Background: an optimization exercise with open tools, aiming at small area and few clock cycles. Do not read the settings as production practice. RTL that was checked went through simulation tests only; none was proved equivalent to the original. The series may have gaps, and a smaller design here may also do less where the tests do not look. The RTL of run 7 was laid out without a check of its function. Power and IR drop assume default switching activity.

$ cat flow/config.mk
export PLATFORM = sky130hd
export DESIGN_NAME = powlib_ipram_top
export DESIGN_NICKNAME = powlib_ipram_top
export VERILOG_FILES = /design/flow/design.v
export SDC_FILE = /design/flow/constraint.sdc
export NUM_CORES = 4
export LEC_CHECK = 0
export CAP_MARGIN = 20
export CORE_MARGIN = 2
export CORE_UTILIZATION = 40
export SLEW_MARGIN = 20
export SYNTH_HIERARCHICAL = 1
$ cat flow/design.v
`timescale 1ns / 1ps
module powlib_ipram_top(clk,rst,wraddr,wrdata,wrvld,wrrdy,rdaddr,rddata,rdvld,rdrdy);
  input  wire             clk;
  input  wire             rst;
  input  wire [31:0]      wraddr;
  input  wire [36:0]      wrdata;
  input  wire             wrvld;
  output wire             wrrdy;
  output wire [31:0]      rdaddr;
  output wire [36:0]      rddata;
  output wire             rdvld;
  input  wire             rdrdy;
  reg  [31:0] mem [0:63];
  reg  [31:0] h_addr, s_addr;
  reg  [5:0]  h_idx,  s_idx;
  reg         h_vld,  s_vld;
  wire [5:0]  idx   = wraddr[7:2];
  wire        op_rd = wrdata[36];
  wire [3:0]  be    = wrdata[35:32];
  wire h_pop  = h_vld && rdrdy;
  wire blk    = (h_vld && !rdrdy && h_idx==idx) || (s_vld && s_idx==idx);
  assign wrrdy = op_rd ? (!s_vld || rdrdy) : !blk;
  wire wr     = wrvld && !op_rd && !blk && !rst;
  wire rd     = wrvld && op_rd && (!s_vld || rdrdy) && !rst;
  integer k;
  always @(posedge clk) begin
    for (k=0; k<4; k=k+1)
      if (wr && be[k]) mem[idx][k*8+:8] <= wrdata[k*8+:8];
  end
  wire h_load = !h_vld || rdrdy;
  always @(posedge clk) begin
    if (h_load) begin
      h_addr <= s_vld ? s_addr : wrdata[31:0];
      h_idx  <= s_vld ? s_idx  : idx;
    end
  end
  wire s_load = h_vld && (s_vld == rdrdy);
  always @(posedge clk) begin
    if (s_load) begin
      s_addr <= wrdata[31:0];
      s_idx  <= idx;
    end
  end
  always @(posedge clk) begin
    if (rst) begin
      h_vld <= 1'b0;
      s_vld <= 1'b0;
    end else begin
      if (h_load) h_vld <= s_vld || rd;
      if (h_load) s_vld <= s_vld && rd;
      else        s_vld <= s_vld || rd;
    end
  end
  assign rdaddr = h_addr;
  wire [63:0] h_sel;
  wire [31:0] h_word;
  genvar gi, gb;
  for (gi=0; gi<64; gi=gi+1) begin : g_sel
    assign h_sel[gi] = (h_idx == gi);
  end
  for (gb=0; gb<32; gb=gb+1) begin : g_bit
    wire [21:0] grp_n;
    wire [5:0]  any;
    wire [1:0]  none;
    for (gi=0; gi<21; gi=gi+1) begin : g_grp
      ram_aoi222 aoi_inst (
        .a1(h_sel[3*gi]),  .a2(mem[3*gi][gb]),
        .b1(h_sel[3*gi+1]),.b2(mem[3*gi+1][gb]),
        .c1(h_sel[3*gi+2]),.c2(mem[3*gi+2][gb]),
        .y(grp_n[gi]));
    end
    ram_nand2 last_inst (.a(h_sel[63]),.b(mem[63][gb]),.y(grp_n[21]));
    for (gi=0; gi<5; gi=gi+1) begin : g_n4
      ram_nand4 n4_inst (.a(grp_n[4*gi]),.b(grp_n[4*gi+1]),.c(grp_n[4*gi+2]),.d(grp_n[4*gi+3]),.y(any[gi]));
    end
    ram_nand2 n2_inst (.a(grp_n[20]),.b(grp_n[21]),.y(any[5]));
    ram_nor3 r0_inst (.a(any[0]),.b(any[1]),.c(any[2]),.y(none[0]));
    ram_nor3 r1_inst (.a(any[3]),.b(any[4]),.c(any[5]),.y(none[1]));
    ram_nand2 o_inst (.a(none[0]),.b(none[1]),.y(h_word[gb]));
  end
  assign rddata = {5'b01111, h_word};
  assign rdvld  = h_vld;
endmodule
module ram_aoi222(a1,a2,b1,b2,c1,c2,y);
  input  wire a1, a2, b1, b2, c1, c2;
  output wire y;
  assign y = !((a1 && a2) || (b1 && b2) || (c1 && c2));
endmodule
module ram_nand4(a,b,c,d,y);
  input  wire a, b, c, d;
  output wire y;
  assign y = !(a && b && c && d);
endmodule
module ram_nand2(a,b,y);
  input  wire a, b;
  output wire y;
  assign y = !(a && b);
endmodule
module ram_nor3(a,b,c,y);
  input  wire a, b, c;
  output wire y;
  assign y = !(a || b || c);
endmodule
$ cat flow/run.sh
#!/bin/bash
# synth_recipe.tcl (not shown) runs the flow's synth.tcl, then flattens the netlist and writes it again
# the make line also repeats each setting of config.mk as NAME=value (left out here)
make -C /OpenROAD-flow-scripts/flow DESIGN_CONFIG=/design/flow/config.mk WORK_HOME=/design/flow/orfs CLKGATE_MAP_FILE= SYNTH_SCRIPT=/design/flow/synth_recipe.tcl finish
$ cat flow/constraint.sdc
create_clock -name core_clock -period 4.0 [get_ports {clk}]
set_input_delay 0.8000 -clock core_clock [delete_from_list [all_inputs] [get_ports {clk}]]
set_output_delay 0.8000 -clock core_clock [all_outputs]
set_load 0.01 [all_outputs]
run_1/metal_stack.png
(1 px per micron) Two of the layers only.
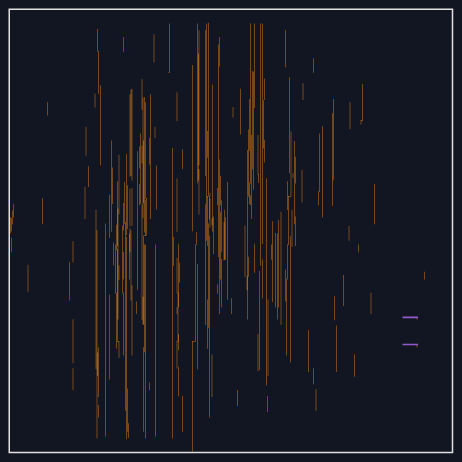
layer	colour	wire length
met5	purple	27.6 microns
met4	orange	13200 microns
drt wl/cell: 32.3 microns
final wirelength: 243 mm
vias post-DR: 46800
overall routing resource usage: 0.239

run_1/met4.png
(1 px per micron)
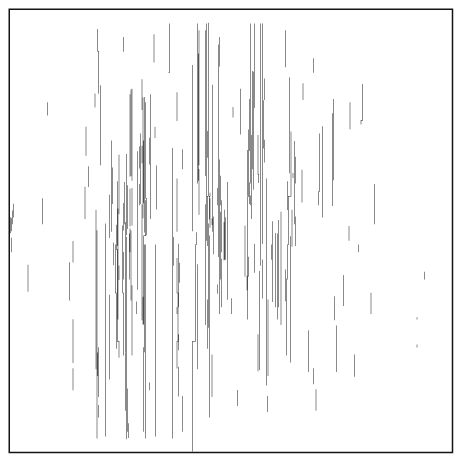
nets with wire on the layer	148
longest straight run	290 microns
main direction	vertical
wire length on this layer	13200 microns
share of all routed wire	5.4%

==> impl_results.md, run 1 <==
- Status: failed layout checks
- SO Viols: setup timing
- Worst slew pin tran: around 1.2 ns
- Buffers excl. clock: between 800 and 900
- Multi-input logic area: about 14000 sq um
- Final hold violations: 0
- Pin count of the biggest net entering global routing: 75
- Commonest non-fill, non-tap cell in the layout: edfxtp_1
- Nets: 4916
- Multi-input combinational cell count: ~1700
- Highest routed layer: met5
- Reg clk slew, reported paths: roughly 0.070 ns
- RePlAce Congestion: between 0.9 and 1
- Setup TNS: -11.78 ns
- Routing usage on met3: 0.0342
- Starting DRT DRC Count: between 8000 and 9000
- Seq/Total Area, Yosys: 0.833
- Most flop-heavy register: mem
- CP Capture Point: rddata[19]
- Setup slack, reg-to-reg: 1.00 ns
- Total chip power: between 0.04 and 0.05 W
- Leading area contributor after synthesis: edfxtp_1
- Endpoints failing setup: 32
- Async set-reset flop share out of synthesis: 0
- WP data arrival: about 3.7 ns
- Met1 Resource Use GR: 0.318
- Fraction of the mapped netlist area in compound gates: 0.0884
- Power Clock: between 0.015 and 0.02 W
- CTS tree: yes
- RSZ-0062 raised after global routing: true
- Largest class: registers
- Hold depth: 1
- Combinational Power: about 0.0024 W
- Max FFs per register: around 2000
- Most frequent CP cell: buf_6
- Die H: between 400 and 500 microns
- Synth Flop Type: edfxtp_1
- Resize count post-CTS: ~310
- Inverters excl. clock: 3
- Power in sequential cells: 0.0246 W
- Worst hold slack: 0.142 ns
- CP Depth: 11
- Root Driver: clkbuf_16
- Cell Pwr Density: approximately 480 nW/um^2
- Residual DRC: 0
- Critical Path Start: h_idx[1]
- Commonest cells post-synth: 2124 x edfxtp_1, 672 x a222oi_1, 289 x nand2_1
- Worst R2R Start: h_idx[2]
- CTS buffer count: between 200 and 250
- Clock network area share: 0.0683
- Post-synthesis simple-gate area fraction: 0.0647
- Vias in the first global route: between 40000 and 50000
- P&R area growth vs syn: 24.7%
- Sw Pwr: about 0.0099 W
- Post-CTS Hold Buffers: 0
- Crit path cell chain: buf_6, buf_6, nand3_4, buf_6, nor2_4, buf_12, a222oi_1, nand4_1, nor3_4, nand2_2, buf_6
- H-tree depth: 4
- Yosys warnings: 7
- Layout non-clock buf frac: 0.0858
- Tapcells: 2511
- Max-cap violations: 0
- Met2 wire len: approximately 120 mm
- Dpl cell area: approximately 87000 sq um
- Crit path largest cell delay: 0.51 ns
- Port buffer count: 112
- Final worst slack: -0.486 ns
- CP bufs+invs: 5
- Mux cell area share after synthesis: 0.00558
- Logic pwr share: 0.052
- Worst reg2reg path depth: 8
- Met3 Routed Length: between 20 and 25 mm
- DPL Wire Length: between 150 and 200 mm
- Crit path kind: register to primary output
- Clock buffer count: 249
- Crit-path leading delay family: simple AND/OR/NAND/NOR gates
- Synth top area cells: edfxtp_1 83%, a222oi_1 8.8%, nand2_1 1.4%
- Final period utilization: 1.12
- Met2 GRT Util: 0.386
- Multi-input combinational area share: 0.145
- Share of the synthesized area in the top cell type: 0.832
- Post-synthesis cell count: between 3000 and 4000
- Placed insts: around 7000
- Core Util, Final: 0.502
- Syn Area/Cell: 19.6 sq um
- Starting Density: 0.403
- Setup Buffers After CTS: 73
Testbench counts for the RTL of run 1, summed over its fixed seeds: cycles 8,060.
run_1/cell_classes.png
(1 px per micron) Fill, decap, tap and diode cells in grey.
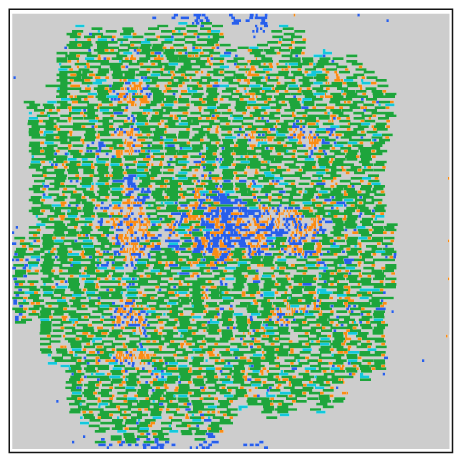
class	colour	cells	share of their area
all other logic	orange	1681	15%
flip-flops	green	2126	69%
other buffers and delay cells	blue	831	8.9%
clock drivers and dummy loads	cyan	367	7.1%

run_1/final_placement.png
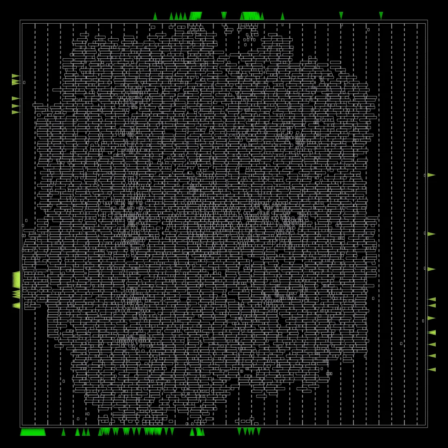
Seq Cell Count: 2126
sequential cell area share: 0.668
final std cells w/o fill: 7518
Fillers: 15300

run_1/registers.png
(1 px per micron) Other sequential cells in the stronger grey, the rest of the logic in the fainter grey.
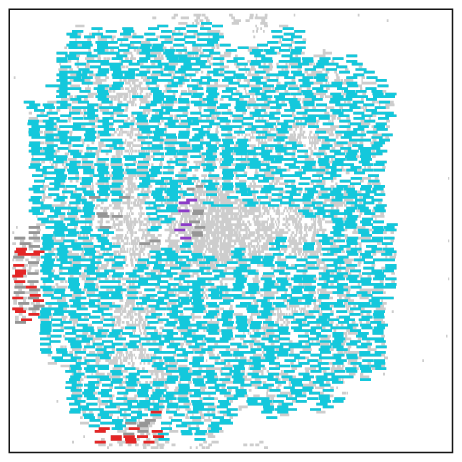

==> run 2: a larger rewrite; changed files in full <==
==> flow/design.v <==
`timescale 1ns / 1ps
module powlib_ipram_top(clk,rst,wraddr,wrdata,wrvld,wrrdy,rdaddr,rddata,rdvld,rdrdy);
  input  wire             clk;
  input  wire             rst;
  input  wire [31:0]      wraddr;
  input  wire [36:0]      wrdata;
  input  wire             wrvld;
  output wire             wrrdy;
  output wire [31:0]      rdaddr;
  output wire [36:0]      rddata;
  output wire             rdvld;
  input  wire             rdrdy;
  reg  [31:0] mem [0:63];
  reg  [31:0] h_addr, h_data, s_addr;
  reg  [5:0]  s_idx;
  reg         h_vld,  s_vld;
  wire [5:0]  idx   = wraddr[7:2];
  wire        op_rd = wrdata[36];
  wire [3:0]  be    = wrdata[35:32];
  wire h_load = !h_vld || rdrdy;
  wire blk    = s_vld && !rdrdy && (s_idx == idx);
  assign wrrdy = op_rd ? (!s_vld || rdrdy) : !blk;
  wire wr     = wrvld && !op_rd && !blk && !rst;
  wire rd     = wrvld && op_rd && (!s_vld || rdrdy) && !rst;
  wire [255:0] we;
  ram_wrdec wrdec_inst (.idx(idx),.wr(wr),.be(be),.we(we));
  integer w, k;
  always @(posedge clk) begin
    for (w=0; w<64; w=w+1)
      for (k=0; k<4; k=k+1)
        if (we[4*w+k]) mem[w][k*8+:8] <= wrdata[k*8+:8];
  end
  wire [5:0]  r_idx = s_vld ? s_idx : idx;
  wire [31:0] r_word;
  ram_rdmux rdmux_inst (
    .idx(r_idx),
    .words({mem[63],mem[62],mem[61],mem[60],mem[59],mem[58],mem[57],mem[56],
            mem[55],mem[54],mem[53],mem[52],mem[51],mem[50],mem[49],mem[48],
            mem[47],mem[46],mem[45],mem[44],mem[43],mem[42],mem[41],mem[40],
            mem[39],mem[38],mem[37],mem[36],mem[35],mem[34],mem[33],mem[32],
            mem[31],mem[30],mem[29],mem[28],mem[27],mem[26],mem[25],mem[24],
            mem[23],mem[22],mem[21],mem[20],mem[19],mem[18],mem[17],mem[16],
            mem[15],mem[14],mem[13],mem[12],mem[11],mem[10],mem[9], mem[8],
            mem[7], mem[6], mem[5], mem[4], mem[3], mem[2], mem[1], mem[0]}),
    .word(r_word));
  always @(posedge clk) begin
    if (h_load) begin
      h_addr <= s_vld ? s_addr : wrdata[31:0];
      h_data <= r_word;
    end
  end
  wire s_load = h_vld && (s_vld == rdrdy);
  always @(posedge clk) begin
    if (s_load) begin
      s_addr <= wrdata[31:0];
      s_idx  <= idx;
    end
  end
  always @(posedge clk) begin
    if (rst) begin
      h_vld <= 1'b0;
      s_vld <= 1'b0;
    end else begin
      if (h_load) h_vld <= s_vld || rd;
      if (h_load) s_vld <= s_vld && rd;
      else        s_vld <= s_vld || rd;
    end
  end
  assign rdaddr = h_addr;
  assign rddata = {5'b01111, h_data};
  assign rdvld  = h_vld;
endmodule
module ram_rdmux(idx,words,word);
  input  wire [5:0]    idx;
  input  wire [2047:0] words;
  output wire [31:0]   word;
  wire [63:0] sel;
  genvar gi, gb;
  for (gi=0; gi<64; gi=gi+1) begin : g_sel
    assign sel[gi] = (idx == gi);
  end
  for (gb=0; gb<32; gb=gb+1) begin : g_bit
    wire [21:0] grp_n;
    wire [5:0]  any;
    wire [2:0]  none;
    for (gi=0; gi<21; gi=gi+1) begin : g_grp
      ram_aoi222 aoi_inst (
        .a1(sel[3*gi]),  .a2(words[(3*gi)*32+gb]),
        .b1(sel[3*gi+1]),.b2(words[(3*gi+1)*32+gb]),
        .c1(sel[3*gi+2]),.c2(words[(3*gi+2)*32+gb]),
        .y(grp_n[gi]));
    end
    ram_nand2 last_inst (.a(sel[63]),.b(words[63*32+gb]),.y(grp_n[21]));
    for (gi=0; gi<5; gi=gi+1) begin : g_n4
      ram_nand4 n4_inst (.a(grp_n[4*gi]),.b(grp_n[4*gi+1]),.c(grp_n[4*gi+2]),.d(grp_n[4*gi+3]),.y(any[gi]));
    end
    ram_nand2 n2_inst (.a(grp_n[20]),.b(grp_n[21]),.y(any[5]));
    for (gi=0; gi<3; gi=gi+1) begin : g_r2
      ram_nor2 r2_inst (.a(any[2*gi]),.b(any[2*gi+1]),.y(none[gi]));
    end
    ram_nand3 o_inst (.a(none[0]),.b(none[1]),.c(none[2]),.y(word[gb]));
  end
endmodule
module ram_wrdec(idx,wr,be,we);
  input  wire [5:0]   idx;
  input  wire         wr;
  input  wire [3:0]   be;
  output wire [255:0] we;
  wire [7:0]  lo_n;    
  wire [7:0]  hi;      
  wire [31:0] hb_n;    
  genvar gh, gl, gk;
  for (gl=0; gl<8; gl=gl+1) begin : g_lo
    assign lo_n[gl] = !(idx[2:0] == gl);
  end
  for (gh=0; gh<8; gh=gh+1) begin : g_hi
    assign hi[gh] = wr && (idx[5:3] == gh);
    for (gk=0; gk<4; gk=gk+1) begin : g_hb
      ram_nand2 hb_inst (.a(hi[gh]),.b(be[gk]),.y(hb_n[4*gh+gk]));
      for (gl=0; gl<8; gl=gl+1) begin : g_we
        ram_nor2 we_inst (.a(hb_n[4*gh+gk]),.b(lo_n[gl]),.y(we[4*(8*gh+gl)+gk]));
      end
    end
  end
endmodule
module ram_aoi222(a1,a2,b1,b2,c1,c2,y);
  input  wire a1, a2, b1, b2, c1, c2;
  output wire y;
  assign y = !((a1 && a2) || (b1 && b2) || (c1 && c2));
endmodule
module ram_nand4(a,b,c,d,y);
  input  wire a, b, c, d;
  output wire y;
  assign y = !(a && b && c && d);
endmodule
module ram_nand3(a,b,c,y);
  input  wire a, b, c;
  output wire y;
  assign y = !(a && b && c);
endmodule
module ram_nand2(a,b,y);
  input  wire a, b;
  output wire y;
  assign y = !(a && b);
endmodule
module ram_nor2(a,b,y);
  input  wire a, b;
  output wire y;
  assign y = !(a || b);
endmodule
==> flow/config.mk <==
export PLATFORM = sky130hd
export DESIGN_NAME = powlib_ipram_top
export DESIGN_NICKNAME = powlib_ipram_top
export VERILOG_FILES = /design/flow/design.v
export SDC_FILE = /design/flow/constraint.sdc
export NUM_CORES = 4
export LEC_CHECK = 0
export CAP_MARGIN = 20
export CORE_MARGIN = 2
export CORE_UTILIZATION = 70
export CTS_CLUSTER_DIAMETER = 100
export CTS_CLUSTER_SIZE = 25
export SLEW_MARGIN = 20
export SYNTH_HIERARCHICAL = 1
run_2/registers.png
(1.5 px per micron) Other sequential cells in the stronger grey, the rest of the logic in the fainter grey.
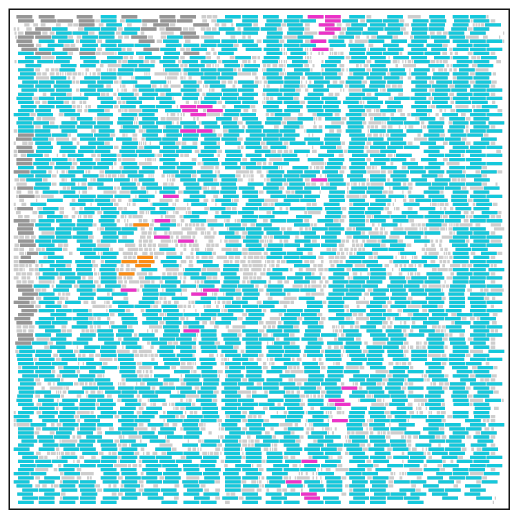
netlist name	colour	placed flops
`s_idx`	orange	6
`h_data`	magenta	32
`mem`	cyan	2048
power in sequential cells: 0.0250 W
sequential cell area share: 0.753
register area: 64600 sq um
Core Util, Final: 0.803

run_2/metal_stack.png
(1.5 px per micron) Two of the layers only.
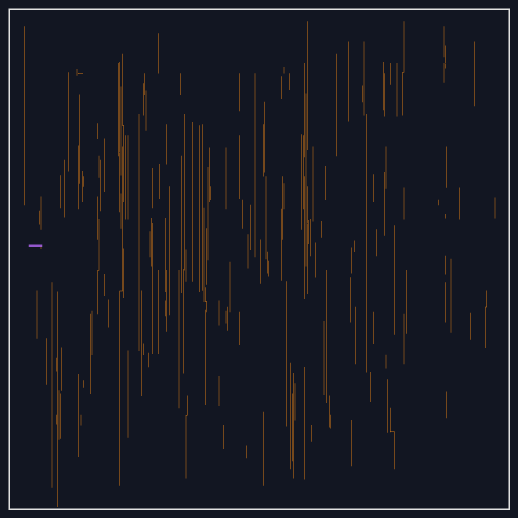
layer	colour	wire length
met5	purple	7.40 microns
met4	orange	7280 microns

==> run 2 against run 1 <==
Flip-flop and latch count up 26. Global-route usage up 12 points. The run now finishes clean. Critical path type is now primary input to register. Design area down 10%. Highest routed layer unchanged. Power down 18%.
==> impl_results.md, run 2 <==
- Status: finished clean (was failed layout checks)
- Post-synthesis simple-gate area fraction: 0.0458 (was 0.0647)
- Crit path kind: primary input to register (was register to primary output)
- DPL Wire Length: 130 mm (was 154 mm)
- Vias in the first global route: 42200 (was 44400)
- Multi-input logic area: 11000 sq um (was 13800 sq um)
- Worst reg2reg path depth: 9 (was 8)
- Met2 wire len: 95.2 mm (was 116 mm)
- Clock Sinks: 2152 (was 2126)
- Drt wl/cell: 33.9 microns (was 32.3 microns)
- Leading area contributor after synthesis: edfxtp_1 (unchanged)
- Placed insts: 5704 (was 7033)
- Mux cell area share after synthesis: 0.00567 (was 0.00558)
- Multi-input combinational cell count: 1474 (was 1678)
- Endpoints failing setup: 0 (was 32)
- Sw Pwr: 0.00750 W (was 0.00990 W)
- First-pass GRT wire length: 283 mm (was 333 mm)
- Seq/Total Area, Yosys: 0.856 (was 0.833)
- Inverters excl. clock: 2 (was 3)
- Max-cap violations: 0 (unchanged)
- CP bufs+invs: 3 (was 5)
- Met1 Resource Use GR: 0.511 (was 0.318)
- Met3 Routed Length: 26.3 mm (was 23.9 mm)
- Fraction of the mapped netlist area in compound gates: 0.0894 (was 0.0884)
- Final std cells w/o fill: 5821 (was 7518)
- Yosys warnings: 8 (was 7)
- Commonest cells post-synth: 2150 x edfxtp_1, 672 x a222oi_1, 417 x nor2_1 (was 2124 x edfxtp_1, 672 x a222oi_1, 289 x nand2_1)
- Final period utilization: 0.941 (was 1.12)
- Worst R2R Start: s_vld (was h_idx[2])
- RSZ-0062 raised after global routing: false (was true)
- CTS tree: yes (unchanged)
- Residual DRC: 0 (unchanged)
- Routing usage on met3: 0.0640 (was 0.0342)
- Starting DRT DRC Count: 9527 (was 8748)
- Share of the synthesized area in the top cell type: 0.856 (was 0.832)
- H-tree depth: 3 (was 4)
- Most flop-heavy register: mem (unchanged)
- Final worst slack: 0.237 ns (was -0.486 ns)
- Logic pwr share: 0.043 (was 0.052)
- Largest class: registers (unchanged)
- Commonest non-fill, non-tap cell in the layout: edfxtp_1 (unchanged)
- Final hold violations: 0 (unchanged)
- RePlAce Congestion: 0.883 (was 0.958)
- Crit-path leading delay family: simple AND/OR/NAND/NOR gates (unchanged)
- Clock buffer count: 111 (was 249)
- Cell Pwr Density: 437 nW/um^2 (was 479 nW/um^2)
- Total chip power: 0.0375 W (was 0.0458 W)
- Tapcells: 1403 (was 2511)
- Combinational Power: 0.00159 W (was 0.00237 W)
- Post-Synth XOR/XNOR Area: 0.000697 (was 0.00137)
- Post-synthesis instance area: 75400 sq um (was 76600 sq um)
- Synth top area cells: edfxtp_1 86%, a222oi_1 8.9%, nor2_1 2.1% (was edfxtp_1 83%, a222oi_1 8.8%, nand2_1 1.4%)
- Fmax: 266 MHz (was 223 MHz)
- Async set-reset flop share out of synthesis: 0 (unchanged)
- Crit path cell chain: clkdlybuf4s50_1, mux2_2, nand4bb_1, nor2_2, a222oi_1, buf_4, nand4_1, buf_4, nor2_1, nand3_1 (was buf_6, buf_6, nand3_4, buf_6, nor2_4, buf_12, a222oi_1, nand4_1, nor3_4, nand2_2, buf_6)
- Setup TNS: 0 ns (was -11.78 ns)
- Synth Flop Type: edfxtp_1 (unchanged)
- Met2 GRT Util: 0.574 (was 0.386)
- Layout non-clock buf frac: 0.0680 (was 0.0858)
- Hold depth: 1 (unchanged)
- Highest routed layer: met5 (unchanged)
- Starting Density: 0.706 (was 0.403)
- Root Driver: clkbuf_16 (unchanged)
- Nets: 4473 (was 4916)
- Overall routing resource usage: 0.357 (was 0.239)
- Crit start category: primary input (was register)
- Vias post-DR: 44100 (was 46800)
- WP data arrival: 4.34 ns (was 3.69 ns)
- Buffers excl. clock: 673 (was 831)
- Setup slack, reg-to-reg: 0.32 ns (was 1.00 ns)
- Reg clk slew, reported paths: 0.09 ns (was 0.07 ns)
- Final wirelength: 198 mm (was 243 mm)
- CP Depth: 10 (was 11)
- Crit path largest cell delay: 1.01 ns (was 0.51 ns)
- Setup Buffers After CTS: 0 (was 73)
- Resize count post-CTS: 0 (was 312)
- Max FFs per register: 2048 (unchanged)
- Syn Area/Cell: 20.7 sq um (was 19.6 sq um)
- Fillers: 5272 (was 15300)
- Seq Cell Count: 2152 (was 2126)
- Most frequent CP cell: buf_4 (was buf_6)
- Post-CTS Hold Buffers: 0 (unchanged)
- Met1 Routed Length: 68.8 mm (was 89.8 mm)
- Die H: 332 microns (was 442 microns)
- Pin count of the biggest net entering global routing: 65 (was 75)
- Worst slew pin tran: 1.17 ns (was 1.19 ns)
- Multi-input combinational area share: 0.128 (was 0.145)
- P&R area growth vs syn: 13.8% (was 24.7%)
- Dpl cell area: 83100 sq um (was 86600 sq um)
- Post-synthesis cell count: 3645 (was 3919)
- Headroom to the max-slew limit: 0.217 (was 0.205)
- Power Clock: 0.0109 W (was 0.0188 W)
- Clock network area share: 0.0304 (was 0.0683)
- CP Capture Point: h_data[3] (was rddata[19])
- CTS buffer count: 96 (was 202)
Testbench counts for the RTL of run 2, summed over its fixed seeds: cycles 8,048.
run_2/cell_classes.png
(1.5 px per micron) Fill, decap, tap and diode cells in grey.
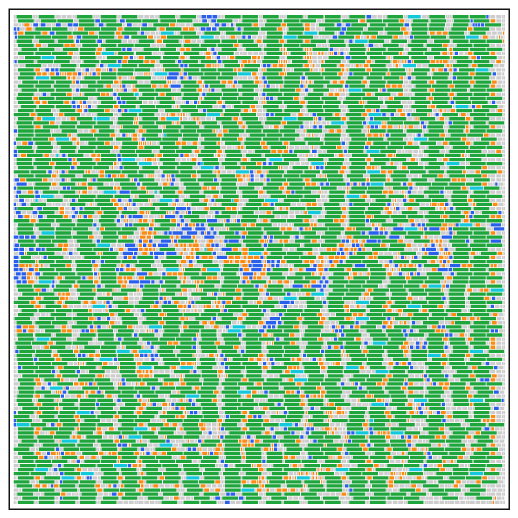

==> run 3, diff against run 2 <==
--- a/flow/config.mk
+++ b/flow/config.mk
@@ -8,7 +8,7 @@
 export CAP_MARGIN = 20
 export CORE_MARGIN = 2
-export CORE_UTILIZATION = 70
-export CTS_CLUSTER_DIAMETER = 100
-export CTS_CLUSTER_SIZE = 25
+export CORE_UTILIZATION = 65
+export CTS_CLUSTER_DIAMETER = 60
+export CTS_CLUSTER_SIZE = 40
 export SLEW_MARGIN = 20
 export SYNTH_HIERARCHICAL = 1
run_3/cell_classes.png
(1.5 px per micron) Fill, decap, tap and diode cells in grey.
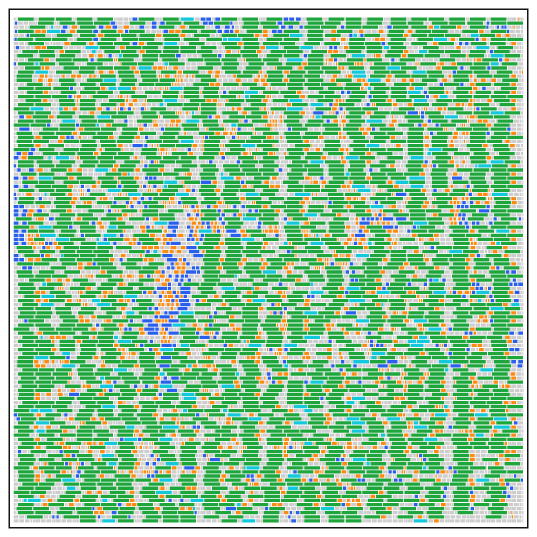
class	colour	cells	share of their area
clock drivers and dummy loads	cyan	244	5.7%
other buffers and delay cells	blue	526	5.6%
flip-flops	green	2152	76%
all other logic	orange	1476	13%

run_3/met4.png
(1.5 px per micron)
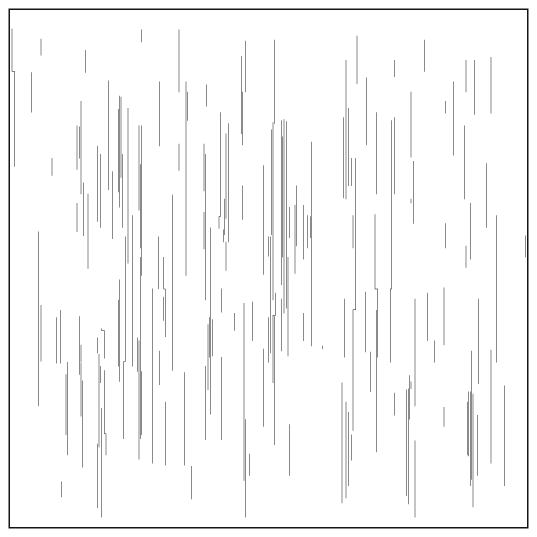
wire length on this layer	8720 microns
longest straight run	136 microns
final wirelength: 205 mm
vias post-DR: 43600

==> run 3 against run 2 <==
Combinational power up 8%. Maximum frequency up 1.9%. Largest cell class unchanged. Critical endpoint is now h_data[21]. Still clean. Flip-flop and latch count unchanged.
==> impl_results.md, run 3 <==
- Met1 Resource Use GR: 0.491 (was 0.511)
- Total chip power: 0.0421 W (was 0.0375 W)
- Power Clock: 0.0154 W (was 0.0109 W)
- Syn Area/Cell: 20.7 sq um (unchanged)
- Routing usage on met3: 0.0685 (was 0.0640)
- Buffers excl. clock: 526 (was 673)
- Setup slack, reg-to-reg: 0.31 ns (was 0.32 ns)
- Clock Sinks: 2152 (unchanged)
- RePlAce Congestion: 0.878 (was 0.883)
- Highest routed layer: met5 (unchanged)
- WP data arrival: 4.31 ns (was 4.34 ns)
- Met1 Routed Length: 73.7 mm (was 68.8 mm)
- Clock buffer count: 148 (was 111)
- Clock network area share: 0.0556 (was 0.0304)
- Most frequent CP cell: buf_4 (unchanged)
- Busiest grt layer: met2 (unchanged)
- Worst hold slack: 0.549 ns (was 0.341 ns)
- Met2 GRT Util: 0.541 (was 0.574)
- Post-Synth XOR/XNOR Area: 0.000697 (unchanged)
- Design Area, Final: 87000 sq um (was 85800 sq um)
- Top pwr grp: registers (unchanged)
- RSZ-0062 raised after global routing: false (unchanged)
- Multi-input combinational area share: 0.125 (was 0.128)
- Share of the synthesized area in the top cell type: 0.856 (unchanged)
- Setup TNS: 0 ns (unchanged)
- Die H: 345 microns (was 332 microns)
- Register area: 64600 sq um (unchanged)
- Status: finished clean (unchanged)
- Residual DRC: 0 (unchanged)
- P&R area growth vs syn: 15.4% (was 13.8%)
- Critical Path Start: s_vld (was wraddr[4])
- Max-cap violations: 0 (unchanged)
- Synth Flop Type: edfxtp_1 (unchanged)
- Logic pwr share: 0.041 (was 0.043)
- Seq Cell Count: 2152 (unchanged)
- Inverters excl. clock: 2 (unchanged)
- Endpoints failing setup: 0 (unchanged)
- Post-synthesis cell count: 3645 (unchanged)
- Async set-reset flop share out of synthesis: 0 (unchanged)
- Fillers: 6291 (was 5272)
- Post-synthesis instance area: 75400 sq um (unchanged)
- Crit path largest cell delay: 0.76 ns (was 1.01 ns)
- Multi-input logic area: 10900 sq um (was 11000 sq um)
- Worst slew pin tran: 1.16 ns (was 1.17 ns)
- Combinational Power: 0.00171 W (was 0.00159 W)
- Drt wl/cell: 34.7 microns (was 33.9 microns)
- Met2 wire len: 97.2 mm (was 95.2 mm)
- CP bufs+invs: 3 (unchanged)
- Clock network fraction of design power: 0.365 (was 0.290)
- Layout non-clock buf frac: 0.0548 (was 0.0680)
- Commonest non-fill, non-tap cell in the layout: edfxtp_1 (unchanged)
- Root Driver: clkbuf_16 (unchanged)
- Dpl cell area: 82200 sq um (was 83100 sq um)
- Mux cell area share after synthesis: 0.00567 (unchanged)
- Reg clk slew, reported paths: 0.08 ns (was 0.09 ns)
- Vias in the first global route: 42000 (was 42200)
- Multi-input combinational cell count: 1474 (unchanged)
- Final std cells w/o fill: 5912 (was 5821)
- Port buffer count: 112 (unchanged)
- Core Util, Final: 0.759 (was 0.803)
- Crit path cell chain: mux2_2, nand4bb_1, buf_4, nor2_2, a222oi_1, buf_4, nand4_1, nor2_1, buf_4, nand3_1 (was clkdlybuf4s50_1, mux2_2, nand4bb_1, nor2_2, a222oi_1, buf_4, nand4_1, buf_4, nor2_1, nand3_1)
- Yosys warnings: 8 (unchanged)
- Nets: 4367 (was 4473)
- CTS buffer count: 137 (was 96)
- Critical Path Fanout Max: 13 (was 16)
- First-pass GRT wire length: 290 mm (was 283 mm)
- Final period utilization: 0.924 (was 0.941)
- Placed insts: 5666 (was 5704)
- Met3 Routed Length: 25.5 mm (was 26.3 mm)
- Seq/Total Area, Yosys: 0.856 (unchanged)
- H-tree depth: 4 (was 3)
- Synth top area cells: edfxtp_1 86%, a222oi_1 8.9%, nor2_1 2.1% (unchanged)
- Leading area contributor after synthesis: edfxtp_1 (unchanged)
- Cell Pwr Density: 484 nW/um^2 (was 437 nW/um^2)
- Sequential cell area share: 0.742 (was 0.753)
- Most flop-heavy register: mem (unchanged)
- Die width: 345 microns (was 332 microns)
- Crit start category: register (was primary input)
- Worst R2R Start: s_vld (unchanged)
- Crit-path leading delay family: simple AND/OR/NAND/NOR gates (unchanged)
- Hold depth: 1 (unchanged)
- CTS tree: yes (unchanged)
- Pin count of the biggest net entering global routing: 52 (was 65)
- Post-CTS Hold Buffers: 0 (unchanged)
- Fraction of the mapped netlist area in compound gates: 0.0894 (unchanged)
- Starting Density: 0.658 (was 0.706)
- Headroom to the max-slew limit: 0.227 (was 0.217)
- Overall routing resource usage: 0.347 (was 0.357)
- Final hold violations: 0 (unchanged)
- Post-synthesis simple-gate area fraction: 0.0458 (unchanged)
- Max FFs per register: 2048 (unchanged)
- Tapcells: 1512 (was 1403)
- Routed Antenna Nets: 0 (unchanged)
- Layout cells sized above 1: 0.181 (was 0.185)
- WP data required: 4.62 ns (was 4.57 ns)
- Crit path kind: register to register (was primary input to register)
- Starting DRT DRC Count: 8910 (was 9527)
- Commonest cells post-synth: 2150 x edfxtp_1, 672 x a222oi_1, 417 x nor2_1 (unchanged)
- Largest class: registers (unchanged)
- Power in sequential cells: 0.0250 W (about the same)
- DPL Wire Length: 133 mm (was 130 mm)
- # IOs: 144 (unchanged)
- CP Capture Point: h_data[21] (was h_data[3])
- Sw Pwr: 0.00893 W (was 0.00750 W)
- Resize count post-CTS: 0 (unchanged)
- Final worst slack: 0.305 ns (was 0.237 ns)
- Worst reg2reg path depth: 10 (was 9)
- Setup Buffers After CTS: 0 (unchanged)
run_3/final_placement.png
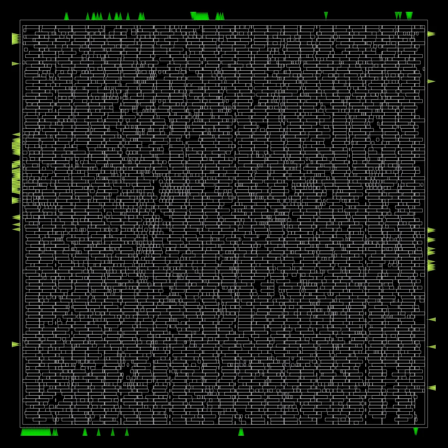

==> run 4, diff against run 3 <==
--- a/flow/config.mk
+++ b/flow/config.mk
@@ -9,6 +9,6 @@
 export CORE_MARGIN = 2
 export CORE_UTILIZATION = 65
-export CTS_CLUSTER_DIAMETER = 60
-export CTS_CLUSTER_SIZE = 40
+export CTS_CLUSTER_DIAMETER = 150
+export CTS_CLUSTER_SIZE = 30
 export SLEW_MARGIN = 20
 export SYNTH_HIERARCHICAL = 1
run_4/final_placement.png
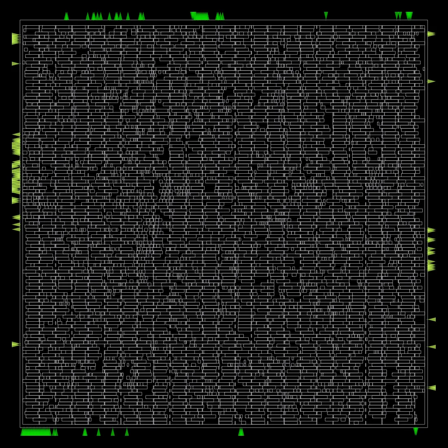
final std cells w/o fill: 5764
Seq Cell Count: 2152

==> run 4 against run 3 <==
Critical path type unchanged. Die area did not move. Still clean on timing, DRC and antenna. Cell count is 2.5% lower. Non-clock buffer count did not move. Clock-buffer cell count fell by 55. Clock skew decreased by 0.0020 ns.
==> impl_results.md, run 4 <==
- Post-Synth XOR/XNOR Area: 0.000697 (unchanged)
- Worst reg2reg path depth: 10 (unchanged)
- Cell Pwr Density: 436 nW/um^2 (was 484 nW/um^2)
- Buffers excl. clock: 526 (unchanged)
- Post-synthesis simple-gate area fraction: 0.0458 (unchanged)
- Crit start category: register (unchanged)
- Final hold violations: 0 (unchanged)
- Resize count post-CTS: 0 (unchanged)
- Dpl cell area: 82200 sq um (unchanged)
- First-pass GRT wire length: 287 mm (was 290 mm)
- Yosys warnings: 8 (unchanged)
- CTS tree: yes (unchanged)
- Crit-path leading delay family: simple AND/OR/NAND/NOR gates (unchanged)
- CP bufs+invs: 3 (unchanged)
- Met3 Routed Length: 26.1 mm (was 25.5 mm)
- Synth top area cells: edfxtp_1 86%, a222oi_1 8.9%, nor2_1 2.1% (unchanged)
- Top pwr grp: registers (unchanged)
- Tapcells: 1512 (unchanged)
- Critical Path Start: s_vld (unchanged)
- CTS buffer count: 81 (was 137)
- Power Clock: 0.0101 W (was 0.0154 W)
- Setup TNS: 0 ns (unchanged)
- WP data required: 4.57 ns (was 4.62 ns)
- Sw Pwr: 0.00744 W (was 0.00893 W)
- Multi-input combinational area share: 0.129 (was 0.125)
- Hold depth: 1 (unchanged)
- Layout non-clock buf frac: 0.0565 (was 0.0548)
- RSZ-0062 raised after global routing: false (unchanged)
- Fraction of the mapped netlist area in compound gates: 0.0894 (unchanged)
- Worst hold slack: 0.559 ns (was 0.549 ns)
- Final worst slack: 0.277 ns (was 0.305 ns)
- Max FFs per register: 2048 (unchanged)
- Most frequent CP cell: buf_4 (unchanged)
- Setup slack, reg-to-reg: 0.28 ns (was 0.31 ns)
- Most flop-heavy register: mem (unchanged)
- Seq/Total Area, Yosys: 0.856 (unchanged)
- Post-synthesis instance area: 75400 sq um (unchanged)
- Met1 Routed Length: 73.0 mm (was 73.7 mm)
- Commonest non-fill, non-tap cell in the layout: edfxtp_1 (unchanged)
- Syn Area/Cell: 20.7 sq um (unchanged)
- Residual DRC: 0 (unchanged)
- Share of the synthesized area in the top cell type: 0.856 (unchanged)
- Core Util, Final: 0.736 (was 0.759)
- Clock network area share: 0.0259 (was 0.0556)
- Die H: 345 microns (unchanged)
- Die width: 345 microns (unchanged)
- Status: finished clean (unchanged)
- Max-cap violations: 0 (unchanged)
- Inverters excl. clock: 2 (unchanged)
- Crit path kind: register to register (unchanged)
- Crit path cell chain: mux2_2, nand4bb_1, buf_4, nor2_2, a222oi_1, buf_4, nand4_1, nor2_1, buf_4, nand3_1 (unchanged)
- Sequential cell area share: 0.766 (was 0.742)
- Root Driver: clkbuf_16 (unchanged)
- Highest routed layer: met5 (unchanged)
- Critical Path Fanout Max: 13 (unchanged)
- Met2 GRT Util: 0.539 (was 0.541)
- Worst R2R Start: s_vld (unchanged)
- Worst slew pin tran: 1.19 ns (was 1.16 ns)
- Register area: 64600 sq um (unchanged)
- Met1 Resource Use GR: 0.491 (about the same)
- Clock buffer count: 93 (was 148)
- Busiest grt layer: met2 (unchanged)
- DPL Wire Length: 133 mm (unchanged)
- Crit path largest cell delay: 0.75 ns (was 0.76 ns)
- Mux cell area share after synthesis: 0.00567 (unchanged)
- Vias in the first global route: 41300 (was 42000)
- Layout cells sized above 1: 0.153 (was 0.181)
- Synth Flop Type: edfxtp_1 (unchanged)
- Pin count of the biggest net entering global routing: 52 (unchanged)
- Multi-input combinational cell count: 1474 (unchanged)
- Met2 wire len: 96.8 mm (was 97.2 mm)
- Async set-reset flop share out of synthesis: 0 (unchanged)
- Combinational Power: 0.00171 W (about the same)
- Setup Buffers After CTS: 0 (unchanged)
- CP Depth: 10 (unchanged)
- Clock Sinks: 2152 (unchanged)
- Post-synthesis cell count: 3645 (unchanged)
- Final period utilization: 0.931 (was 0.924)
- Port buffer count: 112 (unchanged)
- Power in sequential cells: 0.0250 W (about the same)
- Overall routing resource usage: 0.342 (was 0.347)
- Placed insts: 5666 (unchanged)
- Post-CTS Hold Buffers: 0 (unchanged)
- CP Capture Point: h_data[21] (unchanged)
- H-tree depth: 3 (was 4)
- # IOs: 144 (unchanged)
- RePlAce Congestion: 0.878 (unchanged)
- Endpoints failing setup: 0 (unchanged)
- Multi-input logic area: 10900 sq um (unchanged)
- Nets: 4311 (was 4367)
- Fillers: 6588 (was 6291)
- Routed Antenna Nets: 0 (unchanged)
- Design Area, Final: 84400 sq um (was 87000 sq um)
run_4/met4.png
(1.5 px per micron)
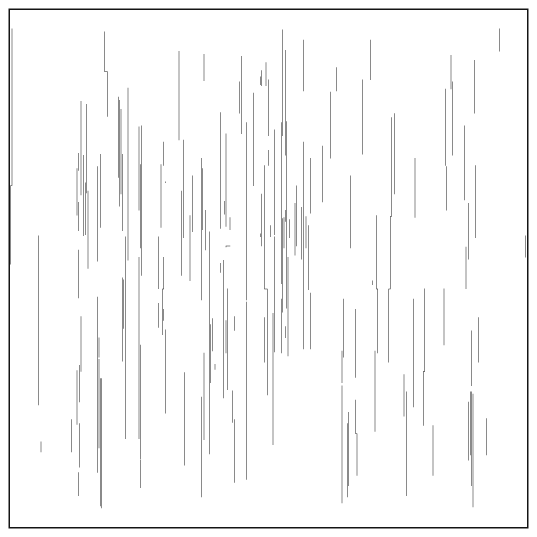
nets with wire on the layer	113
main direction	vertical
share of all routed wire	3.8%
vias post-DR: 43100
final wirelength: 204 mm

run_4/metal_stack.png
(1.5 px per micron) Two of the layers only.
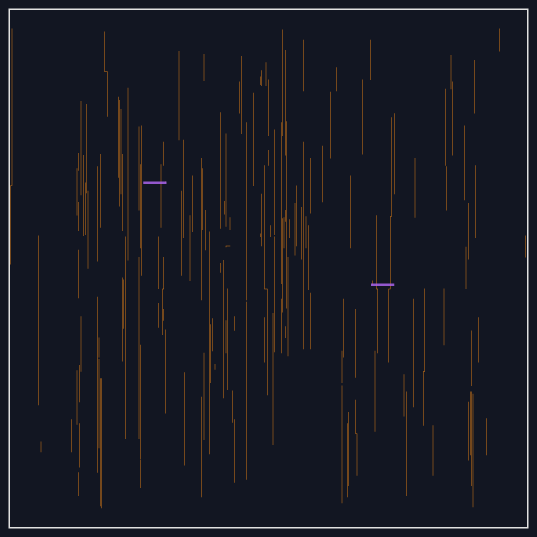

==> run 5, diff against run 4 <==
==> flow/flow/run.sh (new file) <==
#!/bin/bash
set -euo pipefail
cat >> config.mk <<'CFG'
export BUFFER_PORTS_ARGS = -buffer_cell sky130_fd_sc_hd__buf_1
export RECOVER_POWER = 100
CFG
bash standard.sh finish > flow_make.log 2>&1
==> flow/standard.sh (new file) <==
#!/bin/bash
# synth_recipe.tcl (not shown) runs the flow's synth.tcl, then flattens the netlist and writes it again
# the make line also repeats each setting of config.mk as NAME=value (left out here)
make -C /OpenROAD-flow-scripts/flow DESIGN_CONFIG=/design/flow/config.mk WORK_HOME=/design/flow/orfs CLKGATE_MAP_FILE= SYNTH_SCRIPT=/design/flow/synth_recipe.tcl "${@:-finish}"
--- a/flow/config.mk
+++ b/flow/config.mk
@@ -13,2 +13,4 @@
 export SLEW_MARGIN = 20
 export SYNTH_HIERARCHICAL = 1
+export BUFFER_PORTS_ARGS = -buffer_cell sky130_fd_sc_hd__buf_1
+export RECOVER_POWER = 100
removed: flow/run.sh
run_5/metal_stack.png
(1.5 px per micron) Two of the layers only.
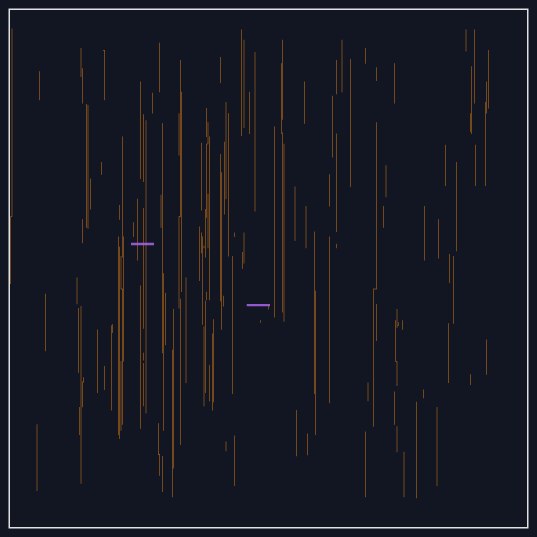
layer	colour	wire length
met5	purple	27.6 microns
met4	orange	7050 microns
final wirelength: 203 mm
vias post-DR: 42300
drt wl/cell: 36.4 microns

run_5/met4.png
(1.5 px per micron)
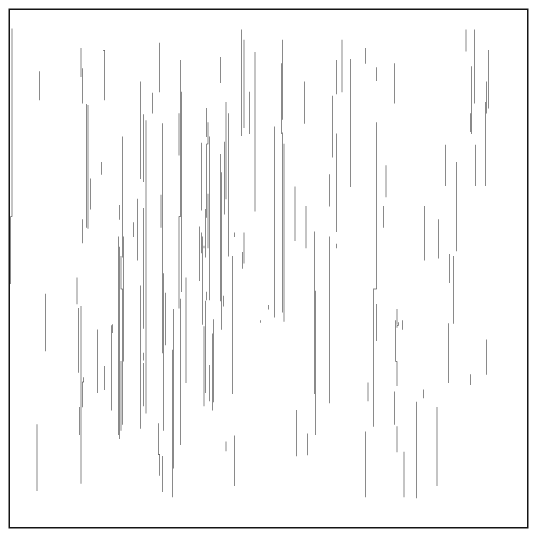
longest straight run	195 microns
nets with wire on the layer	97
share of all routed wire	3.5%

==> run 5 against run 4 <==
Now fails the layout checks on capacitance limit, slew limit. Flip-flop and latch count did not move. Clock skew fell by 0.0094 ns. Critical path depth did not move. Clock power barely moved. Cell count fell by 3.4%. Utilization fell by 2.3 points. Via count fell by 1.9%. Die area did not move. Largest cell class unchanged. Register-to-register slack got worse by 0.18 ns.
==> impl_results.md, run 5 <==
- Status: failed layout checks (was finished clean)
- SO Viols: capacitance limit, slew limit
- Combinational Power: 0.00147 W (was 0.00171 W)
- Vias in the first global route: 40400 (was 41300)
- Largest class: registers (unchanged)
- Crit-path leading delay family: simple AND/OR/NAND/NOR gates (unchanged)
- Crit path kind: register to register (unchanged)
- Worst reg2reg path depth: 10 (unchanged)
- Tapcells: 1512 (unchanged)
- Final hold violations: 0 (unchanged)
- Headroom to the max-slew limit: -1.21 (was 0.208)
- Root Driver: clkbuf_16 (unchanged)
- Layout non-clock buf frac: 0.0253 (was 0.0565)
- Multi-input logic area: 10900 sq um (about the same)
- Async set-reset flop share out of synthesis: 0 (unchanged)
- Final period utilization: 0.976 (was 0.931)
- Placed insts: 5465 (was 5666)
- Fraction of the mapped netlist area in compound gates: 0.0894 (unchanged)
- Met2 wire len: 95.6 mm (was 96.8 mm)
- Routing usage on met3: 0.0692 (was 0.0670)
- Power Clock: 0.0100 W (was 0.0101 W)
- Core Util, Final: 0.713 (was 0.736)
- Sw Pwr: 0.00743 W (was 0.00744 W)
- Final std cells w/o fill: 5569 (was 5764)
- Crit path cell chain: mux2_1, or2_2, clkbuf_2, nor2_2, buf_12, a222oi_1, nand4_1, nor2_1, clkbuf_4, nand3_1 (was mux2_2, nand4bb_1, buf_4, nor2_2, a222oi_1, buf_4, nand4_1, nor2_1, buf_4, nand3_1)
- Multi-input combinational cell count: 1474 (unchanged)
- Reg clk slew, reported paths: 0.11 ns (about the same)
- Syn Area/Cell: 20.7 sq um (unchanged)
- Post-synthesis instance area: 75400 sq um (unchanged)
- P&R area growth vs syn: 8.31% (was 11.8%)
- Met1 Resource Use GR: 0.492 (was 0.491)
- Inverters excl. clock: 2 (unchanged)
- Worst R2R Start: s_vld (unchanged)
- Clock buffer count: 92 (was 93)
- Cell Pwr Density: 447 nW/um^2 (was 436 nW/um^2)
- Design Area, Final: 81700 sq um (was 84400 sq um)
- Nets: 4111 (was 4311)
- Clock network fraction of design power: 0.274 (was 0.273)
- H-tree depth: 3 (unchanged)
- # IOs: 144 (unchanged)
- Hold depth: 2 (was 1)
- Overall routing resource usage: 0.341 (was 0.342)
- Fmax: 256 MHz (was 269 MHz)
- DPL Wire Length: 132 mm (was 133 mm)
- Worst slew pin tran: 3.31 ns (was 1.19 ns)
- Synth Flop Type: edfxtp_1 (unchanged)
- Setup TNS: 0 ns (unchanged)
- Resize count post-CTS: 0 (unchanged)
- Post-Synth XOR/XNOR Area: 0.000697 (unchanged)
- Seq/Total Area, Yosys: 0.856 (unchanged)
- Worst path slowest cell: dfxtp_2 (was nor2_2)
- Clock network area share: 0.0267 (was 0.0259)
- Dpl cell area: 79800 sq um (was 82200 sq um)
- Routed Antenna Nets: 0 (unchanged)
- WP data arrival: 4.36 ns (was 4.29 ns)
- Power in sequential cells: 0.0251 W (was 0.0250 W)
- Seq Cell Count: 2152 (unchanged)
- Total chip power: 0.0366 W (was 0.0368 W)
- Synth top area cells: edfxtp_1 86%, a222oi_1 8.9%, nor2_1 2.1% (unchanged)
- CP Capture Point: h_data[14] (was h_data[21])
- Commonest cells post-synth: 2150 x edfxtp_1, 672 x a222oi_1, 417 x nor2_1 (unchanged)
- Share of the synthesized area in the top cell type: 0.856 (unchanged)
- Sequential cell area share: 0.791 (was 0.766)
- Critical Path Fanout Max: 17 (was 13)
- Multi-input combinational area share: 0.134 (was 0.129)
- Synth cell types: 40 (unchanged)
- Yosys warnings: 8 (unchanged)
- Max FFs per register: 2048 (unchanged)
- Crit path largest cell delay: 0.56 ns (was 0.75 ns)
- Endpoints failing setup: 0 (unchanged)
- Die H: 345 microns (unchanged)
- Fillers: 6889 (was 6588)
- CP Depth: 10 (unchanged)
- Leading area contributor after synthesis: edfxtp_1 (unchanged)
- Buffers excl. clock: 326 (was 526)
- Setup slack, reg-to-reg: 0.1 ns (was 0.28 ns)
- Busiest grt layer: met2 (unchanged)
- Starting DRT DRC Count: 8864 (was 9239)
- Starting Density: 0.658 (unchanged)
- Logic pwr share: 0.040 (was 0.047)
- Register area: 64600 sq um (unchanged)
- Mux cell area share after synthesis: 0.00567 (unchanged)
- Highest routed layer: met5 (unchanged)
- Residual DRC: 0 (unchanged)
- CP bufs+invs: 3 (unchanged)
- Met2 GRT Util: 0.532 (was 0.539)
- Pin count of the biggest net entering global routing: 63 (was 52)
- Max-cap violations: 44 (was 0)
- Final Slew Violations: 1632 (was 0)
- Port buffer count: 112 (unchanged)
- Worst hold slack: 0.351 ns (was 0.559 ns)
- WP data required: 4.46 ns (was 4.57 ns)
- Post-CTS Hold Buffers: 0 (unchanged)
- Clock Sinks: 2152 (unchanged)
- Layout cells sized above 1: 0.0867 (was 0.153)
- CTS buffer count: 81 (unchanged)
- Die width: 345 microns (unchanged)
- Commonest non-fill, non-tap cell in the layout: edfxtp_1 (unchanged)
- RSZ-0062 raised after global routing: false (unchanged)
- CTS tree: yes (unchanged)
- Final worst slack: 0.0961 ns (was 0.277 ns)
- RePlAce Congestion: 0.872 (was 0.878)
- Met3 Routed Length: 26.9 mm (was 26.1 mm)
- First-pass GRT wire length: 283 mm (was 287 mm)
- Post-synthesis cell count: 3645 (unchanged)
- Post-synthesis simple-gate area fraction: 0.0458 (unchanged)
- Most flop-heavy register: mem (unchanged)
- Top pwr grp: registers (unchanged)
- Met1 Routed Length: 73.4 mm (was 73.0 mm)
- Critical Path Start: s_vld (unchanged)
run_5/final_placement.png
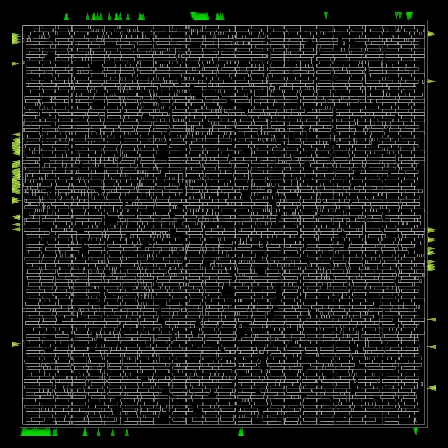

==> run 6, diff against run 5 <==
==> flow/flow/run.sh (replaced) <==
#!/bin/bash
set -euo pipefail
cat >> config.mk <<'CFG'
export BUFFER_PORTS_ARGS = -buffer_cell sky130_fd_sc_hd__buf_1
CFG
bash standard.sh finish > flow_make.log 2>&1
--- a/flow/config.mk
+++ b/flow/config.mk
@@ -14,3 +14,2 @@
 export SYNTH_HIERARCHICAL = 1
 export BUFFER_PORTS_ARGS = -buffer_cell sky130_fd_sc_hd__buf_1
-export RECOVER_POWER = 100
run_6/final_placement.png
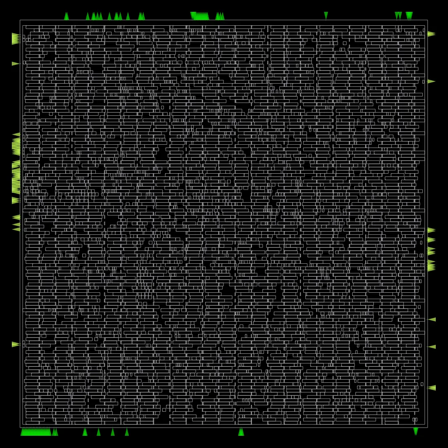
row cnt: 124
Fillers: 6784

==> run 6 against run 5 <==
The run now finishes clean. Worst hold slack worse by 0.011 ns. Die area unchanged. Critical path depth down 1. Clock-buffer cell count unchanged. Clock skew up 0.0070 ns. Via count up 0.39%. Utilization up 0.26 points. Maximum frequency up 0.45%. Combinational power about the same.
==> impl_results.md, run 6 <==
- Final wirelength: 203 mm (about the same)
- Placed insts: 5465 (unchanged)
- Syn Area/Cell: 20.7 sq um (unchanged)
- CTS buffer count: 81 (unchanged)
- Endpoints failing setup: 0 (unchanged)
- Seq/Total Area, Yosys: 0.856 (unchanged)
- Most flop-heavy register: mem (unchanged)
- Met1 Routed Length: 72.9 mm (was 73.4 mm)
- Synth Flop Type: edfxtp_1 (unchanged)
- Commonest cells post-synth: 2150 x edfxtp_1, 672 x a222oi_1, 417 x nor2_1 (unchanged)
- Starting DRT DRC Count: 8915 (was 8864)
- Worst path slowest cell: a222oi_1 (was dfxtp_2)
- Worst slew pin tran: 1.21 ns (was 3.31 ns)
- CTS tree: yes (unchanged)
- Max-cap violations: 0 (was 44)
- Most frequent CP cell: buf_4
- Routed Antenna Nets: 0 (unchanged)
- WP data required: 4.45 ns (was 4.46 ns)
- Tapcells: 1512 (unchanged)
- RSZ-0062 raised after global routing: false (unchanged)
- Int Power: 0.0291 W (about the same)
- Clock network area share: 0.0266 (was 0.0267)
- CP Capture Point: h_data[9] (was h_data[14])
- Critical Path Start: s_vld (unchanged)
- Commonest non-fill, non-tap cell in the layout: edfxtp_1 (unchanged)
- Buffers excl. clock: 326 (unchanged)
- Design Area, Final: 82000 sq um (was 81700 sq um)
- Post-synthesis adder-cell area fraction: 0.000315 (unchanged)
- Met2 wire len: 95.5 mm (was 95.6 mm)
- Synth cell types: 40 (unchanged)
- Layout non-clock buf frac: 0.0289 (was 0.0253)
- Final Slew Violations: 0 (was 1632)
- P&R area growth vs syn: 8.71% (was 8.31%)
- CP bufs+invs: 2 (was 3)
- RePlAce Congestion: 0.872 (unchanged)
- Highest routed layer: met5 (unchanged)
- Yosys warnings: 8 (unchanged)
- Status: finished clean (was failed layout checks)
- Post-synthesis simple-gate area fraction: 0.0458 (unchanged)
- Max FFs per register: 2048 (unchanged)
- Root Driver: clkbuf_16 (unchanged)
- Dpl cell area: 79800 sq um (unchanged)
- Busiest grt layer: met2 (unchanged)
- Met3 Routed Length: 26.9 mm (about the same)
- Core Util, Final: 0.715 (was 0.713)
- Multi-input combinational area share: 0.133 (was 0.134)
- Logic pwr share: 0.041 (was 0.040)
- First-pass GRT wire length: 283 mm (unchanged)
- Met2 GRT Util: 0.532 (unchanged)
- Power in sequential cells: 0.0250 W (was 0.0251 W)
- Hold depth: 1 (was 2)
- Multi-input logic area: 10900 sq um (about the same)
- Sw Pwr: 0.00743 W (about the same)
- Final hold violations: 0 (unchanged)
- Nets: 4111 (unchanged)
- Fmax: 257 MHz (was 256 MHz)
- Top pwr grp: registers (unchanged)
- Starting Density: 0.658 (unchanged)
- Reg clk slew, reported paths: 0.11 ns (about the same)
- Seq Cell Count: 2152 (unchanged)
- Leading area contributor after synthesis: edfxtp_1 (unchanged)
- Final std cells w/o fill: 5564 (was 5569)
- H-tree depth: 3 (unchanged)
- Setup TNS: 0 ns (unchanged)
- Register area: 64600 sq um (unchanged)
- Headroom to the max-slew limit: 0.190 (was -1.21)
- Setup Buffers After CTS: 0 (unchanged)
- Met1 Resource Use GR: 0.492 (unchanged)
- Resize count post-CTS: 0 (unchanged)
- Die H: 345 microns (unchanged)
- LEAKAGE: 24.7 nW (was 24.4 nW)
- Crit start category: register (unchanged)
- Clock network fraction of design power: 0.274 (about the same)
- Cell Pwr Density: 446 nW/um^2 (was 447 nW/um^2)
- Drt wl/cell: 36.4 microns (about the same)
- Crit path cell chain: mux2_2, buf_4, nand4bb_1, nor2_2, buf_4, a222oi_1, nand4_1, nor2_1, nand3_1 (was mux2_1, or2_2, clkbuf_2, nor2_2, buf_12, a222oi_1, nand4_1, nor2_1, clkbuf_4, nand3_1)
- Worst R2R Start: s_vld (unchanged)
- Clock buffer count: 92 (unchanged)
- Sequential cell area share: 0.788 (was 0.791)
- Post-CTS Hold Buffers: 0 (unchanged)
- Post-synthesis cell count: 3645 (unchanged)
- Total chip power: 0.0366 W (about the same)
- Combinational Power: 0.00150 W (was 0.00147 W)
- Die width: 345 microns (unchanged)
- Post-synthesis instance area: 75400 sq um (unchanged)
- Final period utilization: 0.972 (was 0.976)
- CP Depth: 9 (was 10)
- Pin count of the biggest net entering global routing: 63 (unchanged)
- Inverters excl. clock: 2 (unchanged)
- Post-Synth XOR/XNOR Area: 0.000697 (unchanged)
- Async set-reset flop share out of synthesis: 0 (unchanged)
- Crit-path leading delay family: simple AND/OR/NAND/NOR gates (unchanged)
- Critical Path Fanout Max: 21 (was 17)
- Worst reg2reg path depth: 9 (was 10)
- Largest class: registers (unchanged)
- Mux cell area share after synthesis: 0.00567 (unchanged)
- # IOs: 144 (unchanged)
- Clk latency of the worst-skew pair: 0.70 ns (about the same)
- Crit path kind: register to register (unchanged)
- Routing usage on met3: 0.0692 (unchanged)
- Multi-input combinational cell count: 1474 (unchanged)
- Layout cells sized above 1: 0.112 (was 0.0867)
- Power Clock: 0.0100 W (about the same)
- Share of the synthesized area in the top cell type: 0.856 (unchanged)
- Fraction of the mapped netlist area in compound gates: 0.0894 (unchanged)
- Crit path largest cell delay: 0.68 ns (was 0.56 ns)
- Worst hold slack: 0.340 ns (was 0.351 ns)
- Setup slack, reg-to-reg: 0.11 ns (was 0.1 ns)
run_6/cell_classes.png
(1.5 px per micron) Fill, decap, tap and diode cells in grey.
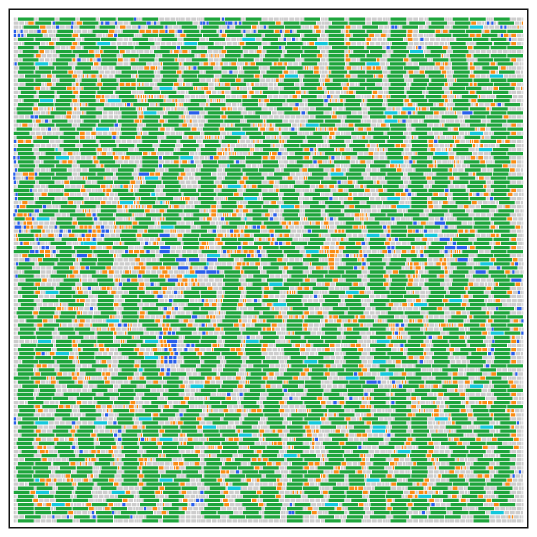
class	colour	cells	share of their area
all other logic	orange	1476	14%
clock drivers and dummy loads	cyan	95	2.7%
other buffers and delay cells	blue	326	3.0%
flip-flops	green	2152	81%

run_6/metal_stack.png
(1.5 px per micron) Two of the layers only.
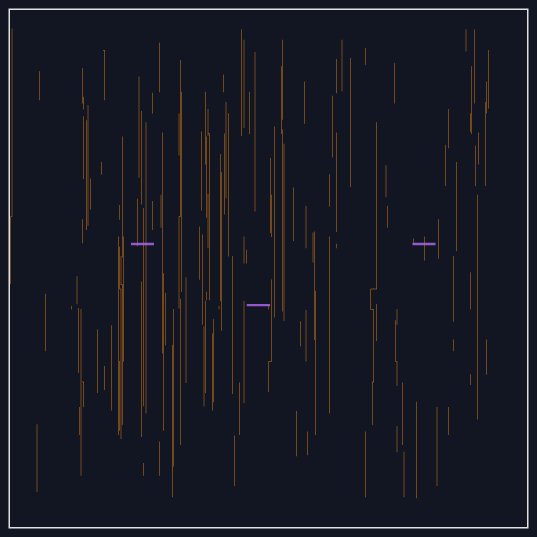

## Run 7: large edit since run 6, in outline
flow/design.v: 150 -> 2052 lines; modules unchanged: 0
  powlib_flipflop: new, 32 lines
  powlib_ffsync: new, 25 lines
  powlib_edge: new, 17 lines
  powlib_pipe: new, 17 lines
  powlib_flag: new, 16 lines
  powlib_cntr: new, 26 lines
  powlib_grayencodeff: new, 87 lines
  powlib_graydecodeff: new, 87 lines
  powlib_dpram: new, 134 lines
  powlib_downfifo: new, 133 lines
  powlib_upfifo: new, 132 lines
  powlib_swissfifo: new, 129 lines
  powlib_sfifo: new, 121 lines
  powlib_afifo: new, 122 lines
  powlib_afifo_wrcntrl: new, 95 lines
  powlib_afifo_rdcntrl: new, 99 lines
  powlib_buscross: new, 136 lines
  powlib_buscross_lane: new, 169 lines
  powlib_busfifo: new, 42 lines
  powlib_ipunpackintr0: new, 90 lines
  powlib_ippackintr0: new, 90 lines
  powlib_ipram: new, 157 lines
  powlib_ipram_top: edited, 71 -> 19 lines
  removed: ram_rdmux, ram_wrdec, ram_aoi222, ram_nand4, ram_nand3, ram_nand2, ram_nor2
==> module powlib_buscross_lane as of run 7 <==
module powlib_buscross_lane(wrdatas,wraddrs,wrvlds,wrrdys,wrnfs,wrclks,wrrsts,rddata,rdaddr,rdvld,rdrdy,rdclk,rdrst);
function integer powlib_clogb2;
  input reg [32-1:0] value;
  begin
    value = value - 1;
    for (powlib_clogb2=0; value>0; powlib_clogb2=powlib_clogb2+1) begin
      value = value >> 1;
    end
  end
endfunction
function integer powlib_grayencode;
  input reg [32-1:0] value;
  begin
    powlib_grayencode = value^(value>>1);
  end
endfunction
function integer powlib_graydecode;
  input reg     [32-1:0] encoded;
        reg     [32-1:0] value;
        integer                  i;
  begin
    value[32-1] = encoded[32-1];
    for (i=32-2; i>=0; i=i-1) begin
      value[i] = encoded[i]^value[i+1];
    end
    powlib_graydecode = value;
  end 
endfunction
function integer powlib_digits;
  input reg     [32-1:0] value;
  input reg     [32-1:0] base;
        integer                  i;
  begin
    i = 0;
    while (value!=0) begin
      value = value/base;
      i     = i+1;
    end
    if (i==0) begin
      powlib_digits = 1;
    end else begin
      powlib_digits = i;
    end    
  end
endfunction
function integer powlib_itoaw;
  parameter                      BASE = 10;          
  parameter                      CW   = 8;  
  input     reg [32-1:0] value;
  begin
    powlib_itoaw = (powlib_digits(value,BASE)+1)*CW;
  end
endfunction    
function [32*8-1:0] powlib_itoa;
  parameter                      BASE = 10;          
  parameter                      CW   = 8;  
  input     reg [32-1:0] value;  
            reg [CW-1:0]         digit;
            integer              i;
  begin
    powlib_itoa = 0;
    i           = 1;
    while (value!=0) begin
      digit                 = value%BASE;
      value                 = value/BASE;
      powlib_itoa[i*CW+:CW] = digit + "0";
      i                     = i+1;
    end
    if (i==1) begin
      powlib_itoa[1*CW+:CW] = "0";
    end
  end
endfunction
  parameter                        NFS       = 0;        
  parameter                        D         = 8;        
  parameter                        S         = 0;        
  parameter                        DD        = 4;        
  parameter                        EAR       = 0;        
  parameter                        ID        = "LANE";   
  parameter                        EDBG      = 0;        
  parameter                        B_WRS     = 4;
  parameter                        B_AW      = 2;
  parameter                        B_DW      = 4;
  parameter       [B_WRS-1:0]      B_EASYNCS = {1'b0,1'b0,1'b0,1'b0};           
  parameter       [B_AW-1:0]       B_BASE    = 0;        
  parameter       [B_AW-1:0]       B_SIZE    = 2;        
  localparam      [B_AW-1:0]       B_HIGH    = B_BASE+B_SIZE;  
  input      wire [B_WRS-1:0]      wrclks;
  input      wire [B_WRS-1:0]      wrrsts;
  input      wire [B_WRS*B_DW-1:0] wrdatas;
  input      wire [B_WRS*B_AW-1:0] wraddrs;
  input      wire [B_WRS-1:0]      wrvlds;
  output     wire [B_WRS-1:0]      wrrdys; 
  output     wire [B_WRS-1:0]      wrnfs;  
  input      wire                  rdclk;
  input      wire                  rdrst;
  output     wire [B_DW-1:0]       rddata;
  output     wire [B_AW-1:0]       rdaddr;
  output     wire                  rdvld;
  input      wire                  rdrdy;  
             wire [B_WRS-1:0]      conds_s0_0;    
             wire [B_WRS-1:0]      vlds_s1_0; 
             wire                  vld_s1_0;
             wire [B_DW-1:0]       data_s1_0;
             wire [B_AW-1:0]       addr_s1_0; 
             wire [B_DW-1:0]       data_s2_0;
             wire [B_AW-1:0]       addr_s2_0;             
             wire                  vld_s2_0;
             wire                  nf_s2_0;
             wire                  rdy_s2_0;
             wire [B_DW-1:0]       datas_s1_2 [0:B_WRS];
             wire [B_AW-1:0]       addrs_s1_2 [0:B_WRS];
             genvar                i;
             assign                vld_s1_0 = |vlds_s1_0;
             assign                datas_s1_2[0] = {B_DW{1'b0}};
             assign                addrs_s1_2[0] = {B_AW{1'b0}};
             assign                data_s1_0 = datas_s1_2[B_WRS];
             assign                addr_s1_0 = addrs_s1_2[B_WRS];
  for (i=0; i<B_WRS; i=i+1) begin
    wire [B_DW-1:0] data_in_0;
    wire [B_AW-1:0] addr_in_0;
    wire [B_DW-1:0] data_s0_0;
    wire [B_AW-1:0] addr_s0_0;
    wire            vld_s0_0;
    wire            rdy_s0_0;
    wire            cond_s0_0;
    wire            cond_s0_1;   
    wire            cond_in_0;
    wire            vld_in_0;
    wire            rdy_in_0;
    wire            nf_in_0;
    wire [B_DW-1:0] data_s1_1;
    wire [B_AW-1:0] addr_s1_1;     
    assign          addr_in_0     = wraddrs[i*B_AW+:B_AW];
    assign          data_in_0     = wrdatas[i*B_DW+:B_DW];
    assign          cond_in_0     = (addr_in_0>=B_BASE) && (addr_in_0<=B_HIGH);        
    assign          vld_in_0      = cond_in_0 && wrvlds[i];                            
    assign          wrrdys[i]     = rdy_in_0;
    assign          wrnfs[i]      = nf_in_0; 
    assign          conds_s0_0[i] = ((i==0) ? 0 :  conds_s0_0[i-1]) || vld_s0_0;       
    assign          cond_s0_0     = ((i==0) ? 1 : !conds_s0_0[i-1]) && conds_s0_0[i];  
    assign          cond_s0_1     = cond_s0_0 && !nf_s2_0;
    assign          rdy_s0_0      = cond_s0_1;
    assign          addrs_s1_2[i+1] = addrs_s1_2[i] | ((vlds_s1_0[i]) ? addr_s1_1 : {B_AW{1'b0}});  
    assign          datas_s1_2[i+1] = datas_s1_2[i] | ((vlds_s1_0[i]) ? data_s1_1 : {B_DW{1'b0}});  
    powlib_busfifo #(
      .D(D),.S(S),.EASYNC(B_EASYNCS[i]),.DD(DD),.EAR(EAR),
      .ID({ID,"_INFIFO"}),.EDBG(EDBG),
      .B_AW(B_AW),.B_DW(B_DW))
    fifo_in_s0_inst (
      .wrclk(wrclks[i]),.wrrst(wrrsts[i]),
      .rdclk(rdclk),    .rdrst(rdrst),
      .wrdata(data_in_0),.wraddr(addr_in_0),.wrvld(vld_in_0),.wrrdy(rdy_in_0),.wrnf(nf_in_0),
      .rddata(data_s0_0),.rdaddr(addr_s0_0),.rdvld(vld_s0_0),.rdrdy(rdy_s0_0));
    powlib_flipflop #(         .EAR(EAR))  vld_s0_s1_0_inst (.d(cond_s0_1),.q(vlds_s1_0[i]),.clk(rdclk),.rst(rdrst));
    powlib_flipflop #(.W(B_AW),.EAR(EAR)) addr_s0_s1_0_inst (.d(addr_s0_0),.q(addr_s1_1),   .clk(rdclk),.rst(1'b0));
    powlib_flipflop #(.W(B_DW),.EAR(EAR)) data_s0_s1_0_inst (.d(data_s0_0),.q(data_s1_1),   .clk(rdclk),.rst(1'b0));
  end
  powlib_flipflop #(         .EAR(EAR))  vld_s1_s2_0_inst (.d( vld_s1_0),.q( vld_s2_0),.clk(rdclk),.rst(rdrst));
  powlib_flipflop #(.W(B_AW),.EAR(EAR)) addr_s1_s2_0_inst (.d(addr_s1_0),.q(addr_s2_0),.clk(rdclk),.rst(1'b0));
  powlib_flipflop #(.W(B_DW),.EAR(EAR)) data_s1_s2_0_inst (.d(data_s1_0),.q(data_s2_0),.clk(rdclk),.rst(1'b0));  
  powlib_busfifo #(
    .NFS(2),.D(8),.EAR(EAR),.EDBG(EDBG),.ID({ID,"_OUTFIFO"}),
    .B_AW(B_AW),.B_DW(B_DW)) 
  fifo_s2_out_inst (
    .wrclk(rdclk),.wrrst(rdrst),.rdclk(rdclk),.rdrst(rdrst),
    .wrdata(data_s2_0),.wraddr(addr_s2_0),.wrvld(vld_s2_0),.wrrdy(rdy_s2_0),.wrnf(nf_s2_0),
    .rddata(rddata),   .rdaddr(rdaddr),   .rdvld(rdvld),   .rdrdy(rdrdy));
endmodule
==> module powlib_edge as of run 7 <==
module powlib_edge(d,q,clk,rst,vld);
  parameter              W    = 1;       
  parameter      [W-1:0] INIT = 0;       
  parameter              EAR  = 0;       
  parameter              EHP  = 1;       
  parameter              EHN  = 0;       
  parameter              EVLD = 0;       
  input     wire [W-1:0] d;              
  output    wire [W-1:0] q;              
  input     wire         vld;            
  input     wire         clk;            
  input     wire         rst;            
            wire [W-1:0] q_0;
  assign                 q = ( (EHP!=0) ? (d & ~q_0) : {W{1'd0}} ) |
                             ( (EHN!=0) ? (~d & q_0) : {W{1'd0}} );             
  powlib_flipflop #(.W(W),.INIT(INIT),.EAR(EAR),.EVLD(EVLD))  ff (.d(d),.q(q_0),.clk(clk),.rst(rst),.vld(vld));
endmodule
==> module powlib_afifo_wrcntrl as of run 7 <==
module powlib_afifo_wrcntrl(wrptr,graywrptr,grayrdptrm1,wrvld,wrrdy,wrinc,wrclk,wrrst);
function integer powlib_clogb2;
  input reg [32-1:0] value;
  begin
    value = value - 1;
    for (powlib_clogb2=0; value>0; powlib_clogb2=powlib_clogb2+1) begin
      value = value >> 1;
    end
  end
endfunction
function integer powlib_grayencode;
  input reg [32-1:0] value;
  begin
    powlib_grayencode = value^(value>>1);
  end
endfunction
function integer powlib_graydecode;
  input reg     [32-1:0] encoded;
        reg     [32-1:0] value;
        integer                  i;
  begin
    value[32-1] = encoded[32-1];
    for (i=32-2; i>=0; i=i-1) begin
      value[i] = encoded[i]^value[i+1];
    end
    powlib_graydecode = value;
  end 
endfunction
function integer powlib_digits;
  input reg     [32-1:0] value;
  input reg     [32-1:0] base;
        integer                  i;
  begin
    i = 0;
    while (value!=0) begin
      value = value/base;
      i     = i+1;
    end
    if (i==0) begin
      powlib_digits = 1;
    end else begin
      powlib_digits = i;
    end    
  end
endfunction
function integer powlib_itoaw;
  parameter                      BASE = 10;          
  parameter                      CW   = 8;  
  input     reg [32-1:0] value;
  begin
    powlib_itoaw = (powlib_digits(value,BASE)+1)*CW;
  end
endfunction    
function [32*8-1:0] powlib_itoa;
  parameter                      BASE = 10;          
  parameter                      CW   = 8;  
  input     reg [32-1:0] value;  
            reg [CW-1:0]         digit;
            integer              i;
  begin
    powlib_itoa = 0;
    i           = 1;
    while (value!=0) begin
      digit                 = value%BASE;
      value                 = value/BASE;
      powlib_itoa[i*CW+:CW] = digit + "0";
      i                     = i+1;
    end
    if (i==1) begin
      powlib_itoa[1*CW+:CW] = "0";
    end
  end
endfunction
  parameter              W   = 16;        
  parameter              EAR = 0;
  output    wire [W-1:0] wrptr;
  output    wire [W-1:0] graywrptr;
  input     wire [W-1:0] grayrdptrm1;
  input     wire         wrvld;
  output    wire         wrrdy;
  output    wire         wrinc;
  input     wire         wrclk;
  input     wire         wrrst;
            wire [W-1:0] wrptr0;
            wire         wrinc0 = wrvld && wrrdy0;
            wire         wrrdy0 = (graywrptr!=grayrdptrm1) && !wrrst;
  assign                 wrinc  = wrinc0;
  assign                 wrrdy  = wrrdy0;
  powlib_flipflop #(.W(W),.INIT(0),.EAR(EAR),.EVLD(1)) wrptr0_inst (
    .d(wrptr0),.q(wrptr),.vld(wrinc0),.clk(wrclk),.rst(wrrst));
  powlib_grayencodeff #(.W(W),.INIT(0),.EAR(EAR),.EVLD(1)) encode_inst (
    .d(wrptr0),.q(graywrptr),.vld(wrinc0),.clk(wrclk),.rst(wrrst));
  powlib_cntr #(.W(W),.INIT(1),.EAR(EAR),.ELD(0)) cntr_inst (
    .cntr(wrptr0),.adv(wrinc0),.clr(1'd0),.clk(wrclk),.rst(wrrst));
endmodule
==> module powlib_downfifo as of run 7 <==
module powlib_downfifo(wrdata,wrvld,wrrdy,wrnf,rddata,rdvld,rdrdy,wrclk,wrrst,rdclk,rdrst);
function integer powlib_clogb2;
  input reg [32-1:0] value;
  begin
    value = value - 1;
    for (powlib_clogb2=0; value>0; powlib_clogb2=powlib_clogb2+1) begin
      value = value >> 1;
    end
  end
endfunction
function integer powlib_grayencode;
  input reg [32-1:0] value;
  begin
    powlib_grayencode = value^(value>>1);
  end
endfunction
function integer powlib_graydecode;
  input reg     [32-1:0] encoded;
        reg     [32-1:0] value;
        integer                  i;
  begin
    value[32-1] = encoded[32-1];
    for (i=32-2; i>=0; i=i-1) begin
      value[i] = encoded[i]^value[i+1];
    end
    powlib_graydecode = value;
  end 
endfunction
function integer powlib_digits;
  input reg     [32-1:0] value;
  input reg     [32-1:0] base;
        integer                  i;
  begin
    i = 0;
    while (value!=0) begin
      value = value/base;
      i     = i+1;
    end
    if (i==0) begin
      powlib_digits = 1;
    end else begin
      powlib_digits = i;
    end    
  end
endfunction
function integer powlib_itoaw;
  parameter                      BASE = 10;          
  parameter                      CW   = 8;  
  input     reg [32-1:0] value;
  begin
    powlib_itoaw = (powlib_digits(value,BASE)+1)*CW;
  end
endfunction    
function [32*8-1:0] powlib_itoa;
  parameter                      BASE = 10;          
  parameter                      CW   = 8;  
  input     reg [32-1:0] value;  
            reg [CW-1:0]         digit;
            integer              i;
  begin
    powlib_itoa = 0;
    i           = 1;
    while (value!=0) begin
      digit                 = value%BASE;
      value                 = value/BASE;
      powlib_itoa[i*CW+:CW] = digit + "0";
      i                     = i+1;
    end
    if (i==1) begin
      powlib_itoa[1*CW+:CW] = "0";
    end
  end
endfunction
  parameter                  W      = 16;          
  parameter                  MULT   = 2;           
  parameter                  NFS    = 0;           
  parameter                  D      = 12;          
  parameter                  S      = 0;           
  parameter                  EASYNC = 0;           
  parameter                  DD     = 8;           
  parameter                  EAR    = 0;           
  parameter                  ID     = "DOWNFIFO";  
  parameter                  EDBG   = 0;           
  localparam                 WR_W   = W*MULT;      
  localparam                 PTR_W  = powlib_clogb2(WR_W);
  input      wire             wrclk;                
  input      wire             wrrst;                
  input      wire             rdclk;                
  input      wire             rdrst;                
  input      wire [WR_W-1:0]  wrdata;               
  input      wire             wrvld;                
  output     wire             wrrdy;                
  output     wire             wrnf;                 
  output     wire [W-1:0]     rddata;               
  output     wire             rdvld;                
  input      wire             rdrdy;                
             wire [WR_W-1:0]  data_s0_0, data_s1_0;
             wire [W-1:0]     data_s1_1 [0:MULT-1];
             reg  [W-1:0]     data_s2_0;
             wire [W-1:0]     data_s3_0;
             wire             vld_s0_0, vld_s0_1, vld_s1_0, 
                              vld_s1_1, vld_s2_0, vld_s3_0;
             wire             rdy_s0_0, rdy_s3_0;
             wire             nf_s3_0;             
             wire [PTR_W-1:0] ptr_s1_0;
             wire             adv_s0_0;
             wire             clr_s0_0;
             genvar           i;
  powlib_swissfifo #(.W(WR_W),.NFS(NFS),.D(D),.S(S),
    .EASYNC(EASYNC),.DD(DD),.EAR(EAR),
    .ID({ID,"_WR_FIFO"}),.EDBG(EDBG))
  fifo_wr_s0_inst (
    .wrdata(wrdata),.wrvld(wrvld),.wrrdy(wrrdy),.wrnf(wrnf),.wrclk(wrclk),.wrrst(wrrst),
    .rddata(data_s0_0),.rdvld(vld_s0_0),.rdrdy(rdy_s0_0),.rdclk(rdclk),.rdrst(rdrst));
  assign rdy_s0_0 = !nf_s3_0 && (!adv_s0_0 || clr_s0_0);
  assign vld_s0_1 = vld_s0_0 && rdy_s0_0;
  assign adv_s0_0 = vld_s1_0 || (ptr_s1_0!=0);
  assign clr_s0_0 = ptr_s1_0 == (MULT-1);
  powlib_flipflop #(.W(WR_W), .EAR(EAR),.EVLD(1)) data_s0_s1_0_inst (.d(data_s0_0),.q(data_s1_0),.vld(vld_s0_1),   .clk(rdclk),.rst(1'd0));
  powlib_flipflop #(.W(1),    .EAR(EAR))           vld_s0_s1_0_inst (.d(vld_s0_1), .q(vld_s1_0),                   .clk(rdclk),.rst(rdrst));  
  powlib_cntr     #(.W(PTR_W),.EAR(EAR),.ELD(0))  cntr_s0_s1_0_inst (.cntr(ptr_s1_0),.adv(adv_s0_0),.clr(clr_s0_0),.clk(rdclk),.rst(rdrst));
  for (i=0; i<MULT; i=i+1) assign data_s1_1[i] = data_s1_0[i*W+:W];
  assign vld_s1_1 = adv_s0_0;
  always @(posedge rdclk) data_s2_0 <= data_s1_1[ptr_s1_0];
  powlib_flipflop #(.W(1),    .EAR(EAR))           vld_s1_s2_0_inst (.d(vld_s1_1), .q(vld_s2_0),                   .clk(rdclk),.rst(rdrst));
  powlib_flipflop #(.W(W),    .EAR(EAR))          data_s2_s3_0_inst (.d(data_s2_0),.q(data_s3_0),                  .clk(rdclk),.rst(1'd0));
  powlib_flipflop #(.W(1),    .EAR(EAR))           vld_s2_s3_0_inst (.d(vld_s2_0), .q(vld_s3_0),                   .clk(rdclk),.rst(rdrst));   
  powlib_swissfifo #(.W(W),.NFS(3+(MULT-1)),.D(10+(MULT-1)),
    .EASYNC(0),.EAR(EAR),.ID({ID,"_RD_FIFO"}),.EDBG(EDBG))
  fifo_s3_rd_inst (
    .wrdata(data_s3_0),.wrvld(vld_s3_0),.wrrdy(rdy_s3_0),.wrnf(nf_s3_0),.wrclk(rdclk),.wrrst(rdrst),
    .rddata(rddata),.rdvld(rdvld),.rdrdy(rdrdy),.rdclk(rdclk),.rdrst(rdrst));   
endmodule
==> module powlib_cntr as of run 7 <==
module powlib_cntr(cntr,nval,adv,ld,dx,clr,clk,rst);
  parameter              W     = 32;  
  parameter      [W-1:0] X     = 1;   
  parameter      [W-1:0] INIT  = 0;   
  parameter              ELD   = 1;   
  parameter              EDX   = 0;   
  parameter              EAR   = 0;   
  output    wire [W-1:0] cntr;        
  input     wire [W-1:0] nval;        
  input     wire         adv;         
  input     wire         ld;          
  input     wire [W-1:0] dx;          
  input     wire         clr;         
  input     wire         clk;         
  input     wire         rst;         
            wire         ld0   = ld && (ELD!=0);
            wire [W-1:0] x0    = (EDX!=0) ? dx : X;        
  powlib_flipflop #(.W(W),.INIT(INIT),.EAR(EAR),.EVLD(1)) cntr_inst (
    .d((clr) ? INIT    : 
       (ld0) ? nval    :
       (adv) ? cntr+x0 : cntr),
    .q(cntr),
    .clk(clk),
    .rst(rst),
    .vld(clr||ld0||adv));
endmodule
==> flow/run.sh (new file) <==
#!/bin/bash
# synth_recipe.tcl (not shown) runs the flow's synth.tcl, then flattens the netlist and writes it again
# the make line also repeats each setting of config.mk as NAME=value (left out here)
make -C /OpenROAD-flow-scripts/flow DESIGN_CONFIG=/design/flow/config.mk WORK_HOME=/design/flow/orfs CLKGATE_MAP_FILE= SYNTH_SCRIPT=/design/flow/synth_recipe.tcl finish
==> flow/config.mk (replaced) <==
export PLATFORM = sky130hd
export DESIGN_NAME = powlib_ipram_top
export DESIGN_NICKNAME = powlib_ipram_top
export VERILOG_FILES = /design/flow/design.v
export SDC_FILE = /design/flow/constraint.sdc
export NUM_CORES = 4
export LEC_CHECK = 0
export CAP_MARGIN = 20
export CORE_MARGIN = 2
export CORE_UTILIZATION = 40
export SLEW_MARGIN = 20
removed: flow/flow/run.sh
removed: flow/standard.sh
run_7/metal_stack.png
(1 px per micron) Two of the layers only.
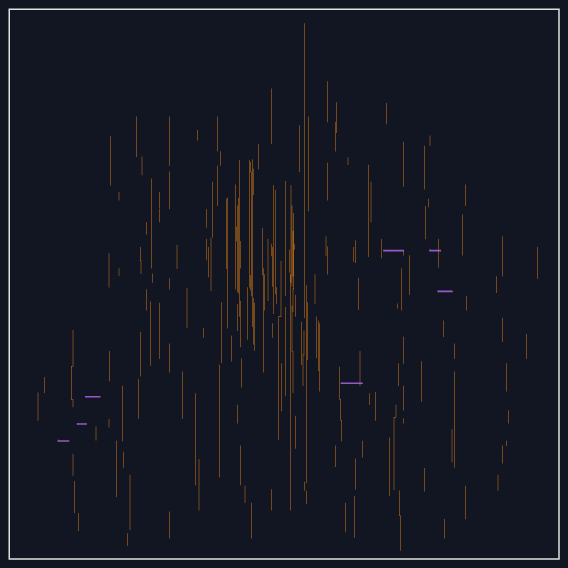
layer	colour	wire length
met4	orange	8060 microns
met5	purple	95.7 microns

run_7/cell_classes.png
(1 px per micron) Fill, decap, tap and diode cells in grey.
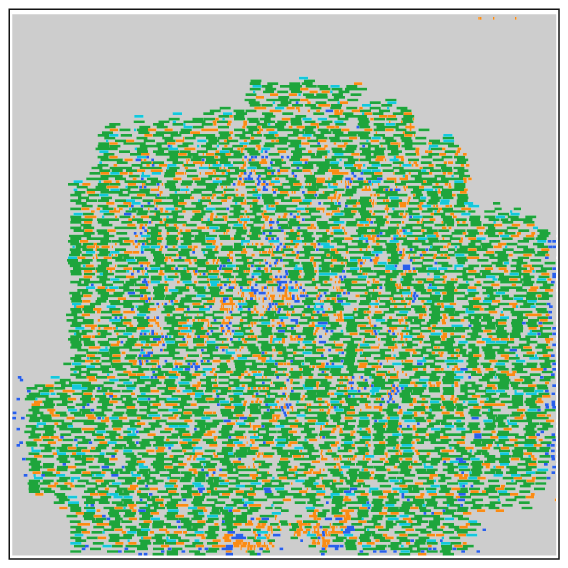
class	colour	cells	share of their area
all other logic	orange	2254	17%
clock drivers and dummy loads	cyan	590	7.9%
other buffers and delay cells	blue	563	3.9%
flip-flops	green	3208	71%
Design Area, Final: 138000 sq um
row cnt: 199

==> run 7 against run 6 <==
Still clean. Register-to-register slack better by 0.42 ns. Non-clock buffer count is 237 higher. Utilization is 25 points lower. Cell count is 90% higher. Critical path depth is 4 lower. Worst hold slack worse by 0.015 ns. Sequential power is about 60% higher. Area after synthesis is 57% higher. First-iteration DRC count is 22% lower. Combinational power grew to 4.4 times the previous value. Via count is 40% higher. Highest routed layer unchanged.
==> impl_results.md, run 7 <==
- Status: finished clean (unchanged)
- Fmax: 289 MHz (was 257 MHz)
- Worst hold slack: 0.325 ns (was 0.340 ns)
- Core Util, Final: 0.468 (was 0.715)
- Top pwr grp: registers (unchanged)
- Crit path cell chain: and3b_2, a22oi_1, o211ai_1, a211oi_1, nand4_1 (was mux2_2, buf_4, nand4bb_1, nor2_2, buf_4, a222oi_1, nand4_1, nor2_1, nand3_1)
- Synth Flop Type: edfxtp_1 (unchanged)
- Met1 Routed Length: 123 mm (was 72.9 mm)
- DPL Wire Length: 179 mm (was 132 mm)
- Crit path kind: register to register (unchanged)
- Post-synthesis simple-gate area fraction: 0.0245 (was 0.0458)
- Post-synthesis cell count: 5821 (was 3645)
- Final Slew Violations: 0 (unchanged)
- Critical Path Start: ram_inst.addr_in_s0_inst.q[3] (was s_vld)
- Total chip power: 0.0765 W (was 0.0366 W)
- Leading area contributor after synthesis: edfxtp_1 (unchanged)
- Mux cell area share after synthesis: 0.117 (was 0.00567)
- Final wirelength: 293 mm (was 203 mm)
- Reg clk slew, reported paths: 0.06 ns (was 0.11 ns)
- Starting DRT DRC Count: 6913 (was 8915)
- Multi-input combinational cell count: 2240 (was 1474)
- Power in sequential cells: 0.0400 W (was 0.0250 W)
- H-tree depth: 5 (was 3)
- RePlAce Congestion: 0.857 (was 0.872)
- Vias post-DR: 59300 (was 42400)
- Post-synthesis adder-cell area fraction: 0.00133 (was 0.000315)
- Met2 wire len: 139 mm (was 95.5 mm)
- Layout cells sized above 1: 0.239 (was 0.112)
- Post-CTS Hold Buffers: 0 (unchanged)
- Seq/Total Area, Yosys: 0.796 (was 0.856)
- Commonest cells post-synth: 3011 x edfxtp_1, 474 x mux4_2, 341 x nor2_1 (was 2150 x edfxtp_1, 672 x a222oi_1, 417 x nor2_1)
- Starting Density: 0.403 (was 0.658)
- Drt wl/cell: 27.8 microns (was 36.4 microns)
- Cell Pwr Density: 555 nW/um^2 (was 446 nW/um^2)
- Final std cells w/o fill: 10500 (was 5564)
- Port buffer count: 112 (unchanged)
- Met3 Routed Length: 23.4 mm (was 26.9 mm)
- Pin count of the biggest net entering global routing: 132 (was 63)
- Worst reg2reg path depth: 5 (was 9)
- Headroom to the max-slew limit: 0.194 (was 0.190)
- Synth cell types: 56 (was 40)
- First-pass GRT wire length: 422 mm (was 283 mm)
- Yosys warnings: 14 (was 8)
- Root Driver: clkbuf_16 (unchanged)
- P&R area growth vs syn: 16.2% (was 8.71%)
- Layout non-clock buf frac: 0.0372 (was 0.0289)
- Clock network area share: 0.0760 (was 0.0266)
- Int Power: 0.0584 W (was 0.0291 W)
- Die width: 548 microns (was 345 microns)
- Sw Pwr: 0.0181 W (was 0.00743 W)
- LEAKAGE: 43.4 nW (was 24.7 nW)
- Hold depth: 0 (was 1)
- Multi-input combinational area share: 0.165 (was 0.133)
- Final period utilization: 0.866 (was 0.972)
- Largest class: registers (unchanged)
- Register area: 94400 sq um (was 64600 sq um)
- Combinational Power: 0.00663 W (was 0.00150 W)
- Multi-input logic area: 22700 sq um (was 10900 sq um)
- Met2 GRT Util: 0.303 (was 0.532)

## what the ideal ports hide
The flow's constraints put no driver on any port. The routed layouts listed below were extracted and timed again, unchanged, in two steps. Step 1 (the two cells are an assumption about what drives the block):
set clk [get_ports {clk}]
set_driving_cell -lib_cell sky130_fd_sc_hd__clkbuf_16 $clk
set_driving_cell -lib_cell sky130_fd_sc_hd__buf_2 [delete_from_list [all_inputs] $clk]
Step 2 moves the port delays by t, midway between the first and last clock arrival at a register: inputs arrive t later, outputs are due t later. That takes back most of the time a late clock gives input paths. Slacks: no drivers / after step 1 / after step 2; pairs: no drivers / after step 1.
run | t, ns | setup slack, ns | hold WS [ns] | worst setup path after step 2 | latest minus earliest clock arrival (ns)
run 1 | 0.929 | -0.486 / -0.570 / 0.006 | 0.142 / 0.179 / 0.547 | input to output | 0.066 / 0.067
run 2 | 0.790 | 0.237 / 0.219 / -0.496 | 0.341 / 0.286 / 0.559 | input to register | 0.027 / 0.027
run 3 | 0.835 | 0.305 / 0.305 / -0.329 | 0.549 / 0.535 / 0.549 | input to register | 0.033 / 0.033
run 4 | 0.776 | 0.277 / 0.277 / -0.340 | 0.559 / 0.559 / 0.559 | input to register | 0.036 / 0.036
run 5 | 0.766 | 0.096 / 0.096 / -0.423 | 0.351 / 0.298 / 0.559 | input to register | 0.025 / 0.025
run 6 | 0.767 | 0.114 / 0.114 / -0.190 | 0.340 / 0.292 / 0.559 | input to register | 0.028 / 0.028
run 7 | 0.963 | 0.535 / 0.438 / 0.379 | 0.325 / 0.325 / 0.325 | input to register | 0.050 / 0.050
The setup slack of run 2, which loses most, moves by -0.018 ns with the drivers and by -0.733 ns with both steps.
